Source: an optimization exercise on an open RTL-to-GDS flow (aim: small area). Production flows keep margins and buffers that such runs may drop. At most, simulation tests tie the RTL to the original design; equivalence was not proved. The series may have gaps, and a smaller design here may also do less where the tests do not look. For runs 2 to 4, only the layout was checked, not whether the RTL still works.

==> flow/design.v <==
`timescale 1ns / 1ps
module apb_bus(
	input i_clk,
	input i_rst_n,
	input i_psel,
	input i_pwrite,
	input i_penable,
	input [31:0] i_paddr,
	input [31:0] i_pwdata,
	output[31:0] o_prdata,
	output o_pready, 
	output o_pslverr,
	input i_error,
	input [31:0] i_rdata,
	output [11:0] o_addr,
	output o_wr_en, 
	output o_rd_en,
	output [31:0] o_wdata
);
assign o_wr_en = i_psel & i_pwrite & i_penable & o_pready & (i_paddr[31:12] == 20'h40002);
assign o_addr =  (i_paddr[31:12] == 20'h40002)?i_paddr[11:0]:0;
assign o_wdata = i_pwdata;
assign o_rd_en = i_psel & !i_pwrite & i_penable & o_pready & (i_paddr[31:12] == 20'h40002);
assign o_prdata = o_pready? i_rdata: 32'b0;
assign o_pready = 1'b1;
	assign o_pslverr = o_pready & (i_error | (i_psel & i_penable & (i_paddr[31:0] >= 32'h40002018 & i_paddr[31:0] <= 32'h40002FFF )));  
endmodule
`timescale 1ns / 1ps
module fifo (
    input              i_clk,
    input              i_rst_n,
    input              i_wr_en,
    input              i_rd_en,
    input  [15:0]      i_data_in,
    output [15:0]      o_data_out,
    output             o_fifo_full,
    output             o_fifo_empty
);    
    reg  [4:0]  r_wptr, r_rptr;         
    reg  [15:0] r_mem[15:0];            
    wire w_fifo_wr, w_fifo_rd, w_fbit_comp, w_pointer_equal;
    assign w_fifo_wr = (~o_fifo_full)  & i_wr_en;
    assign w_fifo_rd = (~o_fifo_empty) & i_rd_en;
    assign w_fbit_comp     = r_wptr[4] ^ r_rptr[4];
    assign w_pointer_equal = (r_wptr[3:0] == r_rptr[3:0]);
    assign o_fifo_full  = w_fbit_comp    & w_pointer_equal;
    assign o_fifo_empty = (~w_fbit_comp) & w_pointer_equal;
    always @(posedge i_clk or negedge i_rst_n) begin
        if(!i_rst_n)
            r_wptr <= 5'b00000;
        else if(w_fifo_wr)
            r_wptr <= r_wptr + 1'b1;
        else 
            r_wptr <= r_wptr;
    end
    always @(posedge i_clk or negedge i_rst_n) begin
        if(!i_rst_n)
            r_rptr <= 5'b00000;
        else if(w_fifo_rd)
            r_rptr <= r_rptr + 1'b1;
        else 
            r_rptr <= r_rptr;
    end
    always @(posedge i_clk) begin
        if(w_fifo_wr) 
            r_mem[r_wptr[3:0]] <= i_data_in;
    end
    assign o_data_out = r_mem[r_rptr[3:0]];
endmodule
`timescale 1ns / 1ps
module interrupt(
	output o_int,
	input tx_empty,
	input tx_full,
	input rx_empty,
	input rx_full,
	input en_tx_empty,
	input en_tx_full,
	input en_rx_empty,
	input en_rx_full
    );
    wire int_tx_empty;    
    wire int_tx_full;     
    wire int_rx_empty;    
    wire int_rx_full;     
    assign int_tx_empty = tx_empty & en_tx_empty;
    assign int_tx_full = tx_full & en_tx_full;
    assign int_rx_empty = rx_empty & en_rx_empty;
    assign int_rx_full = rx_full & en_rx_full;
    assign o_int = int_tx_empty | int_tx_full | int_rx_empty | int_rx_full;
endmodule
`timescale 1ns / 1ps
module register(
    input i_clk,
    input i_rst_n,
    input i_rd_en,
    input i_wr_en,
    input [11:0] i_addr,
    input [31:0] i_wdata,
    output o_error,
    output reg [31:0] o_rdata,
    input i_busy,
    output [7:0] o_div_val,
    output o_cpol,
    output o_cpha,
    output o_wls,
    output o_cdte,
    output [1:0] o_ss,
    input i_tx_empty,
    input i_tx_full,
    output reg o_tx_wr_en,
    output [15:0] o_tx_data,
    input i_rx_empty,
    input i_rx_full,
    input [15:0] i_rx_data,
    output reg o_rx_rd_en,
    output o_en_tx_empty,
    output o_en_tx_full,
    output o_en_rx_empty,
    output o_en_rx_full
    );
    parameter DEFAULT_LCR   = 32'h0000_0000;
    parameter DEFAULT_DLR   = 32'h0000_0000;
    parameter DEFAULT_IER   = 32'h0000_0000;
    parameter DEFAULT_FSR   = 32'h0000_000A;
    parameter DEFAULT_TBR   = 32'h0000_0000;
    parameter DEFAULT_RBR   = 32'h0000_0000;
    reg [31:0] r_LCR;
    reg [31:0] r_DLR;
    reg [31:0] r_IER;
    reg [31:0] r_FSR;
    reg [31:0] r_TBR;
    reg [31:0] r_RBR;
    reg [6:0] r_sel;
    reg r_LCR_change, r_div_val_change, r_div_val_limit;
    always@(i_addr) begin
        case(i_addr)
            12'h000: r_sel = 6'b00_0001;      
            12'h004: r_sel = 6'b00_0010;      
            12'h008: r_sel = 6'b00_0100;      
            12'h00C: r_sel = 6'b00_1000;      
            12'h010: r_sel = 6'b01_0000;      
            12'h014: r_sel = 6'b10_0000;      
            default: r_sel = 6'b00_0000;
        endcase
     end
     always@(*) begin
        if(!i_rst_n) begin
            r_LCR_change = 0;
            r_div_val_change = 0;
            r_div_val_limit = 0;
        end
        else if (i_wr_en) begin
            r_div_val_change = r_sel[1] && i_busy && i_wdata[7:0]!=r_DLR[7:0];
            r_LCR_change = r_sel[0] && i_busy && i_wdata[5:0]!=r_LCR[5:0];
            r_div_val_limit = r_sel[1] && (i_wdata[7:0] == 8'd0);
        end
        else begin
            r_LCR_change = 0;
            r_div_val_change = 0;
            r_div_val_limit = 0;
        end 
     end 
     assign o_error = r_LCR_change | r_div_val_change;
     always@(posedge i_clk, negedge i_rst_n) begin
        if (!i_rst_n)
            r_LCR <= DEFAULT_LCR;
        else if(i_wr_en && r_sel[0] && !i_rd_en && ~o_error)
            r_LCR[5:0] <= i_wdata[5:0];
        else
            r_LCR <= r_LCR;
     end
     assign o_wls    	= r_LCR[0];
     assign o_cpol    	= r_LCR[1];
     assign o_cpha    	= r_LCR[2];
     assign o_cdte    	= r_LCR[3];
     assign o_ss      	= r_LCR[5:4];
     always@(posedge i_clk, negedge i_rst_n) begin
        if (!i_rst_n)
            r_DLR <= DEFAULT_DLR;
        else if (i_wr_en && r_sel[1] && !i_rd_en && ~o_error)
            r_DLR <= i_wdata[7:0];
        else
            r_DLR <= r_DLR;
     end
     assign o_div_val = r_DLR[7:0];
     always@(posedge i_clk, negedge i_rst_n) begin
        if (!i_rst_n)  
            r_IER <= DEFAULT_IER;
        else if (i_wr_en && r_sel[2] && !i_rd_en && ~o_error)
            r_IER <= i_wdata[3:0];
        else
            r_IER <= r_IER;
     end
     assign o_en_tx_empty = r_IER[0];
     assign o_en_tx_full = r_IER[1]; 
     assign o_en_rx_empty = r_IER[2];
     assign o_en_rx_full = r_IER[3];
     always@(posedge i_clk, negedge i_rst_n) begin
     	if (!i_rst_n)
     		r_FSR <= DEFAULT_FSR;
     	else
     		r_FSR <= r_FSR;
     end
     always@(posedge i_clk, negedge i_rst_n) begin
     	if (!i_rst_n)
     		r_TBR <= DEFAULT_TBR;
     	else if (i_wr_en && r_sel[4] && !i_rd_en && ~o_error)
     		r_TBR <= i_wdata[15:0];
     	else
     		r_TBR <= r_TBR;
     end
     assign o_tx_data = r_TBR;
     always@(posedge i_clk, negedge i_rst_n) begin
     	if(!i_rst_n)
     		r_RBR <= DEFAULT_RBR;
     	else
     		r_RBR <= r_RBR;
     end
     always@(*) begin
     	if (i_rd_en)
     		case(r_sel) 
     			6'b00_0001: o_rdata = r_LCR;												 
     			6'b00_0010: o_rdata = r_DLR;												 
     			6'b00_0100: o_rdata = r_IER;												 
     			6'b00_1000: o_rdata = {28'h0, i_rx_full, i_rx_empty, i_tx_full, i_tx_empty}; 
     			6'b01_0000: o_rdata = 32'h0000_0000;										 
     			6'b10_0000: o_rdata = {16'h0000, i_rx_data};											 
     			default:	o_rdata = 32'hFFFF_FFFF;										 
     		endcase
     	else
     		o_rdata = 0;
     end
     always@(posedge i_clk or negedge i_rst_n) begin
     	if(!i_rst_n) 
     		o_tx_wr_en <= 1'b0;
     	else if (~i_tx_full & i_wr_en & r_sel[4])
     		o_tx_wr_en <= 1'b1;
     	else
     		o_tx_wr_en <= 1'b0;
     end
     always@(posedge i_clk or negedge i_rst_n) begin
     	if (!i_rst_n)
     		o_rx_rd_en <= 1'b0;
     	else if (~i_rx_empty & i_rd_en & r_sel[5])
     		o_rx_rd_en <= 1'b1;
     	else 
     		o_rx_rd_en <= 1'b0;
     end     
endmodule
`timescale 1ns / 1ps
module spi_cs_gen(
    input  wire [1:0] i_ss,
    input  wire [1:0] i_state,
    output wire [3:0] o_SS
);
    wire [3:0] w_sel =
        (i_ss == 2'd0) ? 4'b0001 :
        (i_ss == 2'd1) ? 4'b0010 :
        (i_ss == 2'd2) ? 4'b0100 :
                         4'b1000;
    assign o_SS =
        (i_state == 2'b01 ||  
         i_state == 2'b10 )   
         ? ~w_sel             
         : 4'b1111;
endmodule
`timescale 1ns / 1ps
module spi_fsm_ctrl(
    input  wire       i_clk,
    input  wire       i_rst_n,
    input  wire       i_tx_empty,
    input  wire       i_rx_full,
    input  wire       i_cdte,
    input  wire       i_frame_done,
    output reg        o_tx_load,
    output reg        o_tx_rd,
    output reg        o_frame_init,
    output reg        o_in_transfer,
    output reg        o_shift_en,
    output reg        o_sample_en,
    output reg [1:0]  o_state,
    output wire       o_busy
);
    localparam [1:0]
        ST_IDLE     = 2'b00,
        ST_LOAD     = 2'b01,
        ST_TRANSFER = 2'b10,
        ST_DONE     = 2'b11;
    reg [1:0] next_state;
    reg [2:0] gap_cnt;
    assign o_busy = (o_state != ST_IDLE);
    always @(*) begin
        next_state     = o_state;
        o_tx_load      = 1'b0;
        o_tx_rd        = 1'b0;
        o_frame_init   = 1'b0;
        o_in_transfer  = 1'b0;
        o_shift_en     = 1'b0;
        o_sample_en    = 1'b0;
        case (o_state)
            ST_IDLE: begin
                if (!i_tx_empty && !i_rx_full)
                    next_state = ST_LOAD;
            end
            ST_LOAD: begin
                o_tx_rd      = 1'b1;
                o_tx_load    = 1'b1;
                o_frame_init = 1'b1;
                next_state   = ST_TRANSFER;
            end
            ST_TRANSFER: begin
                o_in_transfer = 1'b1;
                o_shift_en    = 1'b1;
                o_sample_en   = 1'b1;
                if (i_frame_done) begin
                    if (!i_cdte)
                        next_state = ST_DONE;
                    else begin
                        if (!i_tx_empty && !i_rx_full)
                            next_state = ST_LOAD;
                        else
                            next_state = ST_IDLE;
                    end
                end
            end
            ST_DONE: begin
                if (gap_cnt == 3)
                    next_state = ST_IDLE;
            end
        endcase
    end
    always @(posedge i_clk or negedge i_rst_n) begin
        if (!i_rst_n) begin
            o_state <= ST_IDLE;
            gap_cnt <= 3'd0;
        end else begin
            o_state <= next_state;
            if (o_state == ST_DONE) begin
                if (gap_cnt != 3'd3)
                    gap_cnt <= gap_cnt + 1'b1;
            end else begin
                gap_cnt <= 3'd0;
            end
        end
    end
endmodule
`timescale 1ns / 1ps
module spi_shift_datapath(
    input  wire        i_clk,
    input  wire        i_rst_n,
    input  wire        i_cpha,
    input  wire        i_wls,
    input  wire [15:0] i_tx_data,
    input  wire [4:0]  i_bit_cnt,
    input  wire        i_tx_load,
    input  wire        i_shift_en,
    input  wire        i_sample_en,
    input  wire        i_frame_done,
    input  wire        i_frame_active,
    input  wire        i_leading_edge,
    input  wire        i_trailing_edge,
    input  wire        i_MISO,
    output reg         o_MOSI,
    output reg         o_rx_wr,
    output reg [15:0]  o_rx_data
);
    reg [15:0] tx_shift;
    reg [15:0] rx_shift;
    reg [4:0]  tx_idx;
    reg [3:0]  rx_idx;
    wire w_shift_edge  = i_cpha ? i_leading_edge  : i_trailing_edge;
    wire w_sample_edge = i_cpha ? i_trailing_edge : i_leading_edge;
    always @(posedge i_clk or negedge i_rst_n) begin
        if (!i_rst_n) begin
            tx_shift <= 16'h0000;
            rx_shift <= 16'h0000;
            tx_idx   <= 0;
            rx_idx   <= 0;
            o_MOSI   <= 1'b0;
            o_rx_wr  <= 1'b0;
            o_rx_data<= 16'h0000;
        end else begin
            o_rx_wr <= 1'b0;
            if (i_tx_load) begin
                tx_shift <= i_wls ? i_tx_data
                                  : {8'h00, i_tx_data[7:0]};
                rx_shift <= 16'h0000;
                rx_idx   <= 0;
                if (!i_cpha) begin
                    tx_idx  <= i_bit_cnt - 1;
                    o_MOSI  <= i_tx_data[i_bit_cnt-1];
                end
                else begin
                    tx_idx <= i_bit_cnt;
                end
            end
            if (i_shift_en && w_shift_edge && i_frame_active) begin
                if (tx_idx != 0) begin
                    tx_idx <= tx_idx - 1;
                    o_MOSI <= tx_shift[tx_idx-1];
                end
            end
            if (i_sample_en && w_sample_edge && i_frame_active) begin
                rx_shift <= {rx_shift[14:0], i_MISO};
                if (rx_idx != (i_bit_cnt - 1))
                    rx_idx <= rx_idx + 1'b1;
            end
            if (i_frame_done) begin
                o_rx_data <= i_wls ? rx_shift
                                   : {8'h00, rx_shift[7:0]};
                o_rx_wr   <= 1'b1;
            end
        end
    end
endmodule
`timescale 1ns / 1ps
module spi_sclk_gen(
    input  wire       i_clk,
    input  wire       i_rst_n,
    input  wire       i_cpol,
    input  wire [7:0] i_div_val,
    input  wire [5:0] i_edge_total,
    input  wire       i_frame_init,
    input  wire       i_in_transfer,
    output reg        o_sclk,
    output reg        o_frame_done,
    output reg        o_frame_active,
    output wire       o_leading_edge,
    output wire       o_trailing_edge
);
    reg [8:0] div_cnt;
    reg [5:0] edge_rem;
    wire toggle = o_frame_active && (div_cnt == i_div_val);
    assign o_leading_edge  = toggle && (o_sclk == i_cpol);
    assign o_trailing_edge = toggle && (o_sclk != i_cpol);
    always @(posedge i_clk or negedge i_rst_n) begin
        if (!i_rst_n) begin
            o_sclk       <= 1'b0;
            div_cnt      <= 9'd0;
            edge_rem     <= 6'd0;
            o_frame_active <= 1'b0;
            o_frame_done <= 1'b0;
        end else begin
            o_frame_done <= 1'b0;
            if (i_frame_init) begin
                o_sclk       <= i_cpol;
                div_cnt      <= 9'd0;
                edge_rem     <= i_edge_total;
                o_frame_active <= 1'b1;
            end
            else if (!i_in_transfer) begin
                o_sclk       <= i_cpol;
                div_cnt      <= 9'd0;
                edge_rem     <= 6'd0;
                o_frame_active <= 1'b0;
            end
            else if (o_frame_active) begin
                if (toggle) begin
                    div_cnt <= 0;
                    o_sclk  <= ~o_sclk;
                    if (edge_rem != 0) begin
                        edge_rem <= edge_rem - 1'b1;
                        if (edge_rem == 6'd1) begin
                            o_frame_active <= 1'b0;
                            o_frame_done <= 1'b1;
                            o_sclk       <= i_cpol;
                        end
                    end
                end
                else begin
                    div_cnt <= div_cnt + 1'b1;
                end
            end
        end
    end
endmodule
`timescale 1ns / 1ps
module spi_master(
    input  wire        i_clk,
    input  wire        i_rst_n,
    input  wire [7:0]  i_div_val,
    input  wire        i_cpol,
    input  wire        i_cpha,
    input  wire        i_wls,
    input  wire        i_cdte,
    input  wire [1:0]  i_ss,
    output wire        o_busy,
    input  wire [15:0] i_tx_data,
    input  wire        i_tx_empty,
    input  wire        i_tx_full,
    output wire [15:0] o_rx_data,
    input  wire        i_rx_empty,
    input  wire        i_rx_full,
    output wire        o_tx_rd,
    output wire        o_rx_wr,
    input  wire        i_MISO,
    output wire        o_MOSI,
    output wire        o_SCLK,
    output wire [3:0]  o_SS
);
    wire [1:0] w_state;
    wire       w_tx_load, w_tx_rd, w_frame_init, w_in_transfer;
    wire       w_shift_en, w_sample_en;
    wire       w_leading_edge, w_trailing_edge, w_frame_done, w_frame_active;
    wire [4:0] bit_cnt  = i_wls ? 5'd16 : 5'd8;
    wire [5:0] edge_cnt = {bit_cnt,1'b0};
    spi_fsm_ctrl FSM(
        .i_clk(i_clk),
        .i_rst_n(i_rst_n),
        .i_tx_empty(i_tx_empty),
        .i_rx_full(i_rx_full),
        .i_cdte(i_cdte),
        .i_frame_done(w_frame_done),
        .o_tx_load(w_tx_load),
        .o_tx_rd(o_tx_rd),
        .o_frame_init(w_frame_init),
        .o_in_transfer(w_in_transfer),
        .o_shift_en(w_shift_en),
        .o_sample_en(w_sample_en),
        .o_state(w_state),
        .o_busy(o_busy)
    );
    spi_sclk_gen SCLK_GEN(
        .i_clk(i_clk),
        .i_rst_n(i_rst_n),
        .i_cpol(i_cpol),
        .i_div_val(i_div_val),
        .i_edge_total(edge_cnt),
        .i_frame_init(w_frame_init),
        .i_in_transfer(w_in_transfer),
        .o_sclk(o_SCLK),
        .o_frame_done(w_frame_done),
        .o_frame_active(w_frame_active),
        .o_leading_edge(w_leading_edge),
        .o_trailing_edge(w_trailing_edge)
    );
    spi_shift_datapath SHIFT(
        .i_clk(i_clk),
        .i_rst_n(i_rst_n),
        .i_cpha(i_cpha),
        .i_wls(i_wls),
        .i_tx_data(i_tx_data),
        .i_bit_cnt(bit_cnt),
        .i_tx_load(w_tx_load),
        .i_shift_en(w_shift_en),
        .i_sample_en(w_sample_en),
        .i_frame_done(w_frame_done),
        .i_frame_active(w_frame_active),
        .i_leading_edge(w_leading_edge),
        .i_trailing_edge(w_trailing_edge),
        .i_MISO(i_MISO),
        .o_MOSI(o_MOSI),
        .o_rx_wr(o_rx_wr),
        .o_rx_data(o_rx_data)
    );
    spi_cs_gen CS(
        .i_ss(i_ss),
        .i_state(w_state),
        .o_SS(o_SS)
    );
endmodule
`timescale 1ns / 1ps
module apb_spi_top(
    input  wire        i_clk,
    input  wire        i_rst_n,
    input  wire        i_psel,
    input  wire        i_pwrite,
    input  wire        i_penable,
    input  wire [31:0] i_paddr,
    input  wire [31:0] i_pwdata,
    output wire [31:0] o_prdata,
    output wire        o_pready,
    output wire        o_pslverr,
    input  wire        i_MISO,
    output wire        o_MOSI,
    output wire        o_SCLK,
    output wire        o_SS0,
    output wire        o_SS1,
    output wire        o_SS2,
    output wire        o_SS3,
    output wire        o_int
);
    wire [11:0] w_addr;
    wire        w_wr_en;
    wire        w_rd_en;
    wire [31:0] w_wdata;
    wire        w_error;
    wire [31:0] w_rdata;
    wire [7:0]  w_div_val;
    wire        w_cpol;
    wire        w_cpha;
    wire        w_wls;
    wire        w_cdte;
    wire [1:0]  w_ss;           
    wire        w_busy;
    wire        w_tx_empty;
    wire        w_tx_full;
    wire        w_tx_wr_en;
    wire [15:0] w_tx_data;
    wire        w_rx_empty;
    wire        w_rx_full;
    wire        w_rx_rd_en;
    wire [15:0] w_rx_fifo_dout;
    wire        w_tx_rd;
    wire        w_rx_wr;
    wire [15:0] w_tx_fifo_dout;
    wire [15:0] w_rx_spi_data;
    wire        w_en_tx_empty;
    wire        w_en_tx_full;
    wire        w_en_rx_empty;
    wire        w_en_rx_full;
    wire [3:0] w_SS_bus;
    apb_bus u_apb_bus (
        .i_clk     (i_clk),
        .i_rst_n   (i_rst_n),
        .i_psel    (i_psel),
        .i_pwrite  (i_pwrite),
        .i_penable (i_penable),
        .i_paddr   (i_paddr),
        .i_pwdata  (i_pwdata),
        .o_prdata  (o_prdata),
        .o_pready  (o_pready),
        .o_pslverr (o_pslverr),
        .i_error   (w_error),
        .i_rdata   (w_rdata),
        .o_addr    (w_addr),
        .o_wr_en   (w_wr_en),
        .o_rd_en   (w_rd_en),
        .o_wdata   (w_wdata)
    );
    register u_register (
        .i_clk      (i_clk),
        .i_rst_n    (i_rst_n),
        .i_rd_en    (w_rd_en),
        .i_wr_en    (w_wr_en),
        .i_addr     (w_addr),
        .i_wdata    (w_wdata),
        .o_error    (w_error),
        .o_rdata    (w_rdata),
        .i_busy     (w_busy),
        .o_div_val  (w_div_val),
        .o_cpol     (w_cpol),
        .o_cpha     (w_cpha),
        .o_wls      (w_wls),
        .o_cdte     (w_cdte),
        .o_ss       (w_ss),
        .i_tx_empty (w_tx_empty),
        .i_tx_full  (w_tx_full),
        .o_tx_wr_en (w_tx_wr_en),
        .o_tx_data  (w_tx_data),
        .i_rx_empty (w_rx_empty),
        .i_rx_full  (w_rx_full),
        .i_rx_data  (w_rx_fifo_dout),
        .o_rx_rd_en (w_rx_rd_en),
        .o_en_tx_empty (w_en_tx_empty),
        .o_en_tx_full  (w_en_tx_full),
        .o_en_rx_empty (w_en_rx_empty),
        .o_en_rx_full  (w_en_rx_full)
    );
    fifo u_tx_fifo (
        .i_clk       (i_clk),
        .i_rst_n     (i_rst_n),
        .i_wr_en     (w_tx_wr_en),
        .i_rd_en     (w_tx_rd),
        .i_data_in   (w_tx_data),
        .o_data_out  (w_tx_fifo_dout),
        .o_fifo_full (w_tx_full),
        .o_fifo_empty(w_tx_empty)
    );
    fifo u_rx_fifo (
        .i_clk       (i_clk),
        .i_rst_n     (i_rst_n),
        .i_wr_en     (w_rx_wr),
        .i_rd_en     (w_rx_rd_en),
        .i_data_in   (w_rx_spi_data),
        .o_data_out  (w_rx_fifo_dout),
        .o_fifo_full (w_rx_full),
        .o_fifo_empty(w_rx_empty)
    );
    spi_master u_spi_master (
        .i_clk      (i_clk),
        .i_rst_n    (i_rst_n),
        .i_div_val  (w_div_val),
        .i_cpol     (w_cpol),
        .i_cpha     (w_cpha),
        .i_wls      (w_wls),
        .i_cdte     (w_cdte),
        .i_ss       (w_ss),
        .o_busy     (w_busy),
        .i_tx_data  (w_tx_fifo_dout),
        .i_tx_empty (w_tx_empty),
        .i_tx_full  (w_tx_full),
        .o_rx_data  (w_rx_spi_data),
        .i_rx_empty (w_rx_empty),
        .i_rx_full  (w_rx_full),
        .o_tx_rd    (w_tx_rd),
        .o_rx_wr    (w_rx_wr),
        .i_MISO     (i_MISO),
        .o_MOSI     (o_MOSI),
        .o_SCLK     (o_SCLK),
        .o_SS       (w_SS_bus)       
    );
    assign o_SS0 = w_SS_bus[0];
    assign o_SS1 = w_SS_bus[1];
    assign o_SS2 = w_SS_bus[2];
    assign o_SS3 = w_SS_bus[3];
    interrupt u_interrupt (
        .o_int        (o_int),
        .tx_empty     (w_tx_empty),
        .tx_full      (w_tx_full),
        .rx_empty     (w_rx_empty),
        .rx_full      (w_rx_full),
        .en_tx_empty  (w_en_tx_empty),
        .en_tx_full   (w_en_tx_full),
        .en_rx_empty  (w_en_rx_empty),
        .en_rx_full   (w_en_rx_full)
    );
endmodule
==> flow/run.sh <==
#!/bin/bash
# synth_recipe.tcl (not shown) runs the flow's synth.tcl, then flattens the netlist and writes it again
# the make line also repeats each setting of config.mk as NAME=value (left out here)
make -C /OpenROAD-flow-scripts/flow DESIGN_CONFIG=/design/flow/config.mk WORK_HOME=/design/flow/orfs CLKGATE_MAP_FILE= SYNTH_SCRIPT=/design/flow/synth_recipe.tcl finish
==> flow/config.mk <==
export PLATFORM = sky130hd
export DESIGN_NAME = apb_spi_top
export DESIGN_NICKNAME = apb_spi_top
export VERILOG_FILES = /design/flow/design.v
export SDC_FILE = /design/flow/constraint.sdc
export NUM_CORES = 4
export LEC_CHECK = 0
export CAP_MARGIN = 20
export CORE_MARGIN = 2
export CORE_UTILIZATION = 40
export PLACE_DENSITY = 0.6
export SLEW_MARGIN = 20
==> flow/constraint.sdc <==
create_clock -name core_clock -period 10.0 [get_ports {i_clk}]
set_input_delay 2.0000 -clock core_clock [delete_from_list [all_inputs] [get_ports {i_clk}]]
set_output_delay 2.0000 -clock core_clock [all_outputs]
set_load 0.01 [all_outputs]
Run 1, ports around the boundary:
Drawn at 2 px/um. Pins as bars across the die edge, other pins in grey.
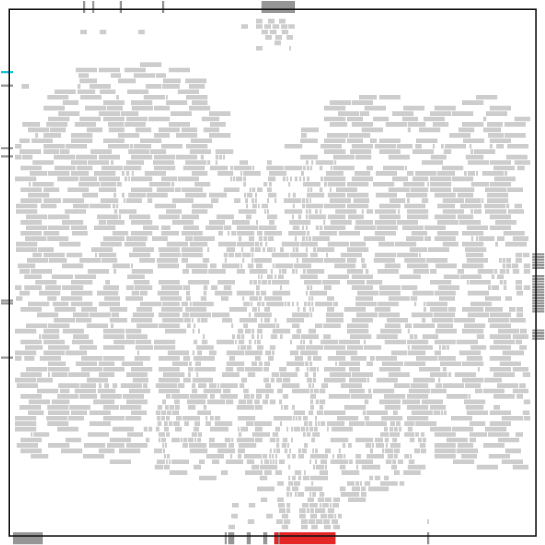
[cyan] i_clk | pins: 1 | direction: input | edge: west
[red] i_paddr | pins: 32 | direction: input | edge: south

Run 1, I/O nets highlighted:
Drawn at 1.5 px/um.
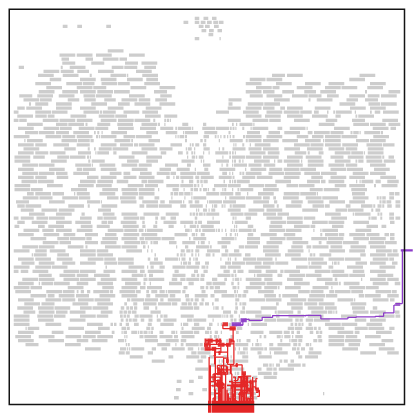
[red] i_paddr | bits: 32 | direction: input | edge: south | end cells: 37 | buffers: 32 | wire: 993 um
[purple] i_pwrite | bits: 1 | direction: input | edge: east | end cells: 5 | buffers: 1 | wire: 175 um

==> key figures, run 1 <==
Setup path
  – Crit path launch: i_paddr[23]
  – CP most frequent cell: clkdlybuf4s50_1
  – CP arrival: between 5 and 6 ns
  – Reg2Reg Launch Point: u_tx_fifo.r_rptr[0]$_DFFE_PN0P_
  – R2R Path End: u_tx_fifo.r_mem[1][0]$_DFFE_PP_
  – R2R depth: 7
  – Critical path endpoint: o_prdata[4]
  – Slowest library cell on the worst path: or4_1
  – Crit Path Max Fanout: 13
  – CP Class: in -> out
  – Worst setup SP type: input pin
  – Worst Path Required: ~8.0 ns
  – Worst setup EP type: output port
  – Worst path cell trace: clkdlybuf4s50_1 -> nor4b_2 -> nand4_2 -> nor2_4 -> nand3_2 -> or4_1 -> o22ai_1 -> clkdlybuf4s50_1
  – R2R Setup Slk: 6.18 ns
  – Worst stage delay on the critical path: between 0.7 and 0.8 ns

Floorplanning
  – Core box area: about 66,000 um2
  – DIE WIDTH: 262.6 um
  – # rows: 94
  – DIE HEIGHT: 262.6 um
  – Initial Util: 0.4054

Synth
  – Cell type with the largest total area after synthesis: edfxtp_1
  – Post-synth top area share: 0.5749
  – Post-synthesis register bit count: 646
  – Synth Instances: roughly 1,500
  – Seq/Total Area, Yosys: 0.7002
  – Synth Flop Type: edfxtp_1
  – Post-synth cell types: 66
  – Ys Warns: 5
  – Number of synthesized flops with an enable pin: 512
  – Mean Syn Cell Area: 17.60 um2
  – Largest cells by area after synthesis: edfxtp_1, dfrtp_1, mux4_2, mux2_2, xnor2_1
  – Async SR Flop Fraction: 0.2074
  – Net count of the mapped netlist: 1,613

Routing
  – Vias: around 14,000
  – TritonRoute pass-1 iters: 5
  – Wire length per cell after detailed routing: ~23 um
  – DRC Markers: 0
  – Final wirelength: between 50,000 and 60,000 um
  – M1 wire length: between 20,000 and 25,000 um
  – WL met3: roughly 3100 um
  – ANT nets after route: 0
  – Iteration-0 DRC Markers: approximately 1,100
  – Max layer used: met4
  – Routed length on met2: between 30,000 and 40,000 um

Cells and area
  – Nets@finish: around 1,700
  – Area delta synth->final: 15.93%
  – Layout cells sized above 1: 0.2306
  – Commonest non-fill, non-tap cell in the layout: edfxtp_1
  – Post-layout util: 0.4699
  – Most frequent cells in the layout: edfxtp_1, mux4_2, dfrtp_1

STA
  – Pins Over Slew Limit: 0
  – Unrepaired setup endpoints after global routing: no
  – Period utilization: 0.7180
  – Clock Skew: between 0.02 and 0.03 ns
  – Fin crit period: 7.180 ns
  – F_max: approximately 140 MHz
  – Final setup vio count: 0
  – Worst Tran Pin Value: between 1 and 1.5 ns

Placement
  – Detailed placement HPWL: approximately 36,000 um
  – Placer Congestion: just under 0.8
  – Port Buffers: 93

Run status
  – Status: complete, no violations

GRT
  – Initial antenna violation count: 2
  – Grt ovf: 0
  – Global route hottest layer: met2
  – GRT met1 Usage: 0.2234
  – Routing usage on met3: 0.03102
  – First-pass GRT wire length: 89,920 um
  – GRT Total Usage: 0.1745
  – GR met2 Demand/Resource: 0.3006
  – Largest net degree at the start of global routing: between 60 and 70

Clock network
  – Cts hold-fix bufs: 0
  – Post-CTS Setup Bufs: 0
  – Clock Tree Root: clkbuf_16
  – Clock buffer count from CTS: 70
  – Clock transition at path regs: roughly 0.06 ns
  – CTS HTree Levels: 3
  – Clock Path Buffers: 3
  – Cts repair resizes: 0
  – CTS tree: built

Worst hold path
  – Hold endpoint: u_spi_master.SHIFT.tx_shift[7]$_DFFE_PN0P_
  – Hold Path Class: reg -> reg
  – Worst hold stages: 1
  – Hold Path Origin: u_spi_master.SHIFT.tx_shift[7]$_DFFE_PN0P_

Run
  – Total of max-cap violations: 0
Run 1, clock network drawn from the DEF:
Drawn at 2 px/um.
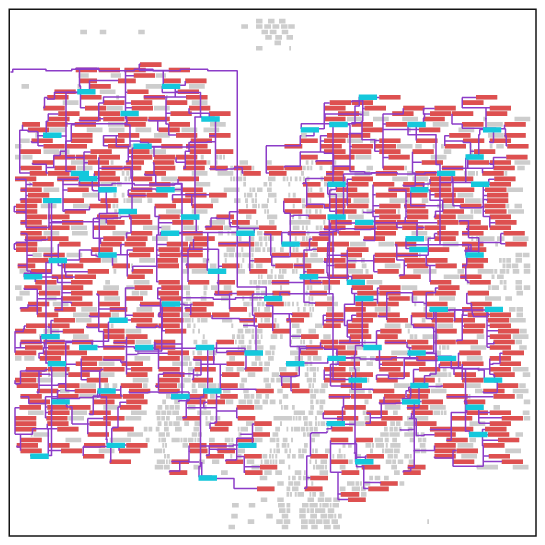
[red] flip-flops | count: 646
[purple] clock wires | length: 7,600 um
[cyan] cells driving clock nets | count: 70
routed clock nets: 71

-- run 1: critical path, delay by kind of cell --
kind,cells,cell delay (ns)
and+or+nand+nor,5,1.67
AOI/OAI and AO/OA,1,0.41
buffers and inverters,2,1.08
-- run 1: Yosys cell counts, types with 23 or more instances --
cell type	instances
o21ai_0	35
nand3_1	44
nor2_1	76
nand4_1	23
clkbuf_1	43
dfrtp_1	134
mux4_2	141
edfxtp_1	512
xnor2_1	50
mux2_2	59
nand2_1	75
inv_1	35
mux2i_1	34
a21oi_1	35
ha_1	23
-- run 1: through the flow --
step | hold slack [ns] | cells | cell area (um2) | setup WS (ns)
final | 0.4736 | 2551 | 31010 | 2.820
after global routing | 0.5112 | 2551 | 31010 | 2.652
after CTS | 0.4795 | 2550 | 30990 | 2.818
after detailed placement | 0.4665 | 2420 | 28640 | 2.819
after global placement | 0.4660 | 2420 | 28640 | 2.882
after floorplan | 0.3519 | 1520 | 26750 | 4.292
-- run 1: logic make-up after synthesis --
family | after synthesis | share of synthesized area
multiplexers | 243 | 0.1613
XOR/XNOR | 65 | 0.02129
other | 1 | 0.0001402
adder cells (fa/ha/maj) | 23 | 0.01076
AND/OR/NAND/NOR | 300 | 0.05731
buffers and inverters | 125 | 0.02166
flip-flops | 646 | 0.7002
AO/OA/AOI/OAI | 117 | 0.02727
-- run 1: flip-flops by register name (all words and copies together), names as in the netlist, 2 cells and up --
name and flops:
u_register.r_LCR 6, u_spi_master.SCLK_GEN.edge_rem 6, u_rx_fifo.r_rptr 5, u_tx_fifo.r_wptr 5, u_spi_master.SHIFT.tx_idx 5, u_spi_master.SHIFT.o_rx_data 16
u_spi_master.SHIFT.tx_shift 16, u_spi_master.FSM.o_state 2, u_spi_master.SHIFT.rx_shift 16, u_rx_fifo.r_mem 256, u_tx_fifo.r_mem 256, u_register.r_DLR 8
u_rx_fifo.r_wptr 5, u_spi_master.FSM.gap_cnt 3, u_register.r_TBR 16, u_tx_fifo.r_rptr 5, u_spi_master.SCLK_GEN.div_cnt 9, u_register.r_IER 4
-- run 1: cell type report --
cell class | count | area [um2]
fillers | 5575 | 34970
flip-flops and latches | 646 | 18740
multi-input cells | 749 | 7511
clock buffers | 94 | 1997
repair buffers | 127 | 1200
well taps | 864 | 1081
clock inverters | 36 | 345.3
inverters | 35 | 131.4
Run 1, track usage over the die:
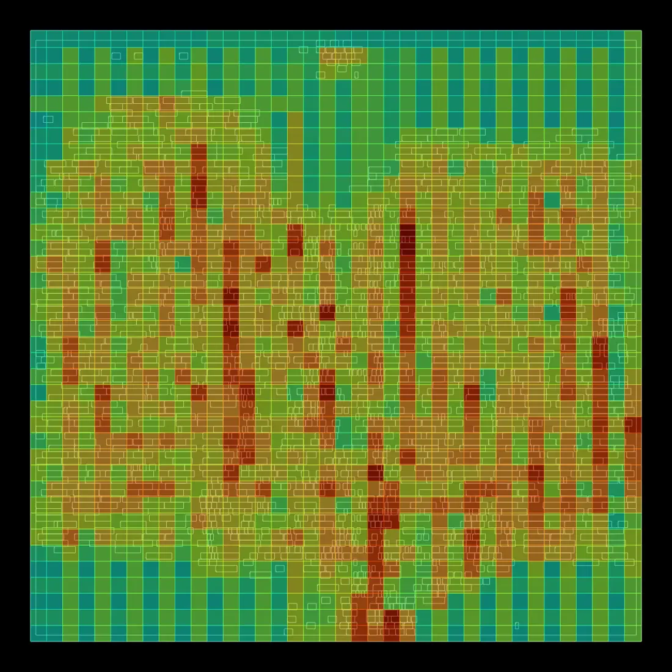

--- run 2 (changed files replaced; the others as in run 1) ---
==> flow/design.v <==
`timescale 1ns / 1ps
module apb_spi_top(
    input  wire        i_clk,
    input  wire        i_rst_n,
    input  wire        i_psel,
    input  wire        i_pwrite,
    input  wire        i_penable,
    input  wire [31:0] i_paddr,
    input  wire [31:0] i_pwdata,
    output wire [31:0] o_prdata,
    output wire        o_pready,
    output wire        o_pslverr,
    input  wire        i_MISO,
    output reg         o_MOSI,
    output reg         o_SCLK,
    output wire        o_SS0,
    output wire        o_SS1,
    output wire        o_SS2,
    output wire        o_SS3,
    output wire        o_int
);
    localparam [1:0] ST_IDLE = 2'd0, ST_LOAD = 2'd1, ST_XFER = 2'd2, ST_DONE = 2'd3;
    wire        page = (i_paddr[31:12] == 20'h40002);
    wire [11:0] off  = i_paddr[11:0];
    wire        acc  = i_psel & i_penable & page;
    wire        wr   = acc & i_pwrite;
    wire        rd   = acc & ~i_pwrite;
    wire s_lcr = (off == 12'h000);
    wire s_dlr = (off == 12'h004);
    wire s_ier = (off == 12'h008);
    wire s_tbr = (off == 12'h010);
    wire s_rbr = (off == 12'h014);
    reg  [1:0] state;
    reg  [1:0] gap;
    wire busy = (state != ST_IDLE);
    wire st_load = (state == ST_LOAD);
    wire st_xfer = (state == ST_XFER);
    reg  [5:0] lcr;
    reg  [7:0] dlr;
    reg  [3:0] ier;
    wire wls  = lcr[0];
    wire cpol = lcr[1];
    wire cpha = lcr[2];
    wire cdte = lcr[3];
    reg  [15:0] tmem [0:15];
    reg  [15:0] rmem [0:15];
    reg  [4:0]  twp, trp, rwp, rrp;
    wire t_eq    = (twp[3:0] == trp[3:0]);
    wire t_empty = t_eq & (twp[4] == trp[4]);
    wire t_full  = t_eq & (twp[4] != trp[4]);
    wire r_eq    = (rwp[3:0] == rrp[3:0]);
    wire r_empty = r_eq & (rwp[4] == rrp[4]);
    wire r_full  = r_eq & (rwp[4] != rrp[4]);
    wire [15:0] tsel, rsel;
    wire [15:0] thead, rhead;
    spi_dec16 u_tdec (.i_a(trp[3:0]), .o_y(tsel));
    spi_dec16 u_rdec (.i_a(rrp[3:0]), .o_y(rsel));
    spi_ohmux16 u_tmux (.i_sel(tsel), .i_d({tmem[15], tmem[14], tmem[13], tmem[12], tmem[11], tmem[10], tmem[9], tmem[8],
                                             tmem[7], tmem[6], tmem[5], tmem[4], tmem[3], tmem[2], tmem[1], tmem[0]}), .o_q(thead));
    spi_ohmux16 u_rmux (.i_sel(rsel), .i_d({rmem[15], rmem[14], rmem[13], rmem[12], rmem[11], rmem[10], rmem[9], rmem[8],
                                             rmem[7], rmem[6], rmem[5], rmem[4], rmem[3], rmem[2], rmem[1], rmem[0]}), .o_q(rhead));
    wire tbr_w = wr & s_tbr & ~t_full;
    reg  tx_push, rx_pop, rx_wr;
    reg  [15:0] rx_sh;
    wire rx_w = rx_wr & ~r_full;
    always @(posedge i_clk) begin
        if (tbr_w) tmem[twp[3:0]] <= i_pwdata[15:0];
        if (rx_w)  rmem[rwp[3:0]] <= rx_sh;
    end
    always @(posedge i_clk or negedge i_rst_n) begin
        if (!i_rst_n) begin
            twp <= 5'd0; trp <= 5'd0; rwp <= 5'd0; rrp <= 5'd0;
            tx_push <= 1'b0; rx_pop <= 1'b0;
        end else begin
            tx_push <= tbr_w;
            rx_pop  <= rd & s_rbr & ~r_empty;
            if (tx_push) twp <= twp + 1'b1;
            if (st_load) trp <= trp + 1'b1;
            if (rx_w)    rwp <= rwp + 1'b1;
            if (rx_pop)  rrp <= rrp + 1'b1;
        end
    end
    always @(posedge i_clk or negedge i_rst_n) begin
        if (!i_rst_n) begin
            lcr <= 6'd0; dlr <= 8'd0; ier <= 4'd0;
        end else begin
            if (wr & s_lcr & ~busy) lcr <= i_pwdata[5:0];
            if (wr & s_dlr & ~busy) dlr <= i_pwdata[7:0];
            if (wr & s_ier)         ier <= i_pwdata[3:0];
        end
    end
    assign o_pready  = 1'b1;
    assign o_pslverr = (wr & busy & ((s_lcr & (i_pwdata[5:0] != lcr)) |
                                     (s_dlr & (i_pwdata[7:0] != dlr))))
                     | (acc & (off >= 12'h018));
    reg [31:0] rdata;
    always @(*) begin
        case (off)
            12'h000: rdata = {26'd0, lcr};
            12'h004: rdata = {24'd0, dlr};
            12'h008: rdata = {28'd0, ier};
            12'h00C: rdata = {28'd0, r_full, r_empty, t_full, t_empty};
            12'h010: rdata = 32'd0;
            12'h014: rdata = {16'd0, rhead};
            default: rdata = 32'hFFFF_FFFF;
        endcase
    end
    assign o_prdata = page ? rdata : 32'd0;
    assign o_int = (t_empty & ier[0]) | (t_full & ier[1]) | (r_empty & ier[2]) | (r_full & ier[3]);
    reg  [7:0] cnt;       
    reg  [5:0] m;         
    reg        done;
    reg [15:0] tx_sh;
    wire z      = (cnt == 8'd0);
    wire toggle = st_xfer & ~done & z;
    wire shedge = m[0] ^ cpha;
    wire can_go = ~t_empty & ~r_full;
    always @(posedge i_clk or negedge i_rst_n) begin
        if (!i_rst_n) begin
            state <= ST_IDLE;
            gap   <= 2'd0;
        end else begin
            if (state == ST_DONE) gap <= gap + 1'b1;
            case (state)
                ST_IDLE: if (can_go) state <= ST_LOAD;
                ST_LOAD: state <= ST_XFER;
                ST_XFER: if (done) state <= ~cdte ? ST_DONE : (can_go ? ST_LOAD : ST_IDLE);
                ST_DONE: if (gap == 2'd3) state <= ST_IDLE;
            endcase
        end
    end
    always @(posedge i_clk) begin
        cnt <= (z | st_load) ? dlr : cnt - 1'b1;
        if (st_load)     m <= wls ? 6'd30 : 6'd14;
        else if (toggle) m <= m - 1'b1;
        if (st_load) tx_sh <= thead;
        if (toggle & ~shedge)
            rx_sh <= {rx_sh[14:8], rx_sh[7] & wls, rx_sh[6:0], i_MISO};
    end
    always @(posedge i_clk or negedge i_rst_n) begin
        if (!i_rst_n) begin
            o_SCLK <= 1'b0;
            o_MOSI <= 1'b0;
            done   <= 1'b0;
            rx_wr  <= 1'b0;
        end else begin
            done  <= toggle & m[5];
            rx_wr <= done;
            if (!st_xfer)    o_SCLK <= cpol;
            else if (toggle) o_SCLK <= ~o_SCLK;
            if (st_load & ~cpha)                o_MOSI <= wls ? thead[15] : thead[7];
            else if (toggle & shedge & ~m[5])   o_MOSI <= tx_sh[m[4:1]];
        end
    end
    wire ss_act = st_load | st_xfer;
    assign o_SS0 = ~(ss_act & (lcr[5:4] == 2'd0));
    assign o_SS1 = ~(ss_act & (lcr[5:4] == 2'd1));
    assign o_SS2 = ~(ss_act & (lcr[5:4] == 2'd2));
    assign o_SS3 = ~(ss_act & (lcr[5:4] == 2'd3));
endmodule
module spi_dec16(input wire [3:0] i_a, output wire [15:0] o_y);
    assign o_y = 16'd1 << i_a;
endmodule
module spi_ohmux16(input wire [15:0] i_sel, input wire [255:0] i_d, output wire [15:0] o_q);
    genvar b;
    generate for (b = 0; b < 16; b = b + 1) begin : g_bit
        wire [5:0] g;
        spi_aoi222 u_g0 (.i_a({i_d[16*2+b],  i_d[16*1+b],  i_d[16*0+b]}),  .i_s(i_sel[2:0]),   .o_y(g[0]));
        spi_aoi222 u_g1 (.i_a({i_d[16*5+b],  i_d[16*4+b],  i_d[16*3+b]}),  .i_s(i_sel[5:3]),   .o_y(g[1]));
        spi_aoi222 u_g2 (.i_a({i_d[16*8+b],  i_d[16*7+b],  i_d[16*6+b]}),  .i_s(i_sel[8:6]),   .o_y(g[2]));
        spi_aoi222 u_g3 (.i_a({i_d[16*11+b], i_d[16*10+b], i_d[16*9+b]}),  .i_s(i_sel[11:9]),  .o_y(g[3]));
        spi_aoi222 u_g4 (.i_a({i_d[16*14+b], i_d[16*13+b], i_d[16*12+b]}), .i_s(i_sel[14:12]), .o_y(g[4]));
        assign g[5] = ~(i_d[16*15+b] & i_sel[15]);
        spi_nand6 u_n (.i_a(g), .o_y(o_q[b]));
    end endgenerate
endmodule
module spi_aoi222(input wire [2:0] i_a, input wire [2:0] i_s, output wire o_y);
    assign o_y = ~((i_a[0] & i_s[0]) | (i_a[1] & i_s[1]) | (i_a[2] & i_s[2]));
endmodule
module spi_nand6(input wire [5:0] i_a, output wire o_y);
    assign o_y = ~&i_a;
endmodule
==> flow/config.mk <==
export PLATFORM = sky130hd
export DESIGN_NAME = apb_spi_top
export DESIGN_NICKNAME = apb_spi_top
export VERILOG_FILES = /design/flow/design.v
export SDC_FILE = /design/flow/constraint.sdc
export NUM_CORES = 4
export LEC_CHECK = 0
export CAP_MARGIN = 0
export CORE_MARGIN = 2
export CORE_UTILIZATION = 70
export CTS_BUF_LIST = sky130_fd_sc_hd__clkbuf_8
export CTS_CLUSTER_DIAMETER = 50
export CTS_CLUSTER_SIZE = 20
export PLACE_DENSITY = 0.85
export SLEW_MARGIN = 0
export SYNTH_HIERARCHICAL = 1
export SYNTH_MINIMUM_KEEP_SIZE = 0
Run 2, track usage over the die:
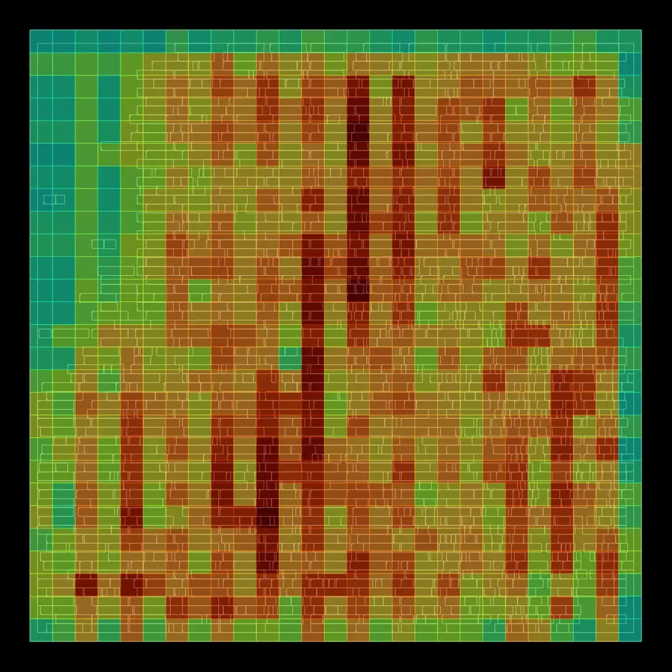
routing usage on met3: 0.06526
wire length per cell after detailed routing: 28.58 um
GRT Total Usage: 0.3066
GRT met1 Usage: 0.4456

Run 2, sequential cells coloured by netlist name:
Drawn at 2 px/um. Other sequential cells in the stronger grey, the rest of the logic in the fainter grey.
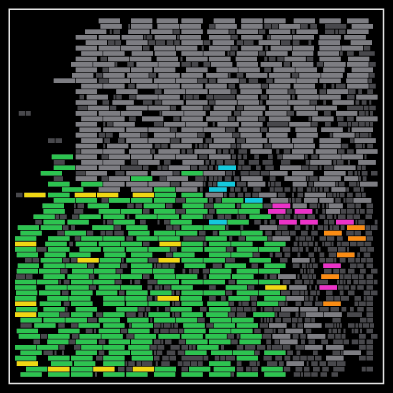
[orange] lcr | flops: 6
[yellow] rx_sh | flops: 16
[cyan] twp | flops: 5 | where: centre
[magenta] dlr | flops: 8 | where: east
[green] rmem | flops: 256
not coloured: 315

Run 2, clock network drawn from the DEF:
Drawn at 2 px/um.
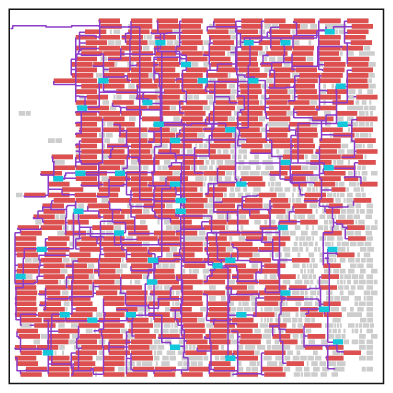
[cyan] cells driving clock nets | count: 44
[purple] clock wires | length: 5,460 um
[red] flip-flops | count: 606
flops lie: all over the die

==> key figures, run 2 <==
Clock network
  – CTS tree: built
  – Cts repair resizes: 0
  – Clock Path Buffers: 3
  – Cts hold-fix bufs: 0
  – Clock Latency Late Sink: approximately 0.62 ns
  – CTS HTree Levels: 2
  – Clock Tree Root: clkbuf_8
  – CTS Sinks: ~600
  – Clock buffer count from CTS: 44
  – Post-CTS Setup Bufs: 0
  – Clock transition at path regs: about 0.09 ns

Routing
  – Vias: about 14,000
  – Vias per std cell: between 7 and 8
  – Iteration-0 DRC Markers: between 2,000 and 3,000
  – Final wirelength: 53,760 um
  – DRC Markers: 0
  – ANT nets after route: 0
  – TritonRoute pass-1 iters: 8

STA
  – Slew Limit Headroom: 0.2571
  – F_max: 136.9 MHz
  – Clock Skew: roughly 0.052 ns
  – Worst hold slack: 0.4975 ns
  – Final setup margin: between 2 and 3 ns
  – Unrepaired setup endpoints after global routing: no
  – Setup total negative slack: 0 ns
  – Period utilization: 0.7303
  – Pins Over Slew Limit: 0
  – Final setup vio count: 0
  – Fin crit period: roughly 7.3 ns
  – Worst Tran Pin Value: ~1.1 ns
  – Final Hold Viols: 0

Synth
  – Largest cells by area after synthesis: edfxtp_1, a222oi_1, dfrtp_1, and4_1, mux2_2
  – Number of synthesized flops with an enable pin: 550
  – Cell type with the largest total area after synthesis: edfxtp_1
  – Ys Warns: 7
  – Synth Instances: ~1,300
  – Post-synth cell types: between 60 and 70
  – Synth top cells by count: edfxtp_1, a222oi_1, nand2_1
  – Mapped cell area: 23,270 um2
  – Seq/Total Area, Yosys: 0.7682
  – Mean Syn Cell Area: around 18 um2
  – Cell with the most instances after synthesis: edfxtp_1
  – Synth Flop Type: edfxtp_1
  – Post-synthesis register bit count: between 600 and 700
  – Post-synth top area share: 0.7097
  – Net count of the mapped netlist: 1,377
  – Async SR Flop Fraction: 0.07921

Run status
  – Status: complete, no violations

Setup path
  – Crit path max-delay family: simple AND/OR/NAND/NOR gates
  – Worst setup SP type: input pin
  – CP arrival: around 5.3 ns
  – Worst stage delay on the critical path: between 0.8 and 0.9 ns
  – Slowest library cell on the worst path: nor4_2
  – Worst Path Buf+Inv: 2
  – Worst setup EP type: output port
  – CP Class: in -> out
  – Worst path cell trace: clkdlybuf4s50_1 -> or4_1 -> or4_1 -> nor4_2 -> a21o_1 -> clkdlybuf4s50_1
  – Worst Path Required: approximately 8.0 ns
  – Crit Path Max Fanout: 10

Cells and area
  – Fin cells: 1,881
  – Area of the multi-input gates: between 5000 and 6000 um2
  – Post-layout util: 0.7873
  – Layout cells sized above 1: 0.1154
  – Fill cells: 1,681
  – Antenna fix cells: 0
  – Area delta synth->final: 10.34%
  – Nets@finish: approximately 1,500
  – Most frequent cells in the layout: edfxtp_1, a222oi_1, clkdlybuf4s50_1
  – Flip-flop and latch area: 17,880 um2
  – Finished layout cell area: ~26,000 um2
  – Commonest non-fill, non-tap cell in the layout: edfxtp_1

Run
  – Total of max-cap violations: 0

Worst hold path
  – Hold Path Class: reg -> reg

GRT
  – Grt ovf: 0
  – Vias in the first global route: between 10,000 and 15,000
  – Initial antenna violation count: 3
  – First-pass GRT wire length: around 80,000 um
  – Largest net degree at the start of global routing: 49

Floorplanning
  – # IOs: 111
  – Die area: around 35,000 um2
  – Initial Util: 0.7135
  – # rows: 66
  – Core box area: approximately 33,000 um2
  – DIE HEIGHT: 186.3 um
  – DIE WIDTH: around 190 um

Placement
  – Placed instance area: around 25,000 um2
  – Dpl cells: 1,806
  – Port Buffers: 93
  – Dpl ws: 2.755 ns
  – Placer Congestion: ~0.84
  – Detailed placement HPWL: 31,310 um
-- run 2: changes by cell type in the layout (fill, tap and decap cells not counted), moves of 22 or more --
cell / delta
nor2_1: -33
o21ai_0: -24
mux4_2: -139
nand2_1: -23
clkbuf_8: +37
clkbuf_16: -74
and4_1: +29
xnor2_1: -22
mux2i_1: -24
dfrtp_1: -80
edfxtp_1: +38
a222oi_1: +160
a21oi_1: -22
mux2_2: -34
-- run 2: final timing paths --
| path | startpoint | endpoint | slack [ns] | cells after the start |
|---|---|---|---|---|
| max in group asynchronous | i_rst_n | rwp[3]$_DFFE_PN0P_ | 7.72 | 1 |
| min | gap[0]$_DFFE_PN0N_ | gap[0]$_DFFE_PN0N_ | 0.50 | 1 |
| max reg2reg | rrp[2]$_DFFE_PN0P_ | rmem[1][8]$_DFFE_PP_ | 6.68 | 6 |
| min reg2reg | gap[0]$_DFFE_PN0N_ | gap[0]$_DFFE_PN0N_ | 0.50 | 1 |
| max | i_paddr[9] | o_prdata[11] | 2.70 | 6 |
| min in group asynchronous | i_rst_n | done$_DFF_PN0_ | 1.58 | 1 |
-- run 2: final cells by class --
| class | instances | area share |
|---|---|---|
| Timing Repair Buffer | 123 | 0.04483 |
| Clock inverter | 31 | 0.01564 |
| Multi-Input combinational cell | 620 | 0.1961 |
| Inverter | 15 | 0.002193 |
| Sequential cell | 606 | 0.6962 |
| Tap cell | 442 | 0.02154 |
| Clock buffer | 44 | 0.02358 |
-- run 2: per-layer routing --
layer  vias up  global-route usage  share of wire
li1       5700                   -              -
met1      6696              0.4456           0.37
met2      1054              0.4792           0.47
met3       122             0.06526           0.14
met4         6             0.09015          0.022
met5         -                   0        0.00074
-- run 2: Yosys stat by module, one instance, submodules excluded --
module	flip-flops and latches	area, um2	times used
apb_spi_top	606	20580	1
spi_dec16	0	226.5	2
spi_ohmux16	0	98.84	2
spi_nand6	0	13.76	32
spi_aoi222	0	10.01	160
-- run 2: kinds of logic after synthesis --
logic type | synth area share
AOI/OAI and AO/OA | 0.08715
buffers and inverters | 0.01645
xor gates and xnor gates | 0.02032
and+or+nand+nor | 0.07973
muxes | 0.01833
other | 0.0001611
DFF | 0.7682
adders and majority gates | 0.009678
Run 2, ports around the boundary:
Drawn at 2 px/um. Pins as bars across the die edge, other pins in grey.
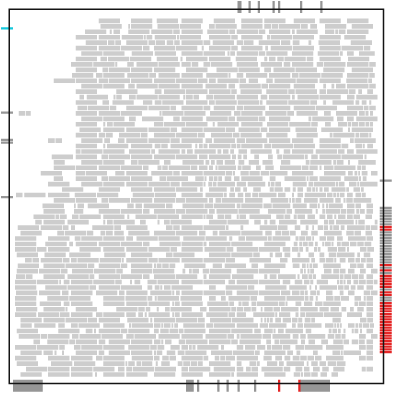

==> run 3: changes to the inputs <==
--- a/flow/config.mk
+++ b/flow/config.mk
@@ -8,9 +8,9 @@
 export CAP_MARGIN = 0
 export CORE_MARGIN = 2
 export CORE_UTILIZATION = 70
-export CTS_BUF_LIST = sky130_fd_sc_hd__clkbuf_8
-export CTS_CLUSTER_DIAMETER = 50
-export CTS_CLUSTER_SIZE = 20
+export CTS_BUF_LIST = sky130_fd_sc_hd__clkbuf_4
+export CTS_CLUSTER_DIAMETER = 40
+export CTS_CLUSTER_SIZE = 10
 export PLACE_DENSITY = 0.85
 export SLEW_MARGIN = 0
 export SYNTH_HIERARCHICAL = 1
Run 3, ports around the boundary:
Drawn at 2 px/um. Pins as bars across the die edge, other pins in grey.
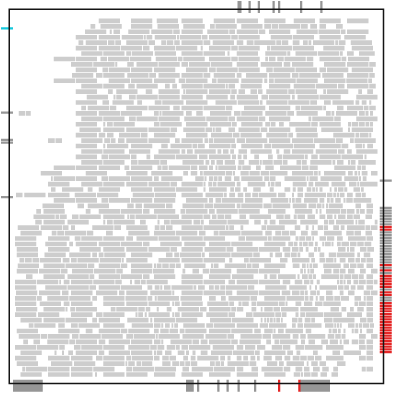
DIE HEIGHT: 186.3 um
Port Buffers: 93
DIE WIDTH: 186.3 um

Run 3, sequential cells coloured by netlist name:
Drawn at 2 px/um. Other sequential cells in the stronger grey, the rest of the logic in the fainter grey.
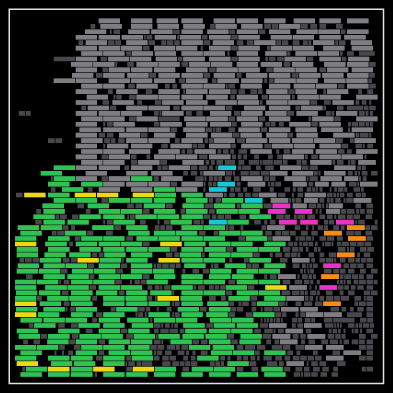
[cyan] twp | flops: 5 | where: centre
[orange] lcr | flops: 6
[magenta] dlr | flops: 8 | where: east
[yellow] rx_sh | flops: 16
[green] rmem | flops: 256
not coloured: 315

==> key figures, run 3 <==
Setup path
  – R2R Setup Slk: about 6.8 ns
  – Worst path cell trace: clkdlybuf4s50_1 -> or4_1 -> or4_1 -> nor4_2 -> a21o_1 -> clkdlybuf4s50_1
  – Worst Path Buf+Inv: 2
  – Critical path endpoint: o_prdata[11]
  – CP Class: in -> out
  – Crit path launch: i_paddr[9]
  – Crit Path Max Fanout: 10
  – Crit path max-delay family: simple AND/OR/NAND/NOR gates
  – Slowest library cell on the worst path: nor4_2
  – Worst setup SP type: input pin
  – Reg2Reg Launch Point: trp[0]$_DFFE_PN0P_
  – Worst setup EP type: output port
  – Number of stages on the worst setup path: 6
  – R2R depth: 9
  – CP arrival: 5.27 ns
  – Worst stage delay on the critical path: roughly 0.8 ns
  – R2R Path End: o_MOSI$_DFFE_PN0P_
  – Worst Path Required: 8.00 ns

Floorplanning
  – # rows: 66
  – Core box area: 32,620 um2
  – # IOs: approximately 110
  – Initial Util: 0.7135
  – Die area: 34,720 um2

Cells and area
  – Area delta synth->final: 9.371%
  – Nets@finish: about 1,500
  – Most frequent cells in the layout: edfxtp_1, a222oi_1, clkdlybuf4s50_1
  – Fin cells: 1,904
  – Layout cells sized above 1: 0.1307
  – Commonest non-fill, non-tap cell in the layout: edfxtp_1
  – Finished layout cell area: 25,450 um2

Routing
  – WL met3: between 7000 and 8000 um
  – Final wirelength: ~52,000 um
  – ANT nets after route: 0
  – Vias per std cell: 7.137
  – M1 wire length: roughly 19,000 um
  – Iteration-0 DRC Markers: 2,661
  – TritonRoute pass-1 iters: 12
  – Routed length on met2: ~25,000 um
  – DRC Markers: 0
  – Vias: between 10,000 and 15,000
  – Max layer used: met5

STA
  – Worst Tran Pin Value: ~1.1 ns
  – Slew Limit Headroom: 0.2512
  – Fin crit period: between 7 and 8 ns
  – Period utilization: 0.7273
  – Unrepaired setup endpoints after global routing: no
  – Worst hold slack: just under 0.5 ns
  – F_max: around 140 MHz
  – Final setup margin: 2.727 ns
  – Final Hold Viols: 0
  – Final setup vio count: 0
  – Pins Over Slew Limit: 0
  – Setup total negative slack: 0 ns
  – Clock Skew: approximately 0.042 ns

Placement
  – Dpl ws: around 2.8 ns
  – Detailed placement HPWL: 31,310 um
  – Dpl cells: ~1,800
  – Placed instance area: approximately 25,000 um2
  – Placer Congestion: 0.8428

Synth
  – Post-synth top area share: 0.7097
  – Synth top cells by count: edfxtp_1, a222oi_1, nand2_1
  – Post-synth cell types: 65
  – Async SR Flop Fraction: 0.07921
  – Ys Warns: 7
  – Synth Flop Type: edfxtp_1
  – Cell with the most instances after synthesis: edfxtp_1
  – Largest cells by area after synthesis: edfxtp_1, a222oi_1, dfrtp_1, and4_1, mux2_2
  – Mapped cell area: roughly 23,000 um2
  – Synth Instances: ~1,300
  – Post-synthesis register bit count: 606
  – Number of synthesized flops with an enable pin: 550
  – Seq/Total Area, Yosys: 0.7682
  – Cell type with the largest total area after synthesis: edfxtp_1
  – Mean Syn Cell Area: around 18 um2
  – Net count of the mapped netlist: 1,377

GRT
  – Largest net degree at the start of global routing: 49
  – Vias in the first global route: about 14,000
  – Grt ovf: 0
  – First-pass GRT wire length: between 70,000 and 80,000 um
  – Initial antenna violation count: 2

Clock network
  – CTS Sinks: approximately 610
  – Clock Tree Root: clkbuf_4
  – Clock Latency Late Sink: between 0.7 and 0.8 ns
  – Cts repair resizes: 0
  – Cts hold-fix bufs: 0
  – Clock buffer count from CTS: between 70 and 80
  – Clock transition at path regs: roughly 0.10 ns
  – Post-CTS Setup Bufs: 0
  – CTS tree: built
  – CTS HTree Levels: 3
  – Clock Path Buffers: 3

Run status
  – Status: complete, no violations

Run
  – Total of max-cap violations: 0

Worst hold path
  – Hold Path Class: reg -> reg
Run 3, track usage over the die:
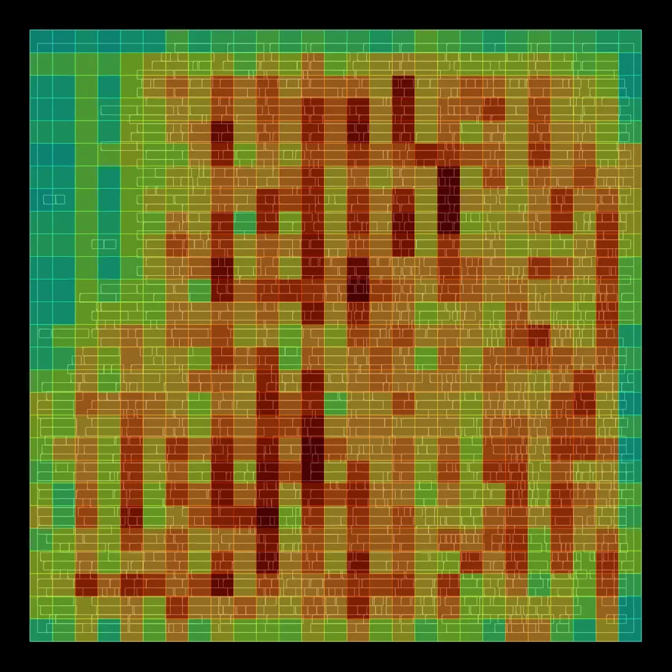
GRT met1 Usage: 0.4370
GRT Total Usage: 0.3031
post-layout util: 0.7803
GR met2 Demand/Resource: 0.4648
wire length per cell after detailed routing: 27.55 um

[run 3: kinds of logic after synthesis]
family / count (synthesis) / share of synthesized area
flip-flops: 606 / 0.7682
AND/OR/NAND/NOR: 288 / 0.07973
multiplexers: 37 / 0.01833
AO/OA/AOI/OAI: 222 / 0.08715
adder cells (fa/ha/maj): 18 / 0.009678
buffers and inverters: 63 / 0.01645
other: 1 / 0.0001611
XOR/XNOR: 54 / 0.02032
[run 3: cell type report]
cell class / instances / area, um2
diodes: 1 / 2.502
clock buffers: 86 / 645.6
clock inverters: 11 / 132.6
fillers: 1735 / 7166
inverters: 15 / 56.30
multi-input cells: 620 / 5035
flip-flops and latches: 606 / 17880
well taps: 442 / 553.0
repair buffers: 123 / 1151
[run 3: routing by layer]
layer / vias to the layer above / track usage
li1: 5802 / -
met1: 6645 / 0.4370
met2: 1018 / 0.4648
met3: 121 / 0.07561
met4: 2 / 0.09846
met5: - / 0
[run 3: how the worst min path moves through the flow]
| stage | startpoint | to | slack [ns] | cells past startpoint |
|---|---|---|---|---|
| after global placement | gap[0]$_DFFE_PN0N_ | gap[0]$_DFFE_PN0N_ | 0.46 | 1 |
| after detailed placement | gap[0]$_DFFE_PN0N_ | gap[0]$_DFFE_PN0N_ | 0.48 | 1 |
| after global routing | gap[0]$_DFFE_PN0N_ | gap[0]$_DFFE_PN0N_ | 0.51 | 1 |
| final | gap[0]$_DFFE_PN0N_ | gap[0]$_DFFE_PN0N_ | 0.50 | 1 |
| after floorplan | done$_DFF_PN0_ | rx_wr$_DFF_PN0_ | 0.37 | 0 |
| after CTS | gap[0]$_DFFE_PN0N_ | gap[0]$_DFFE_PN0N_ | 0.50 | 1 |
[run 3: per-module statistics from Yosys (local to each module, per instance)]
module       area [um2]  cells inside  flops+latches
apb_spi_top       20580           989            606
spi_aoi222        10.01             1              0
spi_dec16         226.5            20              0
spi_nand6         13.76             2              0
spi_ohmux16       98.84            18              0
Run 3, I/O nets highlighted:
Drawn at 2 px/um.
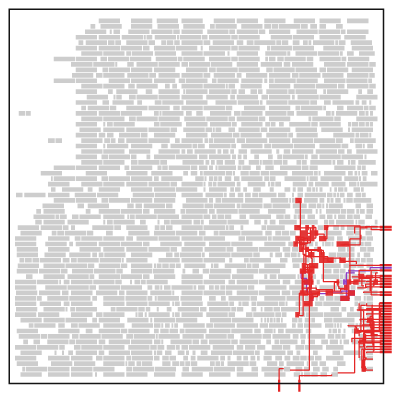

==> run 4: changes to the inputs <==
--- a/flow/design.v
+++ b/flow/design.v
@@ -44,40 +44,45 @@
     wire cdte = lcr[3];
     reg  [15:0] tmem [0:15];
     reg  [15:0] rmem [0:15];
-    reg  [4:0]  twp, trp, rwp, rrp;
-    wire t_eq    = (twp[3:0] == trp[3:0]);
-    wire t_empty = t_eq & (twp[4] == trp[4]);
-    wire t_full  = t_eq & (twp[4] != trp[4]);
-    wire r_eq    = (rwp[3:0] == rrp[3:0]);
-    wire r_empty = r_eq & (rwp[4] == rrp[4]);
-    wire r_full  = r_eq & (rwp[4] != rrp[4]);
+    reg  [4:0]  th, rh;
+    reg  tx_push, rx_pop, rx_wr;
+    reg  [15:0] rx_sh;
+    wire t_empty = tx_push ? (th == 5'd0) : (th == 5'd31);
+    wire t_full  = ~tx_push & (th == 5'd15);
+    wire r_empty = (rh == 5'd31);
+    wire r_full  = (rh == 5'd15);
+    wire tbr_w   = wr & s_tbr & ~t_full;
+    wire rx_w    = rx_wr & ~r_full;
     wire [15:0] tsel, rsel;
     wire [15:0] thead, rhead;
-    spi_dec16 u_tdec (.i_a(trp[3:0]), .o_y(tsel));
-    spi_dec16 u_rdec (.i_a(rrp[3:0]), .o_y(rsel));
+    spi_dec16 u_tdec (.i_a(th[3:0]), .o_y(tsel));
+    spi_dec16 u_rdec (.i_a(rh[3:0]), .o_y(rsel));
     spi_ohmux16 u_tmux (.i_sel(tsel), .i_d({tmem[15], tmem[14], tmem[13], tmem[12], tmem[11], tmem[10], tmem[9], tmem[8],
                                              tmem[7], tmem[6], tmem[5], tmem[4], tmem[3], tmem[2], tmem[1], tmem[0]}), .o_q(thead));
     spi_ohmux16 u_rmux (.i_sel(rsel), .i_d({rmem[15], rmem[14], rmem[13], rmem[12], rmem[11], rmem[10], rmem[9], rmem[8],
                                              rmem[7], rmem[6], rmem[5], rmem[4], rmem[3], rmem[2], rmem[1], rmem[0]}), .o_q(rhead));
-    wire tbr_w = wr & s_tbr & ~t_full;
-    reg  tx_push, rx_pop, rx_wr;
-    reg  [15:0] rx_sh;
-    wire rx_w = rx_wr & ~r_full;
+    integer k;
     always @(posedge i_clk) begin
-        if (tbr_w) tmem[twp[3:0]] <= i_pwdata[15:0];
-        if (rx_w)  rmem[rwp[3:0]] <= rx_sh;
+        if (tbr_w) begin
+            tmem[0] <= i_pwdata[15:0];
+            for (k = 1; k < 16; k = k + 1) tmem[k] <= tmem[k-1];
+        end
+        if (rx_w) begin
+            rmem[0] <= rx_sh;
+            for (k = 1; k < 16; k = k + 1) rmem[k] <= rmem[k-1];
+        end
     end
     always @(posedge i_clk or negedge i_rst_n) begin
         if (!i_rst_n) begin
-            twp <= 5'd0; trp <= 5'd0; rwp <= 5'd0; rrp <= 5'd0;
+            th <= 5'd31; rh <= 5'd31;
             tx_push <= 1'b0; rx_pop <= 1'b0;
         end else begin
             tx_push <= tbr_w;
             rx_pop  <= rd & s_rbr & ~r_empty;
-            if (tx_push) twp <= twp + 1'b1;
-            if (st_load) trp <= trp + 1'b1;
-            if (rx_w)    rwp <= rwp + 1'b1;
-            if (rx_pop)  rrp <= rrp + 1'b1;
+            if (tbr_w & ~st_load)      th <= th + 1'b1;
+            else if (~tbr_w & st_load) th <= th - 1'b1;
+            if (rx_w & ~rx_pop)        rh <= rh + 1'b1;
+            else if (~rx_w & rx_pop)   rh <= rh - 1'b1;
         end
     end
     always @(posedge i_clk or negedge i_rst_n) begin
Run 4, I/O nets highlighted:
Drawn at 2 px/um.
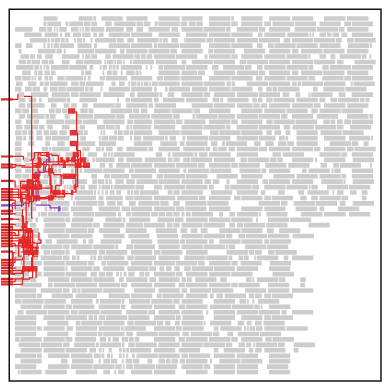
# IOs: 111

Run 4, ports around the boundary:
Drawn at 2 px/um. Pins as bars across the die edge, other pins in grey.
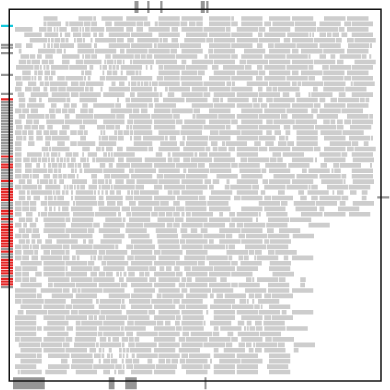
[red] i_paddr | pins: 32 | direction: input | edge: west
[cyan] i_clk | pins: 1 | direction: input | edge: west

==> key figures, run 4 <==
Run status
  – Status: complete, no violations

Routing
  – DRC Markers: 0
  – Max layer used: met4
  – TritonRoute pass-1 iters: 11
  – Vias per std cell: a little over 7
  – M1 wire length: ~18,000 um
  – Final wirelength: around 47,000 um
  – ANT nets after route: 0
  – Vias: ~13,000
  – Wire length per cell after detailed routing: ~25 um
  – Iteration-0 DRC Markers: 2,436
  – Routed length on met2: around 22,000 um
  – WL met3: between 5000 and 6000 um

GRT
  – Largest net degree at the start of global routing: 209
  – Vias in the first global route: 12,776
  – Initial antenna violation count: 2
  – GRT Total Usage: 0.2785
  – GRT met1 Usage: 0.4089
  – Global route hottest layer: met2
  – First-pass GRT wire length: between 70,000 and 80,000 um
  – Routing usage on met3: 0.05859
  – GR met2 Demand/Resource: 0.4295
  – Grt ovf: 0

Synth
  – Async SR Flop Fraction: 0.06376
  – Cell type with the largest total area after synthesis: edfxtp_1
  – Synth Instances: ~1,200
  – Largest cells by area after synthesis: edfxtp_1, a222oi_1, dfrtp_1, and4_1, dfstp_2
  – Post-synth top area share: 0.7193
  – Seq/Total Area, Yosys: 0.7683
  – Post-synthesis register bit count: just under 600
  – Number of synthesized flops with an enable pin: 550
  – Mapped cell area: between 20,000 and 25,000 um2
  – Ys Warns: 9
  – Synth Flop Type: edfxtp_1
  – Net count of the mapped netlist: around 1,300
  – Synth top cells by count: edfxtp_1, a222oi_1, nand2_1
  – Post-synth cell types: between 60 and 70
  – Cell with the most instances after synthesis: edfxtp_1
  – Mean Syn Cell Area: roughly 18 um2

STA
  – Fin crit period: approximately 6.9 ns
  – Pins Over Slew Limit: 0
  – Unrepaired setup endpoints after global routing: no
  – Setup total negative slack: 0 ns
  – Final Hold Viols: 0
  – Final setup vio count: 0
  – Period utilization: 0.6909
  – Clock Skew: 0.05454 ns
  – Worst Tran Pin Value: roughly 1.1 ns
  – F_max: 144.7 MHz
  – Slew Limit Headroom: 0.2785
  – Worst hold slack: between 0.4 and 0.5 ns

Clock network
  – CTS HTree Levels: 3
  – Cts hold-fix bufs: 0
  – Clock Tree Root: clkbuf_4
  – Clock transition at path regs: about 0.10 ns
  – CTS tree: built
  – Clock Latency Late Sink: roughly 0.78 ns
  – Clock buffer count from CTS: 76
  – Post-CTS Setup Bufs: 0
  – CTS Sinks: around 600
  – Cts repair resizes: 0
  – Clock Path Buffers: 3

Setup path
  – R2R Setup Slk: about 6.1 ns
  – Crit path max-delay family: simple AND/OR/NAND/NOR gates
  – R2R depth: 12
  – CP most frequent cell: clkdlybuf4s50_1
  – R2R Path End: th[4]$_DFFE_PN1P_
  – Crit path launch: i_paddr[9]
  – Critical path endpoint: o_prdata[0]
  – Crit Path Max Fanout: 15
  – Worst path cell trace: clkdlybuf4s50_1 -> or4_1 -> nor4_4 -> nand2_1 -> a31oi_1 -> clkdlybuf4s50_1
  – Worst Path Required: approximately 8.0 ns
  – Slowest library cell on the worst path: nor4_4
  – CP arrival: 4.91 ns
  – Worst setup SP type: input pin
  – Number of stages on the worst setup path: 6
  – Reg2Reg Launch Point: th[0]$_DFFE_PN1P_
  – Worst setup EP type: output port
  – Worst Path Buf+Inv: 2
  – Worst stage delay on the critical path: slightly above 0.8 ns
  – CP Class: in -> out

Placement
  – Port Buffers: 93
  – Placer Congestion: ~0.90
  – Detailed placement HPWL: 29,010 um

Cells and area
  – Area delta synth->final: 9.847%
  – Layout cells sized above 1: 0.1371
  – Most frequent cells in the layout: edfxtp_1, a222oi_1, clkbuf_4, clkdlybuf4s50_1, nand2_1
  – Commonest non-fill, non-tap cell in the layout: edfxtp_1
  – Nets@finish: about 1,500

Floorplanning
  – Core box area: about 32,000 um2
  – Initial Util: 0.7075
  – DIE HEIGHT: approximately 190 um
  – Die area: between 30,000 and 40,000 um2
  – # rows: 66
  – DIE WIDTH: roughly 190 um

Run
  – Total of max-cap violations: 0

Worst hold path
  – Hold Path Class: reg -> reg
  – Worst hold stages: 0
Run 4, sequential cells coloured by netlist name:
Drawn at 2 px/um. Other sequential cells in the stronger grey, the rest of the logic in the fainter grey.
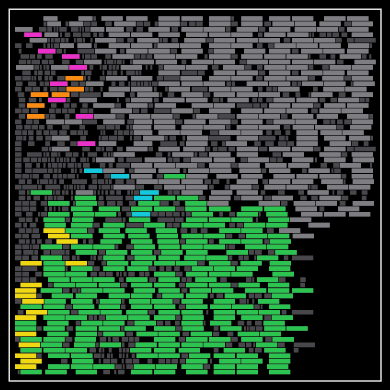
Seq area share: 0.6994
flip-flop and latch area: 17,640 um2

-- run 4: final cells by class --
| class | instances | area [um2] |
|---|---|---|
| multi-input combinational | 591 | 4982 |
| antenna | 1 | 2.502 |
| clock buffer | 92 | 690.7 |
| tap | 442 | 553.0 |
| clock inverter | 20 | 289.0 |
| sequential | 596 | 17640 |
| timing repair buffer | 100 | 1003 |
| inverter | 16 | 60.06 |
| fill | 1679 | 7233 |
-- run 4: cells by family after synthesis --
family / share of synthesized area
compound gates: 0.08741
xor+xnor: 0.01335
fa+ha+maj: 0.01046
buf+inv: 0.01679
flops: 0.7683
mux: 0.01864
other cells: 0.0001633
simple gates: 0.08490
-- run 4: worst min path at each step --
stage | start | endpoint | slack [ns]
floorplan | done$_DFF_PN0_ | rx_wr$_DFF_PN0_ | 0.37
detailed placement | done$_DFF_PN0_ | rx_wr$_DFF_PN0_ | 0.40
finish | rmem[13][7]$_DFFE_PP_ | rmem[14][7]$_DFFE_PP_ | 0.42
global placement | done$_DFF_PN0_ | rx_wr$_DFF_PN0_ | 0.40
global route | done$_DFF_PN0_ | rx_wr$_DFF_PN0_ | 0.41
CTS | done$_DFF_PN0_ | rx_wr$_DFF_PN0_ | 0.42
-- run 4: through the flow --
stage	cells	instance area, um2	util	setup WS (ns)
2_1_floorplan	1244	23030	-	-2.945
3_3_place_gp	1745	24240	0.7469	3.143
3_5_place_dp	1745	24240	0.7469	3.134
4_1_cts	1857	25220	0.7770	3.124
5_1_grt	1858	25220	0.7771	2.944
6_report	1858	25220	0.7771	3.091
-- run 4: worst register-to-register path: cells and delay by family, from the launching register on --
kind                     cells  cell delay (ns)
multiplexers                 1             0.25
buffers and inverters        2             0.77
AO/OA/AOI/OAI                2             0.36
AND/OR/NAND/NOR              4             1.09
XOR/XNOR                     1             0.14
adder cells (fa/ha/maj)      2             0.66
flip-flops                   1             0.54
-- run 4: per-module statistics from Yosys (local to each module, per instance) --
module / cell area (um2) / cells inside / flops+latches
apb_spi_top: 20170 / 944 / 596
spi_aoi222: 10.01 / 1 / 0
spi_dec16: 276.5 / 20 / 0
spi_nand6: 13.76 / 2 / 0
spi_ohmux16: 98.84 / 18 / 0
Run 4, track usage over the die:
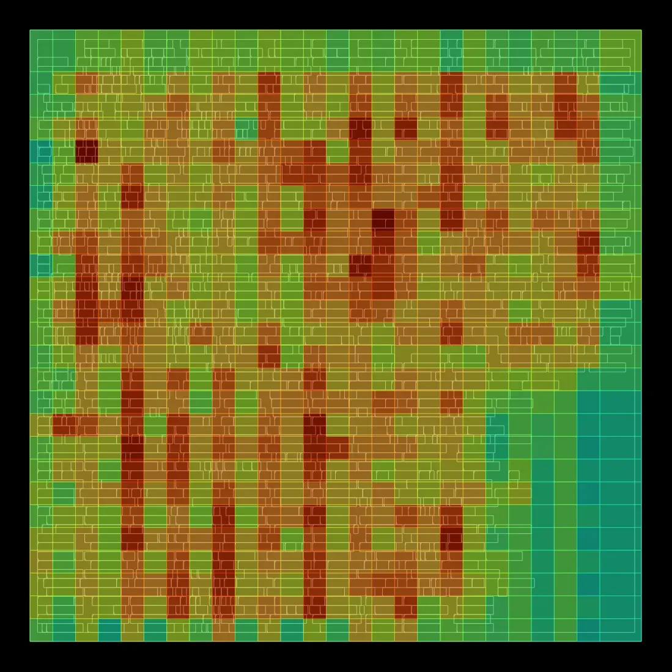

==> run 5: changes to the inputs <==
--- a/flow/design.v
+++ b/flow/design.v
@@ -42,47 +42,56 @@
     wire cpol = lcr[1];
     wire cpha = lcr[2];
     wire cdte = lcr[3];
-    reg  [15:0] tmem [0:15];
-    reg  [15:0] rmem [0:15];
-    reg  [4:0]  th, rh;
-    reg  tx_push, rx_pop, rx_wr;
+    reg  [15:0] tring [0:15];
+    reg  [15:0] rring [0:15];
+    reg  [3:0]  xh, rh;
+    reg  [4:0]  xc, rc;
+    reg  [15:0] tbr;
     reg  [15:0] rx_sh;
-    wire t_empty = tx_push ? (th == 5'd0) : (th == 5'd31);
-    wire t_full  = ~tx_push & (th == 5'd15);
-    wire r_empty = (rh == 5'd31);
-    wire r_full  = (rh == 5'd15);
+    reg         tx_push, tx_pend, rx_pop, rx_wr, done;
+    wire t_empty = (xc == 5'd0);
+    wire t_full  = xc[4];
+    wire r_empty = (rc == 5'd0);
+    wire r_full  = rc[4];
     wire tbr_w   = wr & s_tbr & ~t_full;
-    wire rx_w    = rx_wr & ~r_full;
+    wire [3:0] xtail = xh + xc[3:0];
+    wire [3:0] rtail = rh + rc[3:0];
+    wire t_ins = (tx_push & ~xtail[0]) | tx_pend;
+    wire r_ins = ((done & (~r_full | rx_pop)) | (rx_wr & ~r_full)) & ~rtail[0];
     wire [15:0] tsel, rsel;
     wire [15:0] thead, rhead;
-    spi_dec16 u_tdec (.i_a(th[3:0]), .o_y(tsel));
-    spi_dec16 u_rdec (.i_a(rh[3:0]), .o_y(rsel));
-    spi_ohmux16 u_tmux (.i_sel(tsel), .i_d({tmem[15], tmem[14], tmem[13], tmem[12], tmem[11], tmem[10], tmem[9], tmem[8],
-                                             tmem[7], tmem[6], tmem[5], tmem[4], tmem[3], tmem[2], tmem[1], tmem[0]}), .o_q(thead));
-    spi_ohmux16 u_rmux (.i_sel(rsel), .i_d({rmem[15], rmem[14], rmem[13], rmem[12], rmem[11], rmem[10], rmem[9], rmem[8],
-                                             rmem[7], rmem[6], rmem[5], rmem[4], rmem[3], rmem[2], rmem[1], rmem[0]}), .o_q(rhead));
+    spi_dec16 u_tdec (.i_a(xh), .o_y(tsel));
+    spi_dec16 u_rdec (.i_a(rh), .o_y(rsel));
+    spi_ohmux16 u_tmux (.i_sel(tsel), .i_d({tring[15], tring[14], tring[13], tring[12], tring[11], tring[10], tring[9], tring[8],
+                                             tring[7], tring[6], tring[5], tring[4], tring[3], tring[2], tring[1], tring[0]}), .o_q(thead));
+    spi_ohmux16 u_rmux (.i_sel(rsel), .i_d({rring[15], rring[14], rring[13], rring[12], rring[11], rring[10], rring[9], rring[8],
+                                             rring[7], rring[6], rring[5], rring[4], rring[3], rring[2], rring[1], rring[0]}), .o_q(rhead));
     integer k;
     always @(posedge i_clk) begin
-        if (tbr_w) begin
-            tmem[0] <= i_pwdata[15:0];
-            for (k = 1; k < 16; k = k + 1) tmem[k] <= tmem[k-1];
-        end
-        if (rx_w) begin
-            rmem[0] <= rx_sh;
-            for (k = 1; k < 16; k = k + 1) rmem[k] <= rmem[k-1];
+        if (tbr_w) tbr <= i_pwdata[15:0];
+        tring[0] <= tring[15];
+        rring[0] <= rring[15];
+        for (k = 1; k < 16; k = k + 1) begin
+            if ((k & 1) && t_ins && (xtail[3:1] == (k >> 1))) tring[k] <= tbr;
+            else                                          tring[k] <= tring[k-1];
+            if ((k & 1) && r_ins && (rtail[3:1] == (k >> 1))) rring[k] <= rx_sh;
+            else                                              rring[k] <= rring[k-1];
         end
     end
     always @(posedge i_clk or negedge i_rst_n) begin
         if (!i_rst_n) begin
-            th <= 5'd31; rh <= 5'd31;
-            tx_push <= 1'b0; rx_pop <= 1'b0;
+            xh <= 4'd0; rh <= 4'd0; xc <= 5'd0; rc <= 5'd0;
+            tx_push <= 1'b0; tx_pend <= 1'b0; rx_pop <= 1'b0;
         end else begin
             tx_push <= tbr_w;
+            tx_pend <= tx_push & xtail[0];
             rx_pop  <= rd & s_rbr & ~r_empty;
-            if (tbr_w & ~st_load)      th <= th + 1'b1;
-            else if (~tbr_w & st_load) th <= th - 1'b1;
-            if (rx_w & ~rx_pop)        rh <= rh + 1'b1;
-            else if (~rx_w & rx_pop)   rh <= rh - 1'b1;
+            xh <= xh + 1'b1 + st_load;
+            rh <= rh + 1'b1 + rx_pop;
+            if (tx_push & ~st_load)      xc <= xc + 1'b1;
+            else if (~tx_push & st_load) xc <= xc - 1'b1;
+            if (rx_wr & ~r_full & ~rx_pop)    rc <= rc + 1'b1;
+            else if (~(rx_wr & ~r_full) & rx_pop) rc <= rc - 1'b1;
         end
     end
     always @(posedge i_clk or negedge i_rst_n) begin
@@ -114,7 +123,6 @@
     assign o_int = (t_empty & ier[0]) | (t_full & ier[1]) | (r_empty & ier[2]) | (r_full & ier[3]);
     reg  [7:0] cnt;       
     reg  [5:0] m;         
-    reg        done;
     reg [15:0] tx_sh;
     wire z      = (cnt == 8'd0);
     wire toggle = st_xfer & ~done & z;
==> flow/flow/run.sh (new file) <==
#!/bin/bash
# Standard ORFS layout (standard.sh) with two changes:
#  - port buffers use the smallest buffer cell instead of the resizer's pick
#  - clock tree synthesis without dummy loads
set -euo pipefail
export BUFFER_PORTS_ARGS="-buffer_cell sky130_fd_sc_hd__buf_1"
export CTS_ARGS="-sink_clustering_enable -repair_clock_nets -dont_use_dummy_load -buf_list sky130_fd_sc_hd__clkbuf_4 -sink_clustering_size 10 -sink_clustering_max_diameter 40"
bash standard.sh > standard.log 2>&1
==> flow/standard.sh (new file) <==
#!/bin/bash
# synth_recipe.tcl (not shown) runs the flow's synth.tcl, then flattens the netlist and writes it again
# the make line also repeats each setting of config.mk as NAME=value (left out here)
make -C /OpenROAD-flow-scripts/flow DESIGN_CONFIG=/design/flow/config.mk WORK_HOME=/design/flow/orfs CLKGATE_MAP_FILE= SYNTH_SCRIPT=/design/flow/synth_recipe.tcl "${@:-finish}"
removed: flow/run.sh
Run 5, track usage over the die:
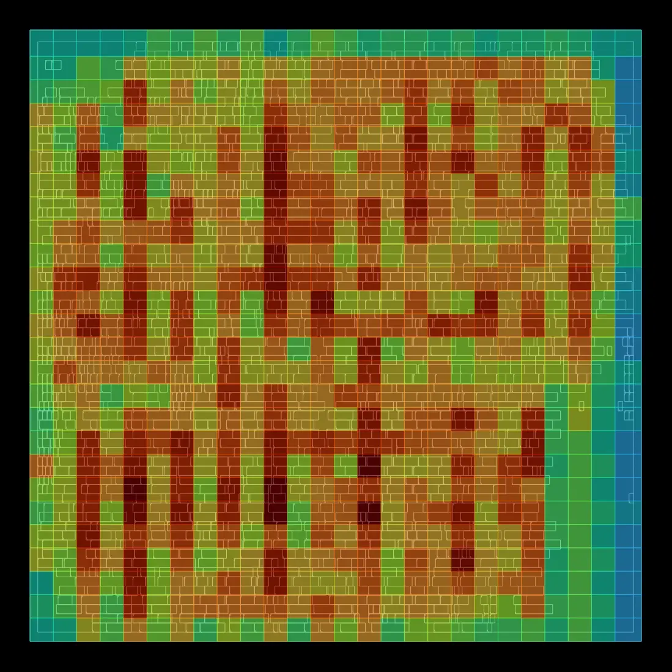
GR met2 Demand/Resource: 0.4928
global route hottest layer: met2

Run 5, I/O nets highlighted:
Drawn at 2 px/um.
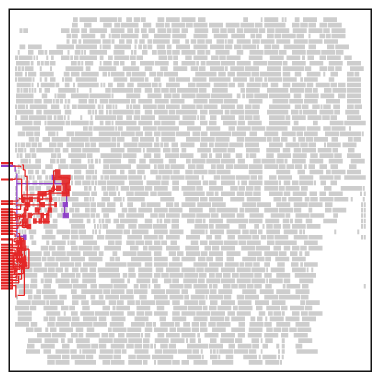
[red] i_paddr | bits: 32 | direction: input | edge: west | end cells: 36 | buffers: 32 | wire: 608 um
[purple] i_pwrite | bits: 1 | direction: input | edge: west | end cells: 4 | buffers: 1 | wire: 87.3 um

Run 5, clock network drawn from the DEF:
Drawn at 2 px/um.
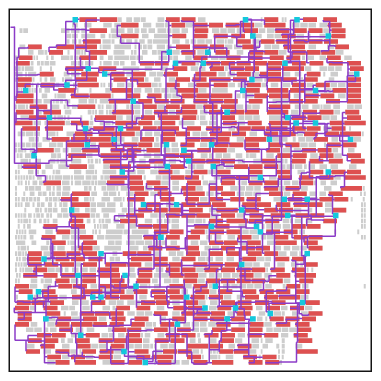
[red] flip-flops | count: 621
[cyan] cells driving clock nets | count: 76
[purple] clock wires | length: 6,050 um
routed clock nets: 77

==> key figures, run 5 <==
Cells and area
  – Clk tree area frac: 0.02486
  – Commonest non-fill, non-tap cell in the layout: dfxtp_1
  – Area delta synth->final: 5.482%
  – Signal buffers share of area: 0.02247
  – Fill cells: 1,965
  – Most frequent cells in the layout: dfxtp_1, mux2_2, a222oi_1
  – Multi-input gate count: 886
  – Post-layout util: 0.7501
  – Seq area share: 0.5756
  – Clkbuf count: 76
  – Antenna fix cells: 2
  – Number of non-clock buffers in the layout: ~120
  – Area of the multi-input gates: just over 8000 um2
  – Signal inverters: 21
  – Flip-flop and latch area: around 13,000 um2
  – Seq Cell Count: just over 600
  – Leading cell kind: flip-flops and latches
  – Fin cells: 2,117
  – Layout cells sized above 1: 0.2432
  – Fraction of area in multi-input gates: 0.3518
  – Nets@finish: 1,821

Synth
  – Net count of the mapped netlist: about 1,700
  – Synth Instances: approximately 1,600
  – Async SR Flop Fraction: 0.07568
  – Post-synth top area share: 0.4785
  – Post-synth cell types: 60
  – Largest cells by area after synthesis: dfxtp_1, mux2_2, a222oi_1, edfxtp_1, dfrtp_1
  – Cell with the most instances after synthesis: dfxtp_1
  – Cell type with the largest total area after synthesis: dfxtp_1
  – Mean Syn Cell Area: between 10 and 15 um2
  – Ys Warns: 9
  – Seq/Total Area, Yosys: 0.6072
  – Mapped cell area: between 20,000 and 25,000 um2
  – Synth top cells by count: dfxtp_1, mux2_2, a222oi_1
  – Number of synthesized flops with an enable pin: 54
  – Synth Flop Type: dfxtp_1
  – Post-synthesis register bit count: between 600 and 700

Floorplanning
  – Initial Util: 0.7111
  – # IOs: between 100 and 150
  – Die area: approximately 33,000 um2
  – DIE WIDTH: about 180 um
  – DIE HEIGHT: around 180 um
  – # rows: 64
  – Tap cells: 396
  – Core box area: 30,590 um2

Routing
  – ANT nets after route: 0
  – TritonRoute pass-1 iters: 10
  – Vias per std cell: a little under 7
  – Wire length per cell after detailed routing: around 24 um
  – Final wirelength: just over 50,000 um
  – Iteration-0 DRC Markers: 2,068
  – Vias: roughly 14,000
  – DRC Markers: 0

Setup path
  – Worst Path Required: approximately 8.0 ns
  – Crit Path Max Fanout: 17
  – Crit path launch: i_paddr[12]
  – CP arrival: 4.24 ns
  – CP Class: in -> out
  – Slowest library cell on the worst path: nor2b_1
  – Number of stages on the worst setup path: 5
  – Critical path endpoint: o_prdata[23]
  – Worst path cell trace: buf_1 -> or4b_4 -> or3_2 -> nor2b_1 -> buf_1
  – Reg2Reg Launch Point: state[1]$_DFFE_PN0P_
  – Worst stage delay on the critical path: about 0.7 ns
  – R2R Setup Slk: between 6 and 7 ns
  – Worst setup EP type: output port
  – R2R Path End: xc[4]$_DFFE_PN0P_
  – Worst Path Buf+Inv: 2
  – Crit path max-delay family: simple AND/OR/NAND/NOR gates
  – Worst setup SP type: input pin
  – R2R depth: 11
  – CP most frequent cell: buf_1

Placement
  – Dpl cells: approximately 2,000
  – Placer Congestion: a little over 0.9
  – Detailed placement HPWL: 31,290 um
  – Port Buffers: 93

STA
  – Setup total negative slack: 0 ns
  – Final Hold Viols: 0
  – Unrepaired setup endpoints after global routing: no
  – Pins Over Slew Limit: 0
  – Slew Limit Headroom: 0.1566
  – Clock Skew: ~0.080 ns
  – Final setup vio count: 0
  – Period utilization: 0.6242
  – Worst Tran Pin Value: ~1.3 ns
  – F_max: roughly 160 MHz
  – Fin crit period: between 6 and 7 ns

Clock network
  – Clock Path Buffers: 3
  – Cts hold-fix bufs: 0
  – CTS Sinks: approximately 620
  – Post-CTS Setup Bufs: 0
  – Clock transition at path regs: roughly 0.1 ns
  – Clock Tree Root: clkbuf_4
  – CTS HTree Levels: 3
  – Clock Latency Late Sink: 0.75 ns
  – Cts repair resizes: 0
  – CTS tree: built
  – Clock buffer count from CTS: 76

GRT
  – GRT Total Usage: 0.3128
  – Initial antenna violation count: 1
  – First-pass GRT wire length: 79,740 um
  – Largest net degree at the start of global routing: between 40 and 50
  – Grt ovf: 0
  – Vias in the first global route: between 10,000 and 15,000

Run
  – Total of max-cap violations: 0

Worst hold path
  – Hold Path Class: reg -> reg

Run status
  – Status: complete, no violations
run 5: changes by cell type after synthesis, sizes merged, moves of 8 or more:
| cell | previous run | this run |
|---|---|---|
| dfxtp | 8 | 520 |
| edfxtp | 550 | 54 |
| mux2 | 22 | 281 |
| dfrtp | 28 | 47 |
| nand2 | 58 | 77 |
| clkbuf | 10 | 26 |
| xor2 | 9 | 20 |
| dfstp | 10 | 0 |
| ha | 16 | 26 |
| and3 | 0 | 8 |
run 5: worst min path at each step:
stage	start	to	slack [ns]	depth (start not counted)
after floorplan	rring[9][0]$_DFF_P_	rring[10][0]$_DFF_P_	0.33	0
after global placement	rring[3][9]$_DFF_P_	rring[4][9]$_DFF_P_	0.33	0
after detailed placement	tring[3][13]$_DFF_P_	tring[4][13]$_DFF_P_	0.33	0
after CTS	tring[9][6]$_DFF_P_	tring[10][6]$_DFF_P_	0.31	0
after global routing	rring[1][1]$_DFF_P_	rring[2][1]$_DFF_P_	0.31	0
final	tring[13][5]$_DFF_P_	tring[14][5]$_DFF_P_	0.31	0
run 5: metal layers:
| metal | track usage | wire length, um | vias to the layer above |
|---|---|---|---|
| met5 | 0 | 0 | - |
| met4 | 0.1397 | 1766 | 0 |
| met3 | 0.07074 | 5443 | 144 |
| li1 | - | - | 6390 |
| met1 | 0.4165 | 20800 | 7049 |
| met2 | 0.4928 | 23710 | 826 |
run 5: stage by stage:
stage / hold WS [ns] / cell area (um2) / setup slack (ns)
2_1_floorplan: 0.3305 / 21750 / 3.959
3_3_place_gp: 0.3321 / 22370 / 3.766
3_5_place_dp: 0.3345 / 22370 / 3.722
4_1_cts: 0.3065 / 22940 / 3.722
5_1_grt: 0.3084 / 22950 / 3.599
6_report: 0.3055 / 22950 / 3.758
run 5: kinds of logic after synthesis:
family,after synthesis,share of synthesized area
flip-flops,621,0.6072
multiplexers,287,0.1512
buffers and inverters,85,0.02324
XOR/XNOR,50,0.02048
AND/OR/NAND/NOR,288,0.08587
other,1,0.0001724
AO/OA/AOI/OAI,230,0.09324
adder cells (fa/ha/maj),30,0.01864
run 5: per-module statistics from Yosys (local to each module, per instance):
module | flops+latches | cell area, um2
apb_spi_top | 621 | 18960
spi_aoi222 | 0 | 10.01
spi_dec16 | 0 | 276.5
spi_nand6 | 0 | 13.76
spi_ohmux16 | 0 | 98.84
Run 5, ports around the boundary:
Drawn at 2 px/um. Pins as bars across the die edge, other pins in grey.
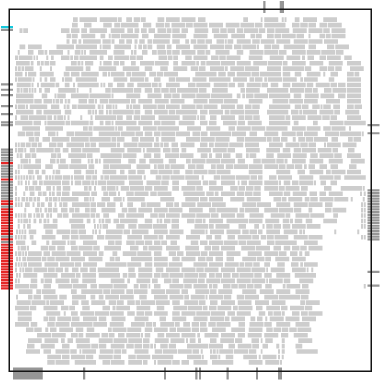

==> run 6: changes to the inputs <==
==> flow/run.sh (new file) <==
#!/bin/bash
# synth_recipe.tcl (not shown) runs the flow's synth.tcl, then flattens the netlist and writes it again
# the make line also repeats each setting of config.mk as NAME=value (left out here)
make -C /OpenROAD-flow-scripts/flow DESIGN_CONFIG=/design/flow/config.mk WORK_HOME=/design/flow/orfs CLKGATE_MAP_FILE= SYNTH_SCRIPT=/design/flow/synth_recipe.tcl finish
removed: flow/flow/run.sh
removed: flow/standard.sh
Run 6, ports around the boundary:
Drawn at 2 px/um. Pins as bars across the die edge, other pins in grey.
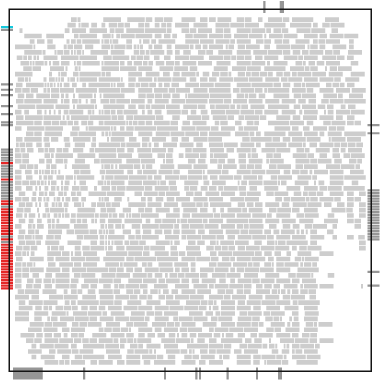
DIE WIDTH: 180.3 um
DIE HEIGHT: 180.3 um

Run 6, track usage over the die:
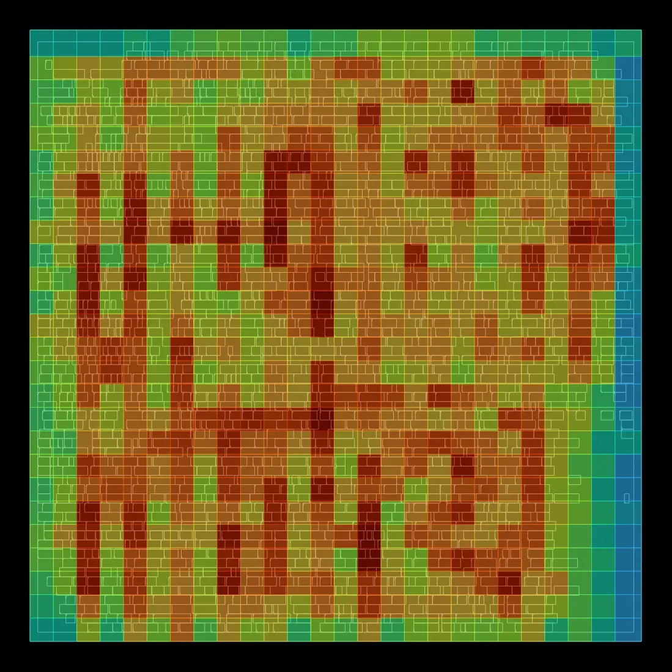
routing usage on met3: 0.06528
wire length per cell after detailed routing: 24.27 um
GRT met1 Usage: 0.4359
GR met2 Demand/Resource: 0.5032

==> key figures, run 6 <==
Run status
  – Status: complete, no violations

Floorplanning
  – Die area: between 30,000 and 40,000 um2
  – # rows: 64
  – Initial Util: 0.7111
  – Core box area: approximately 30,000 um2
  – # IOs: 111

STA
  – Period utilization: 0.7137
  – Setup total negative slack: 0 ns
  – Worst Tran Pin Value: about 1.3 ns
  – Pins Over Slew Limit: 0
  – Fin crit period: 7.137 ns
  – Final setup vio count: 0
  – F_max: ~140 MHz
  – Unrepaired setup endpoints after global routing: no
  – Final Hold Viols: 0
  – Slew Limit Headroom: 0.1559
  – Clock Skew: 0.05443 ns

Placement
  – Placer Congestion: 0.8950
  – Detailed placement HPWL: about 32,000 um
  – Port Buffers: between 90 and 100

GRT
  – Global route hottest layer: met2
  – Largest net degree at the start of global routing: 48
  – GRT Total Usage: 0.3178
  – Grt ovf: 0
  – Vias in the first global route: about 14,000
  – First-pass GRT wire length: approximately 80,000 um
  – Initial antenna violation count: 1

Synth
  – Net count of the mapped netlist: approximately 1,700
  – Mapped cell area: approximately 22,000 um2
  – Ys Warns: 9
  – Largest cells by area after synthesis: dfxtp_1, mux2_2, a222oi_1, edfxtp_1, dfrtp_1
  – Number of synthesized flops with an enable pin: 54
  – Cell with the most instances after synthesis: dfxtp_1
  – Seq/Total Area, Yosys: 0.6072
  – Post-synthesis register bit count: 621
  – Post-synth top area share: 0.4785
  – Synth Flop Type: dfxtp_1
  – Mean Syn Cell Area: 13.66 um2
  – Synth Instances: about 1,600
  – Cell type with the largest total area after synthesis: dfxtp_1
  – Post-synth cell types: 60
  – Async SR Flop Fraction: 0.07568
  – Synth top cells by count: dfxtp_1, mux2_2, a222oi_1

Clock network
  – Clock Path Buffers: 3
  – CTS tree: built
  – Clock Tree Root: clkbuf_4
  – Clock transition at path regs: approximately 0.11 ns
  – Cts repair resizes: 0
  – Cts hold-fix bufs: 0
  – CTS HTree Levels: 3
  – Post-CTS Setup Bufs: 0
  – Clock buffer count from CTS: 76
  – CTS Sinks: about 620

Setup path
  – Crit Path Max Fanout: 17
  – Worst path cell trace: clkdlybuf4s50_1 -> or4b_4 -> or3_2 -> nor2b_1 -> clkdlybuf4s50_1
  – CP Class: in -> out
  – CP most frequent cell: clkdlybuf4s50_1
  – Worst setup SP type: input pin
  – Worst Path Buf+Inv: 2
  – Slowest library cell on the worst path: nor2b_1
  – Worst Path Required: 8.00 ns
  – Worst stage delay on the critical path: slightly below 0.8 ns
  – CP arrival: approximately 5.1 ns
  – Worst setup EP type: output port
  – Crit path max-delay family: simple AND/OR/NAND/NOR gates

Cells and area
  – Most frequent cells in the layout: dfxtp_1, mux2_2, a222oi_1
  – Layout cells sized above 1: 0.2641
  – Commonest non-fill, non-tap cell in the layout: dfxtp_1
  – Nets@finish: about 1,800
  – Area delta synth->final: 10.22%

Routing
  – Final wirelength: 52,660 um
  – Max layer used: met4
  – Vias per std cell: approximately 6.7
  – M1 wire length: between 20,000 and 25,000 um
  – Vias: 14,467
  – Iteration-0 DRC Markers: ~2,100
  – ANT nets after route: 0
  – DRC Markers: 0
  – WL met3: around 5000 um
  – Routed length on met2: approximately 25,000 um
  – TritonRoute pass-1 iters: 10

Worst hold path
  – Hold Path Class: reg -> reg

Run
  – Total of max-cap violations: 0
Run 6, clock network drawn from the DEF:
Drawn at 2 px/um.
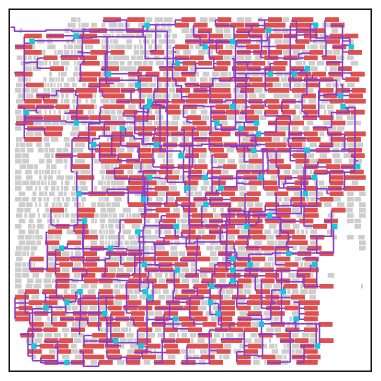
Clock Latency Late Sink: 0.76 ns

==> run 6: path summary, 6_finish.rpt <==
path / start / to / slack [ns] / depth (start not counted)
max in group asynchronous: i_rst_n / ier[0]$_DFFE_PN0P_ / 7.88 / 1
min in group asynchronous: i_rst_n / gap[0]$_DFFE_PN0N_ / 1.42 / 1
setup / recovery: i_paddr[12] / o_prdata[23] / 2.86 / 5
hold reg to reg: tring[7][7]$_DFF_P_ / tring[8][7]$_DFF_P_ / 0.31 / 0
hold / removal: tring[7][7]$_DFF_P_ / tring[8][7]$_DFF_P_ / 0.31 / 0
setup reg to reg: xh[1]$_DFF_PN0_ / tring[7][10]$_DFF_P_ / 6.57 / 6
==> run 6: through the flow <==
stage	hold WS, ns	util	setup slack [ns]	instances	area [um2]
6_report	0.3062	0.7838	2.863	2170	23980
3_3_place_gp	0.3310	0.7501	2.936	2039	22950
4_1_cts	0.2952	0.7837	2.824	2168	23970
3_5_place_dp	0.3353	0.7501	2.824	2039	22950
2_1_floorplan	0.3305	-	3.959	1592	21750
5_1_grt	0.3067	0.7837	2.692	2169	23970
==> run 6: worst register-to-register path, delay by kind of cell, from the launching register on <==
| family | cells | cell delay [ns] |
|---|---|---|
| AO/OA/AOI/OAI | 2 | 0.41 |
| XOR/XNOR | 1 | 0.24 |
| adder cells (fa/ha/maj) | 1 | 0.35 |
| flip-flops | 1 | 0.86 |
| multiplexers | 1 | 0.43 |
| AND/OR/NAND/NOR | 1 | 1.02 |
==> run 6: logic make-up (layout without fill, tap and decap cells) <==
logic type / after synthesis / count (layout) / share of synthesized area
AO/OA/AOI/OAI: 230 / 230 / 0.09324
XOR/XNOR: 50 / 50 / 0.02048
adder cells (fa/ha/maj): 30 / 30 / 0.01864
buffers and inverters: 85 / 265 / 0.02324
flip-flops: 621 / 621 / 0.6072
multiplexers: 287 / 287 / 0.1512
other: 1 / 3 / 0.0001724
AND/OR/NAND/NOR: 288 / 288 / 0.08587
==> run 6: final cells by class <==
| cell class | instances | area (um2) |
|---|---|---|
| Clock inverter | 17 | 185.2 |
| Sequential cell | 621 | 13210 |
| Antenna cell | 2 | 5.005 |
| Tap cell | 396 | 495.5 |
| Timing Repair Buffer | 115 | 1091 |
| Inverter | 21 | 78.83 |
| Multi-Input combinational cell | 886 | 8073 |
| Fill cell | 1864 | 6613 |
| Clock buffer | 112 | 840.8 |
Run 6, I/O nets highlighted:
Drawn at 2 px/um.
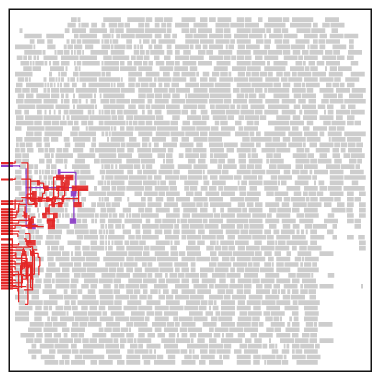

==> run 7: changes to the inputs <==
--- a/flow/design.v
+++ b/flow/design.v
@@ -58,17 +58,20 @@
     wire [3:0] rtail = rh + rc[3:0];
     wire t_ins = (tx_push & ~xtail[0]) | tx_pend;
     wire r_ins = ((done & (~r_full | rx_pop)) | (rx_wr & ~r_full)) & ~rtail[0];
-    wire [15:0] tsel, rsel;
-    wire [15:0] thead, rhead;
-    spi_dec16 u_tdec (.i_a(xh), .o_y(tsel));
+    reg  [15:0] thead;
+    reg         thv;
+    wire th_tbr  = tx_push & (xc == {4'd0, st_load});
+    wire th_ring = ~thv & (xh == 4'd0) & ~t_empty;
+    wire [15:0] rsel;
+    wire [15:0] rhead;
     spi_dec16 u_rdec (.i_a(rh), .o_y(rsel));
-    spi_ohmux16 u_tmux (.i_sel(tsel), .i_d({tring[15], tring[14], tring[13], tring[12], tring[11], tring[10], tring[9], tring[8],
-                                             tring[7], tring[6], tring[5], tring[4], tring[3], tring[2], tring[1], tring[0]}), .o_q(thead));
     spi_ohmux16 u_rmux (.i_sel(rsel), .i_d({rring[15], rring[14], rring[13], rring[12], rring[11], rring[10], rring[9], rring[8],
                                              rring[7], rring[6], rring[5], rring[4], rring[3], rring[2], rring[1], rring[0]}), .o_q(rhead));
     integer k;
     always @(posedge i_clk) begin
         if (tbr_w) tbr <= i_pwdata[15:0];
+        if (th_tbr)       thead <= tbr;
+        else if (th_ring) thead <= tring[0];
         tring[0] <= tring[15];
         rring[0] <= rring[15];
         for (k = 1; k < 16; k = k + 1) begin
@@ -82,7 +85,10 @@
         if (!i_rst_n) begin
             xh <= 4'd0; rh <= 4'd0; xc <= 5'd0; rc <= 5'd0;
             tx_push <= 1'b0; tx_pend <= 1'b0; rx_pop <= 1'b0;
-        end else begin
+            thv <= 1'b0;
+        end else begin
+            if (th_tbr | th_ring) thv <= 1'b1;
+            else if (st_load)     thv <= 1'b0;
             tx_push <= tbr_w;
             tx_pend <= tx_push & xtail[0];
             rx_pop  <= rd & s_rbr & ~r_empty;
==> flow/flow/run.sh (new file) <==
#!/bin/bash
# Standard ORFS layout (standard.sh) with two changes:
#  - port buffers use the smallest buffer cell instead of the resizer's pick
#  - clock tree synthesis without dummy loads
set -euo pipefail
export BUFFER_PORTS_ARGS="-buffer_cell sky130_fd_sc_hd__buf_1"
export CTS_ARGS="-sink_clustering_enable -repair_clock_nets -dont_use_dummy_load -buf_list sky130_fd_sc_hd__clkbuf_16 -sink_clustering_size 32 -sink_clustering_max_diameter 50"
bash standard.sh > standard.log 2>&1
==> flow/standard.sh (new file) <==
#!/bin/bash
# synth_recipe.tcl (not shown) runs the flow's synth.tcl, then flattens the netlist and writes it again
# the make line also repeats each setting of config.mk as NAME=value (left out here)
make -C /OpenROAD-flow-scripts/flow DESIGN_CONFIG=/design/flow/config.mk WORK_HOME=/design/flow/orfs CLKGATE_MAP_FILE= SYNTH_SCRIPT=/design/flow/synth_recipe.tcl "${@:-finish}"
removed: flow/run.sh
Run 7, I/O nets highlighted:
Drawn at 2 px/um.
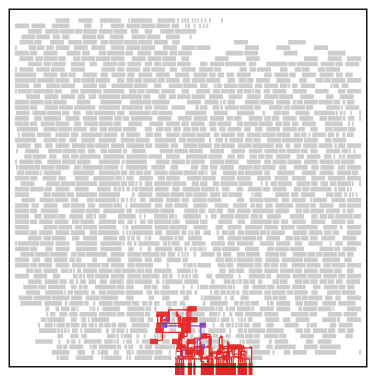
[purple] i_pwrite | bits: 1 | direction: input | edge: south | end cells: 4 | buffers: 1 | wire: 60.3 um
[red] i_paddr | bits: 32 | direction: input | edge: south | end cells: 27 | buffers: 32 | wire: 671 um

Run 7, sequential cells coloured by netlist name:
Drawn at 2 px/um. Other sequential cells in the stronger grey, the rest of the logic in the fainter grey.
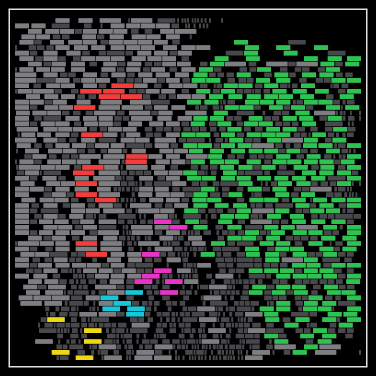
[cyan] lcr | flops: 6
[red] thead | flops: 16
[magenta] dlr | flops: 8 | where: south
[green] rring | flops: 256
[yellow] xc | flops: 5 | where: south-west
not coloured: 347

Run 7, clock network drawn from the DEF:
Drawn at 3 px/um.
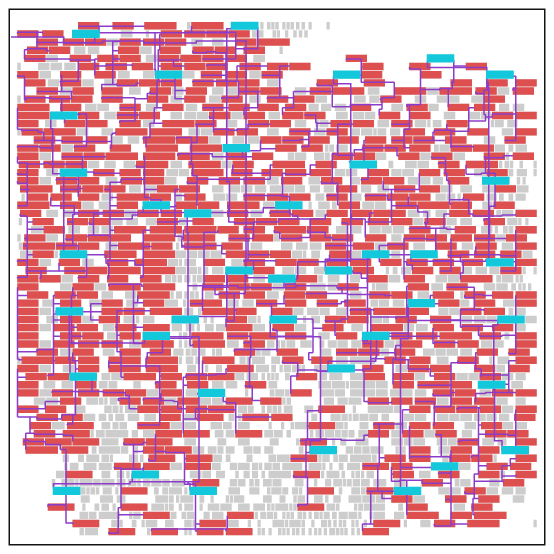
[purple] clock wires | length: 5,500 um
[red] flip-flops | count: 638
[cyan] cells driving clock nets | count: 39
flops lie: all over the die

==> key figures, run 7 <==
STA
  – Slew Limit Headroom: 0.2452
  – F_max: 150.7 MHz
  – Worst Tran Pin Value: 1.132 ns
  – Pins Over Slew Limit: 0
  – Final setup vio count: 0
  – Fin crit period: 6.636 ns
  – Setup total negative slack: 0 ns
  – Final Hold Viols: 0
  – Unrepaired setup endpoints after global routing: no
  – Clock Skew: about 0.075 ns
  – Period utilization: 0.6636

Worst hold path
  – Hold Path Class: reg -> reg
  – Hold endpoint: tring[4][0]$_DFF_P_
  – Worst hold stages: 0
  – Hold Path Origin: tring[3][0]$_DFF_P_

Synth
  – Post-synthesis register bit count: roughly 640
  – Post-synth cell types: 65
  – Net count of the mapped netlist: about 1,600
  – Largest cells by area after synthesis: dfxtp_1, mux2_2, edfxtp_1, dfrtp_1, a222oi_1
  – Number of synthesized flops with an enable pin: 70
  – Post-synth top area share: 0.4914
  – Seq/Total Area, Yosys: 0.6473
  – Mapped cell area: 21,190 um2
  – Async SR Flop Fraction: 0.07524
  – Ys Warns: 9
  – Cell type with the largest total area after synthesis: dfxtp_1
  – Mean Syn Cell Area: between 10 and 15 um2
  – Synth Instances: 1,487
  – Cell with the most instances after synthesis: dfxtp_1
  – Synth Flop Type: dfxtp_1
  – Synth top cells by count: dfxtp_1, mux2_2, a222oi_1

Setup path
  – CP Class: in -> out
  – Number of stages on the worst setup path: 7
  – Crit Path Max Fanout: 17
  – Slowest library cell on the worst path: and4b_1
  – CP most frequent cell: buf_1
  – Worst path cell trace: buf_1 -> or4_1 -> nor4_2 -> and4b_1 -> a221oi_1 -> nor2_1 -> buf_1
  – Worst Path Buf+Inv: 2
  – Crit path max-delay family: simple AND/OR/NAND/NOR gates
  – Worst stage delay on the critical path: 0.87 ns
  – Worst Path Required: about 8.0 ns
  – Worst setup EP type: output port
  – R2R Path End: xc[4]$_DFFE_PN0P_
  – R2R depth: 11
  – Reg2Reg Launch Point: state[1]$_DFFE_PN0P_
  – CP arrival: 4.64 ns
  – Worst setup SP type: input pin
  – R2R Setup Slk: 6.34 ns

Routing
  – Wire length per cell after detailed routing: ~23 um
  – ANT nets after route: 0
  – Vias per std cell: ~6.3
  – TritonRoute pass-1 iters: 9
  – Vias: ~12,000
  – Final wirelength: roughly 44,000 um
  – Iteration-0 DRC Markers: between 1,000 and 1,500
  – DRC Markers: 0

Cells and area
  – Layout cells sized above 1: 0.2357
  – Most frequent cells in the layout: dfxtp_1, mux2_2, buf_1
  – Commonest non-fill, non-tap cell in the layout: dfxtp_1
  – Area delta synth->final: 7.223%
  – Nets@finish: 1,672
  – Fin cells: ~2,000
  – Antenna fix cells: 0

Clock network
  – Post-CTS Setup Bufs: 0
  – Clock Latency Late Sink: ~0.56 ns
  – Clock Path Buffers: 3
  – Clock Tree Root: clkbuf_16
  – CTS tree: built
  – Cts hold-fix bufs: 0
  – Clock transition at path regs: approximately 0.10 ns
  – CTS HTree Levels: 2
  – CTS Sinks: around 640
  – Clock buffer count from CTS: 39
  – Cts repair resizes: 0

Placement
  – Port Buffers: a little over 90
  – Detailed placement HPWL: 26,450 um
  – Placer Congestion: approximately 0.84
  – Dpl cells: approximately 1,900

GRT
  – First-pass GRT wire length: approximately 70,000 um
  – Grt ovf: 0
  – GRT Total Usage: 0.2808
  – Initial antenna violation count: 0
  – Largest net degree at the start of global routing: between 40 and 50
  – Vias in the first global route: 12,481

Run status
  – Status: complete, no violations

Floorplanning
  – DIE WIDTH: about 180 um
  – Die area: ~32,000 um2
  – DIE HEIGHT: about 180 um
  – Initial Util: 0.7129
  – # IOs: between 100 and 150
  – Core box area: 29,720 um2
  – # rows: 63

Run
  – Total of max-cap violations: 0
-- run 7: cell type report --
class                           count  area, um2
Sequential cell                   638      13710
Tap cell                          390      488.0
Timing Repair Buffer              106      447.9
Fill cell                        1807       7002
Multi-Input combinational cell    769       7023
Clock buffer                       39      975.9
Inverter                           18      67.56
-- run 7: metal layers --
metal,up-vias,share of wire,track usage
met5,-,0,0
met4,0,0.031,0.09870
met3,110,0.067,0.04113
met2,477,0.49,0.4843
met1,6148,0.41,0.3619
li1,5600,-,-
-- run 7: kinds of logic after synthesis --
logic type / count (synthesis) / synth area share
other: 1 / 0.0001770
muxes: 307 / 0.1627
buffers and inverters: 80 / 0.02179
AOI/OAI and AO/OA: 151 / 0.05930
and+or+nand+nor: 229 / 0.06816
xor gates and xnor gates: 51 / 0.02144
adders and majority gates: 30 / 0.01914
DFF: 638 / 0.6473
-- run 7: worst max path at each step --
stage | slack, ns | endpoint | start
floorplan | 4.24 | o_prdata[17] | i_paddr[5]
global placement | 3.49 | o_prdata[6] | i_paddr[9]
detailed placement | 3.47 | o_prdata[6] | i_paddr[9]
CTS | 3.46 | o_prdata[6] | i_paddr[9]
global route | 3.37 | o_prdata[6] | i_paddr[9]
finish | 3.36 | o_prdata[6] | i_paddr[9]
-- run 7: Yosys stat by module (local to each module, per instance) --
module	cells	flip-flops and latches	copies in the design	cell area, um2
spi_nand6	2	0	16	13.76
spi_aoi222	1	0	80	10.01
apb_spi_top	1337	638	1	19790
spi_ohmux16	18	0	1	98.84
spi_dec16	20	0	1	276.5
-- run 7: through the flow --
| step | instance area (um2) | worst slack (ns) | util | hold slack, ns |
|---|---|---|---|---|
| 2_1_floorplan | 21190 | 4.239 | - | 0.3096 |
| 3_3_place_gp | 21740 | 3.489 | 0.7315 | 0.3099 |
| 3_5_place_dp | 21740 | 3.469 | 0.7315 | 0.3121 |
| 4_1_cts | 22720 | 3.456 | 0.7644 | 0.2933 |
| 5_1_grt | 22720 | 3.373 | 0.7644 | 0.2960 |
| 6_report | 22720 | 3.364 | 0.7644 | 0.2922 |
Run 7, ports around the boundary:
Drawn at 3 px/um. Pins as bars across the die edge, other pins in grey.
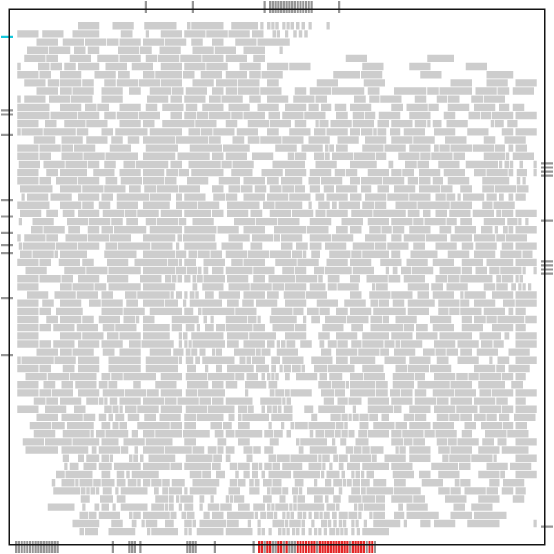

==> run 8: changes to the inputs <==
==> flow/flow/run.sh (replaced) <==
#!/bin/bash
# Standard ORFS layout (standard.sh) with two changes:
#  - port buffers use the smallest buffer cell instead of the resizer's pick
#  - clock tree synthesis without dummy loads
set -euo pipefail
export BUFFER_PORTS_ARGS="-buffer_cell sky130_fd_sc_hd__buf_1"
export CTS_ARGS="-sink_clustering_enable -repair_clock_nets -dont_use_dummy_load -buf_list sky130_fd_sc_hd__clkbuf_4 -sink_clustering_size 12 -sink_clustering_max_diameter 30"
bash standard.sh > standard.log 2>&1
Run 8, ports around the boundary:
Drawn at 3 px/um. Pins as bars across the die edge, other pins in grey.
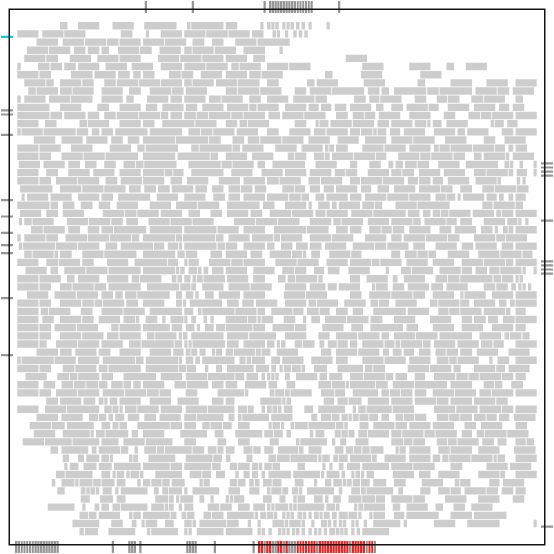
[cyan] i_clk | pins: 1 | direction: input | edge: west
[red] i_paddr | pins: 32 | direction: input | edge: south

Run 8, I/O nets highlighted:
Drawn at 2 px/um.
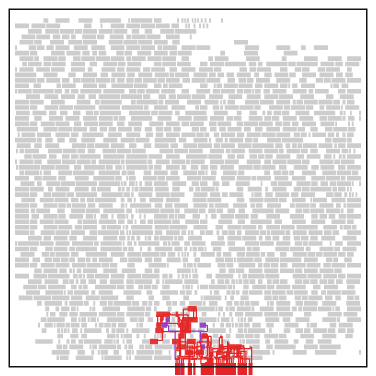
[purple] i_pwrite | bits: 1 | direction: input | edge: south | end cells: 4 | buffers: 1 | wire: 64.2 um
[red] i_paddr | bits: 32 | direction: input | edge: south | end cells: 27 | buffers: 32 | wire: 679 um

Run 8, sequential cells coloured by netlist name:
Drawn at 2 px/um. Other sequential cells in the stronger grey, the rest of the logic in the fainter grey.
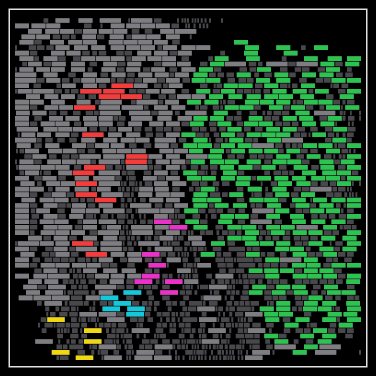
[cyan] lcr | flops: 6
[green] rring | flops: 256
[magenta] dlr | flops: 8 | where: south
[red] thead | flops: 16
[yellow] xc | flops: 5 | where: south-west
not coloured: 347

==> key figures, run 8 <==
Synth
  – Synth Area in Simple Gates: 0.06815
  – Number of synthesized flops with an enable pin: 70
  – Post-synthesis register bit count: approximately 640
  – Synth Instances: between 1,000 and 1,500
  – Seq/Total Area, Yosys: 0.6473
  – Cell with the most instances after synthesis: dfxtp_1
  – Synth Area in Adders: 0.01914
  – Async SR Flop Fraction: 0.07524
  – Largest cells by area after synthesis: dfxtp_1, mux2_2, edfxtp_1, dfrtp_1, a222oi_1
  – Mean Syn Cell Area: between 10 and 15 um2
  – Synth top cells by count: dfxtp_1, mux2_2, a222oi_1
  – Post-synth top area share: 0.4914
  – Xor/xnor cell area share of the yosys netlist: 0.02144
  – Post-synth cell types: 65
  – Synth Flop Type: dfxtp_1
  – Net count of the mapped netlist: approximately 1,600
  – Cell type with the largest total area after synthesis: dfxtp_1
  – Compound-Gate Fraction of Synth Area: 0.05930
  – Mux share of post-synthesis cell area: 0.1627
  – Mapped cell area: about 21,000 um2
  – Largest family of logic cells by synthesized area: multiplexers
  – Ys Warns: 9

Setup path
  – Reg2Reg Launch Point: state[1]$_DFFE_PN0P_
  – R2R depth: 11
  – R2R Setup Slk: approximately 6.3 ns
  – CP Class: in -> out
  – CP arrival: between 4 and 5 ns
  – Worst setup EP type: output port
  – Worst setup SP type: input pin
  – Worst Path Required: around 8 ns
  – Crit Path Max Fanout: 17
  – R2R Path End: xc[4]$_DFFE_PN0P_

Placement
  – Detailed placement HPWL: 26,450 um
  – Placed instance area: approximately 22,000 um2
  – Port Buffers: 93
  – Placer Congestion: 0.8409
  – Dpl ws: roughly 3.5 ns

STA
  – Pins Over Slew Limit: 0
  – Final Hold Viols: 0
  – Worst hold slack: about 0.27 ns
  – Final setup vio count: 0
  – Fin crit period: 6.573 ns
  – Unrepaired setup endpoints after global routing: no
  – Clock Skew: just over 0.1 ns
  – F_max: 152.1 MHz
  – Worst Tran Pin Value: about 1.1 ns
  – Setup total negative slack: 0 ns
  – Period utilization: 0.6573
  – Slew Limit Headroom: 0.2441
  – Final setup margin: 3.427 ns

Worst hold path
  – Hold Path Class: reg -> reg
  – Hold endpoint: tring[6][7]$_DFF_P_
  – Hold Path Origin: tring[5][7]$_DFF_P_
  – Worst hold stages: 0

Cells and area
  – Area delta synth->final: 6.136%
  – Fill cells: about 1,900
  – Post-layout util: 0.7566
  – Nets@finish: approximately 1,700
  – Layout cells sized above 1: 0.2638
  – Finished layout cell area: between 20,000 and 25,000 um2
  – Commonest non-fill, non-tap cell in the layout: dfxtp_1
  – Most frequent cells in the layout: dfxtp_1, mux2_2, clkbuf_4

Clock network
  – Cts repair resizes: 0
  – Cts hold-fix bufs: 0
  – Clock buffer count from CTS: 99
  – Clock Tree Root: clkbuf_4
  – CTS HTree Levels: 3
  – Clock Path Buffers: 3
  – CTS Sinks: 638
  – Clock Latency Late Sink: a little under 0.8 ns
  – Post-CTS Setup Bufs: 0
  – Clock transition at path regs: 0.11 ns
  – CTS tree: built

Floorplanning
  – Die area: roughly 32,000 um2
  – Initial Util: 0.7129
  – # IOs: 111
  – DIE HEIGHT: roughly 180 um
  – DIE WIDTH: about 180 um
  – # rows: 63
  – Core box area: about 30,000 um2

Routing
  – Routed length on met2: around 21,000 um
  – Vias per std cell: roughly 6.2
  – DRC Markers: 0
  – Vias: 12,501
  – TritonRoute pass-1 iters: 6
  – Wire length per cell after detailed routing: approximately 22 um
  – ANT nets after route: 0
  – Max layer used: met4
  – M1 wire length: 17,920 um
  – Final wirelength: around 44,000 um
  – WL met3: between 2000 and 3000 um
  – Iteration-0 DRC Markers: approximately 1,200

GRT
  – Grt ovf: 0
  – Vias in the first global route: around 13,000
  – Largest net degree at the start of global routing: between 40 and 50
  – GRT Total Usage: 0.2805
  – Initial antenna violation count: 1
  – First-pass GRT wire length: between 60,000 and 70,000 um

Run status
  – Status: complete, no violations

Run
  – Total of max-cap violations: 0
run 8: worst max-delay path by stage:
stage,start,to,cells past startpoint
CTS,i_paddr[9],o_prdata[6],7
detailed placement,i_paddr[9],o_prdata[6],7
global placement,i_paddr[9],o_prdata[6],7
finish,i_paddr[9],o_prdata[6],7
global route,i_paddr[9],o_prdata[6],7
floorplan,i_paddr[5],o_prdata[17],6
run 8: logic make-up (layout without fill, tap and decap cells):
| logic type | Yosys count | after routing |
|---|---|---|
| XOR/XNOR | 51 | 51 |
| adder cells (fa/ha/maj) | 30 | 30 |
| AO/OA/AOI/OAI | 151 | 151 |
| other | 1 | 2 |
| buffers and inverters | 80 | 223 |
| flip-flops | 638 | 638 |
| multiplexers | 307 | 307 |
| AND/OR/NAND/NOR | 229 | 229 |
run 8: final cells by class:
type	instances	area, um2	share of cell area
tap	390	488.0	0.02170
multi-input combinational	769	7023	0.3123
clock buffer	99	743.2	0.03305
timing repair buffer	106	447.9	0.01992
antenna	1	2.502	0.0001113
inverter	18	67.56	0.003005
sequential	638	13710	0.6099
run 8: routing by layer:
| layer | up-vias | global-route usage |
|---|---|---|
| li1 | 5756 | - |
| met1 | 6149 | 0.3564 |
| met2 | 479 | 0.4751 |
| met3 | 117 | 0.05291 |
| met4 | 0 | 0.1107 |
| met5 | - | 0 |
run 8: per-module statistics from Yosys, one instance, submodules excluded:
module | times used | area [um2] | flops+latches | cells inside
spi_aoi222 | 80 | 10.01 | 0 | 1
spi_nand6 | 16 | 13.76 | 0 | 2
spi_ohmux16 | 1 | 98.84 | 0 | 18
spi_dec16 | 1 | 276.5 | 0 | 20
apb_spi_top | 1 | 19790 | 638 | 1337
run 8: per-stage QoR:
stage,instances
after floorplan,1487
after global placement,1921
after detailed placement,1921
after CTS,2020
after global routing,2021
final,2021
run 8: worst max-delay path: stages:
cell and delay [ns]:
buf_1 0.07, or4_1 0.70, nor4_2 0.27, and4b_1 0.86, a221oi_1 0.23, nor2_1 0.24
buf_1 0.19

==> layout pictures side by side <==
Clock network drawn from the DEF.
picture 1
Drawn at 3 px/um.
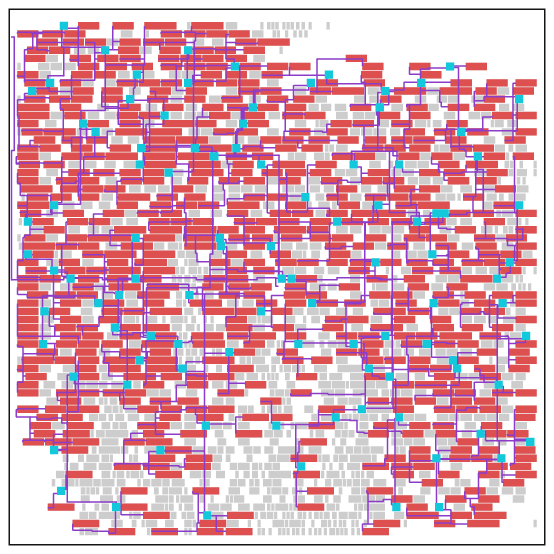
picture 2
Drawn at 2 px/um.
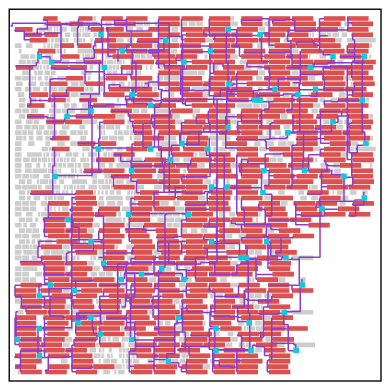
picture 3
Drawn at 2 px/um.
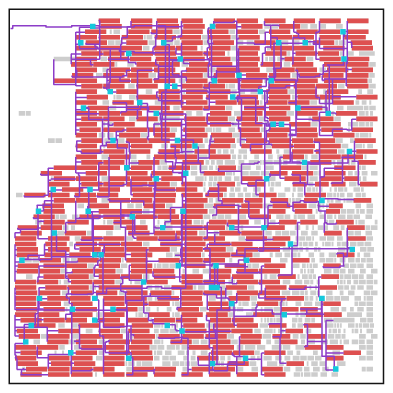
picture 2 -> run 4
picture 1 -> run 8
picture 3 -> run 3

Key to picture 1:
[purple] clock wires | length: 6,130 um
[red] flip-flops | count: 638
[cyan] cells driving clock nets | count: 99
routed clock nets: 100
flops lie: all over the die


==> screenshots <==
Sequential cells coloured by netlist name.
panel A
Drawn at 1.5 px/um. Other sequential cells in the stronger grey, the rest of the logic in the fainter grey.
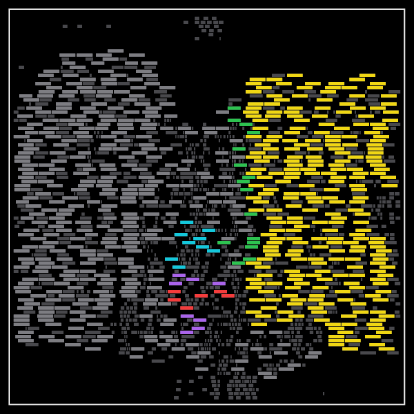
panel B
Drawn at 2 px/um. Other sequential cells in the stronger grey, the rest of the logic in the fainter grey.
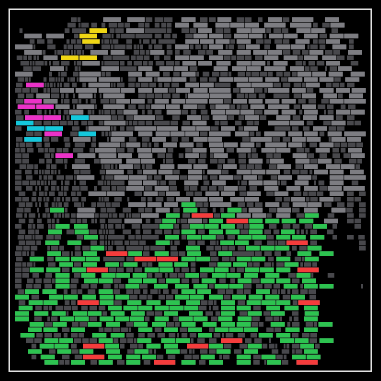
| from | picture |
|---|---|
| run 1 | panel A |
| run 6 | panel B |
- largest die: panel A

Key to panel A:
[purple] u_register.r_DLR | flops: 8 | where: south
[cyan] u_spi_master.SCLK_GEN.div_cnt | flops: 9 | where: centre
[red] u_register.r_LCR | flops: 6 | where: south
[green] u_spi_master.SHIFT.o_rx_data | flops: 16 | where: centre
[yellow] u_rx_fifo.r_mem | flops: 256
not coloured: 351

-- what the ideal ports hide --
In the flow no input, the clock included, has a driving cell. The finished layouts below were timed again as built, in two steps. Step 1 assumes that a clkbuf_16 drives the clock port and a buf_2 every other input. Step 2 adds t to the input delays and takes it off the output delays; t is the mean of the earliest and latest rising clock arrival at the registers after step 1. Input paths then give back, and output paths get back, about the clock's delay inside the block. Slacks: ideal / step 1 / step 2; pairs: ideal / step 1.
run | t (ns) | setup slack, ns | worst data-port slew with drivers (ns)
run 1 | 0.659 | 2.820 / 2.791 / 2.791 | 0.08
run 2 | 0.642 | 2.697 / 2.668 / 2.668 | 0.05
run 3 | 0.772 | 2.727 / 2.698 / 2.698 | 0.06
run 4 | 0.802 | 3.091 / 3.070 / 3.070 | 0.04
run 5 | 0.764 | 3.758 / 3.738 / 3.738 | 0.03
run 6 | 0.786 | 2.863 / 2.841 / 2.841 | 0.04
run 7 | 0.575 | 3.364 / 3.334 / 3.334 | 0.04
run 8 | 0.774 | 3.427 / 3.395 / 3.395 | 0.04
After both steps every run listed still meets setup and hold. For run 8, which loses most, drivers alone change the setup slack by -0.032 ns; drivers and shift together by -0.032 ns.
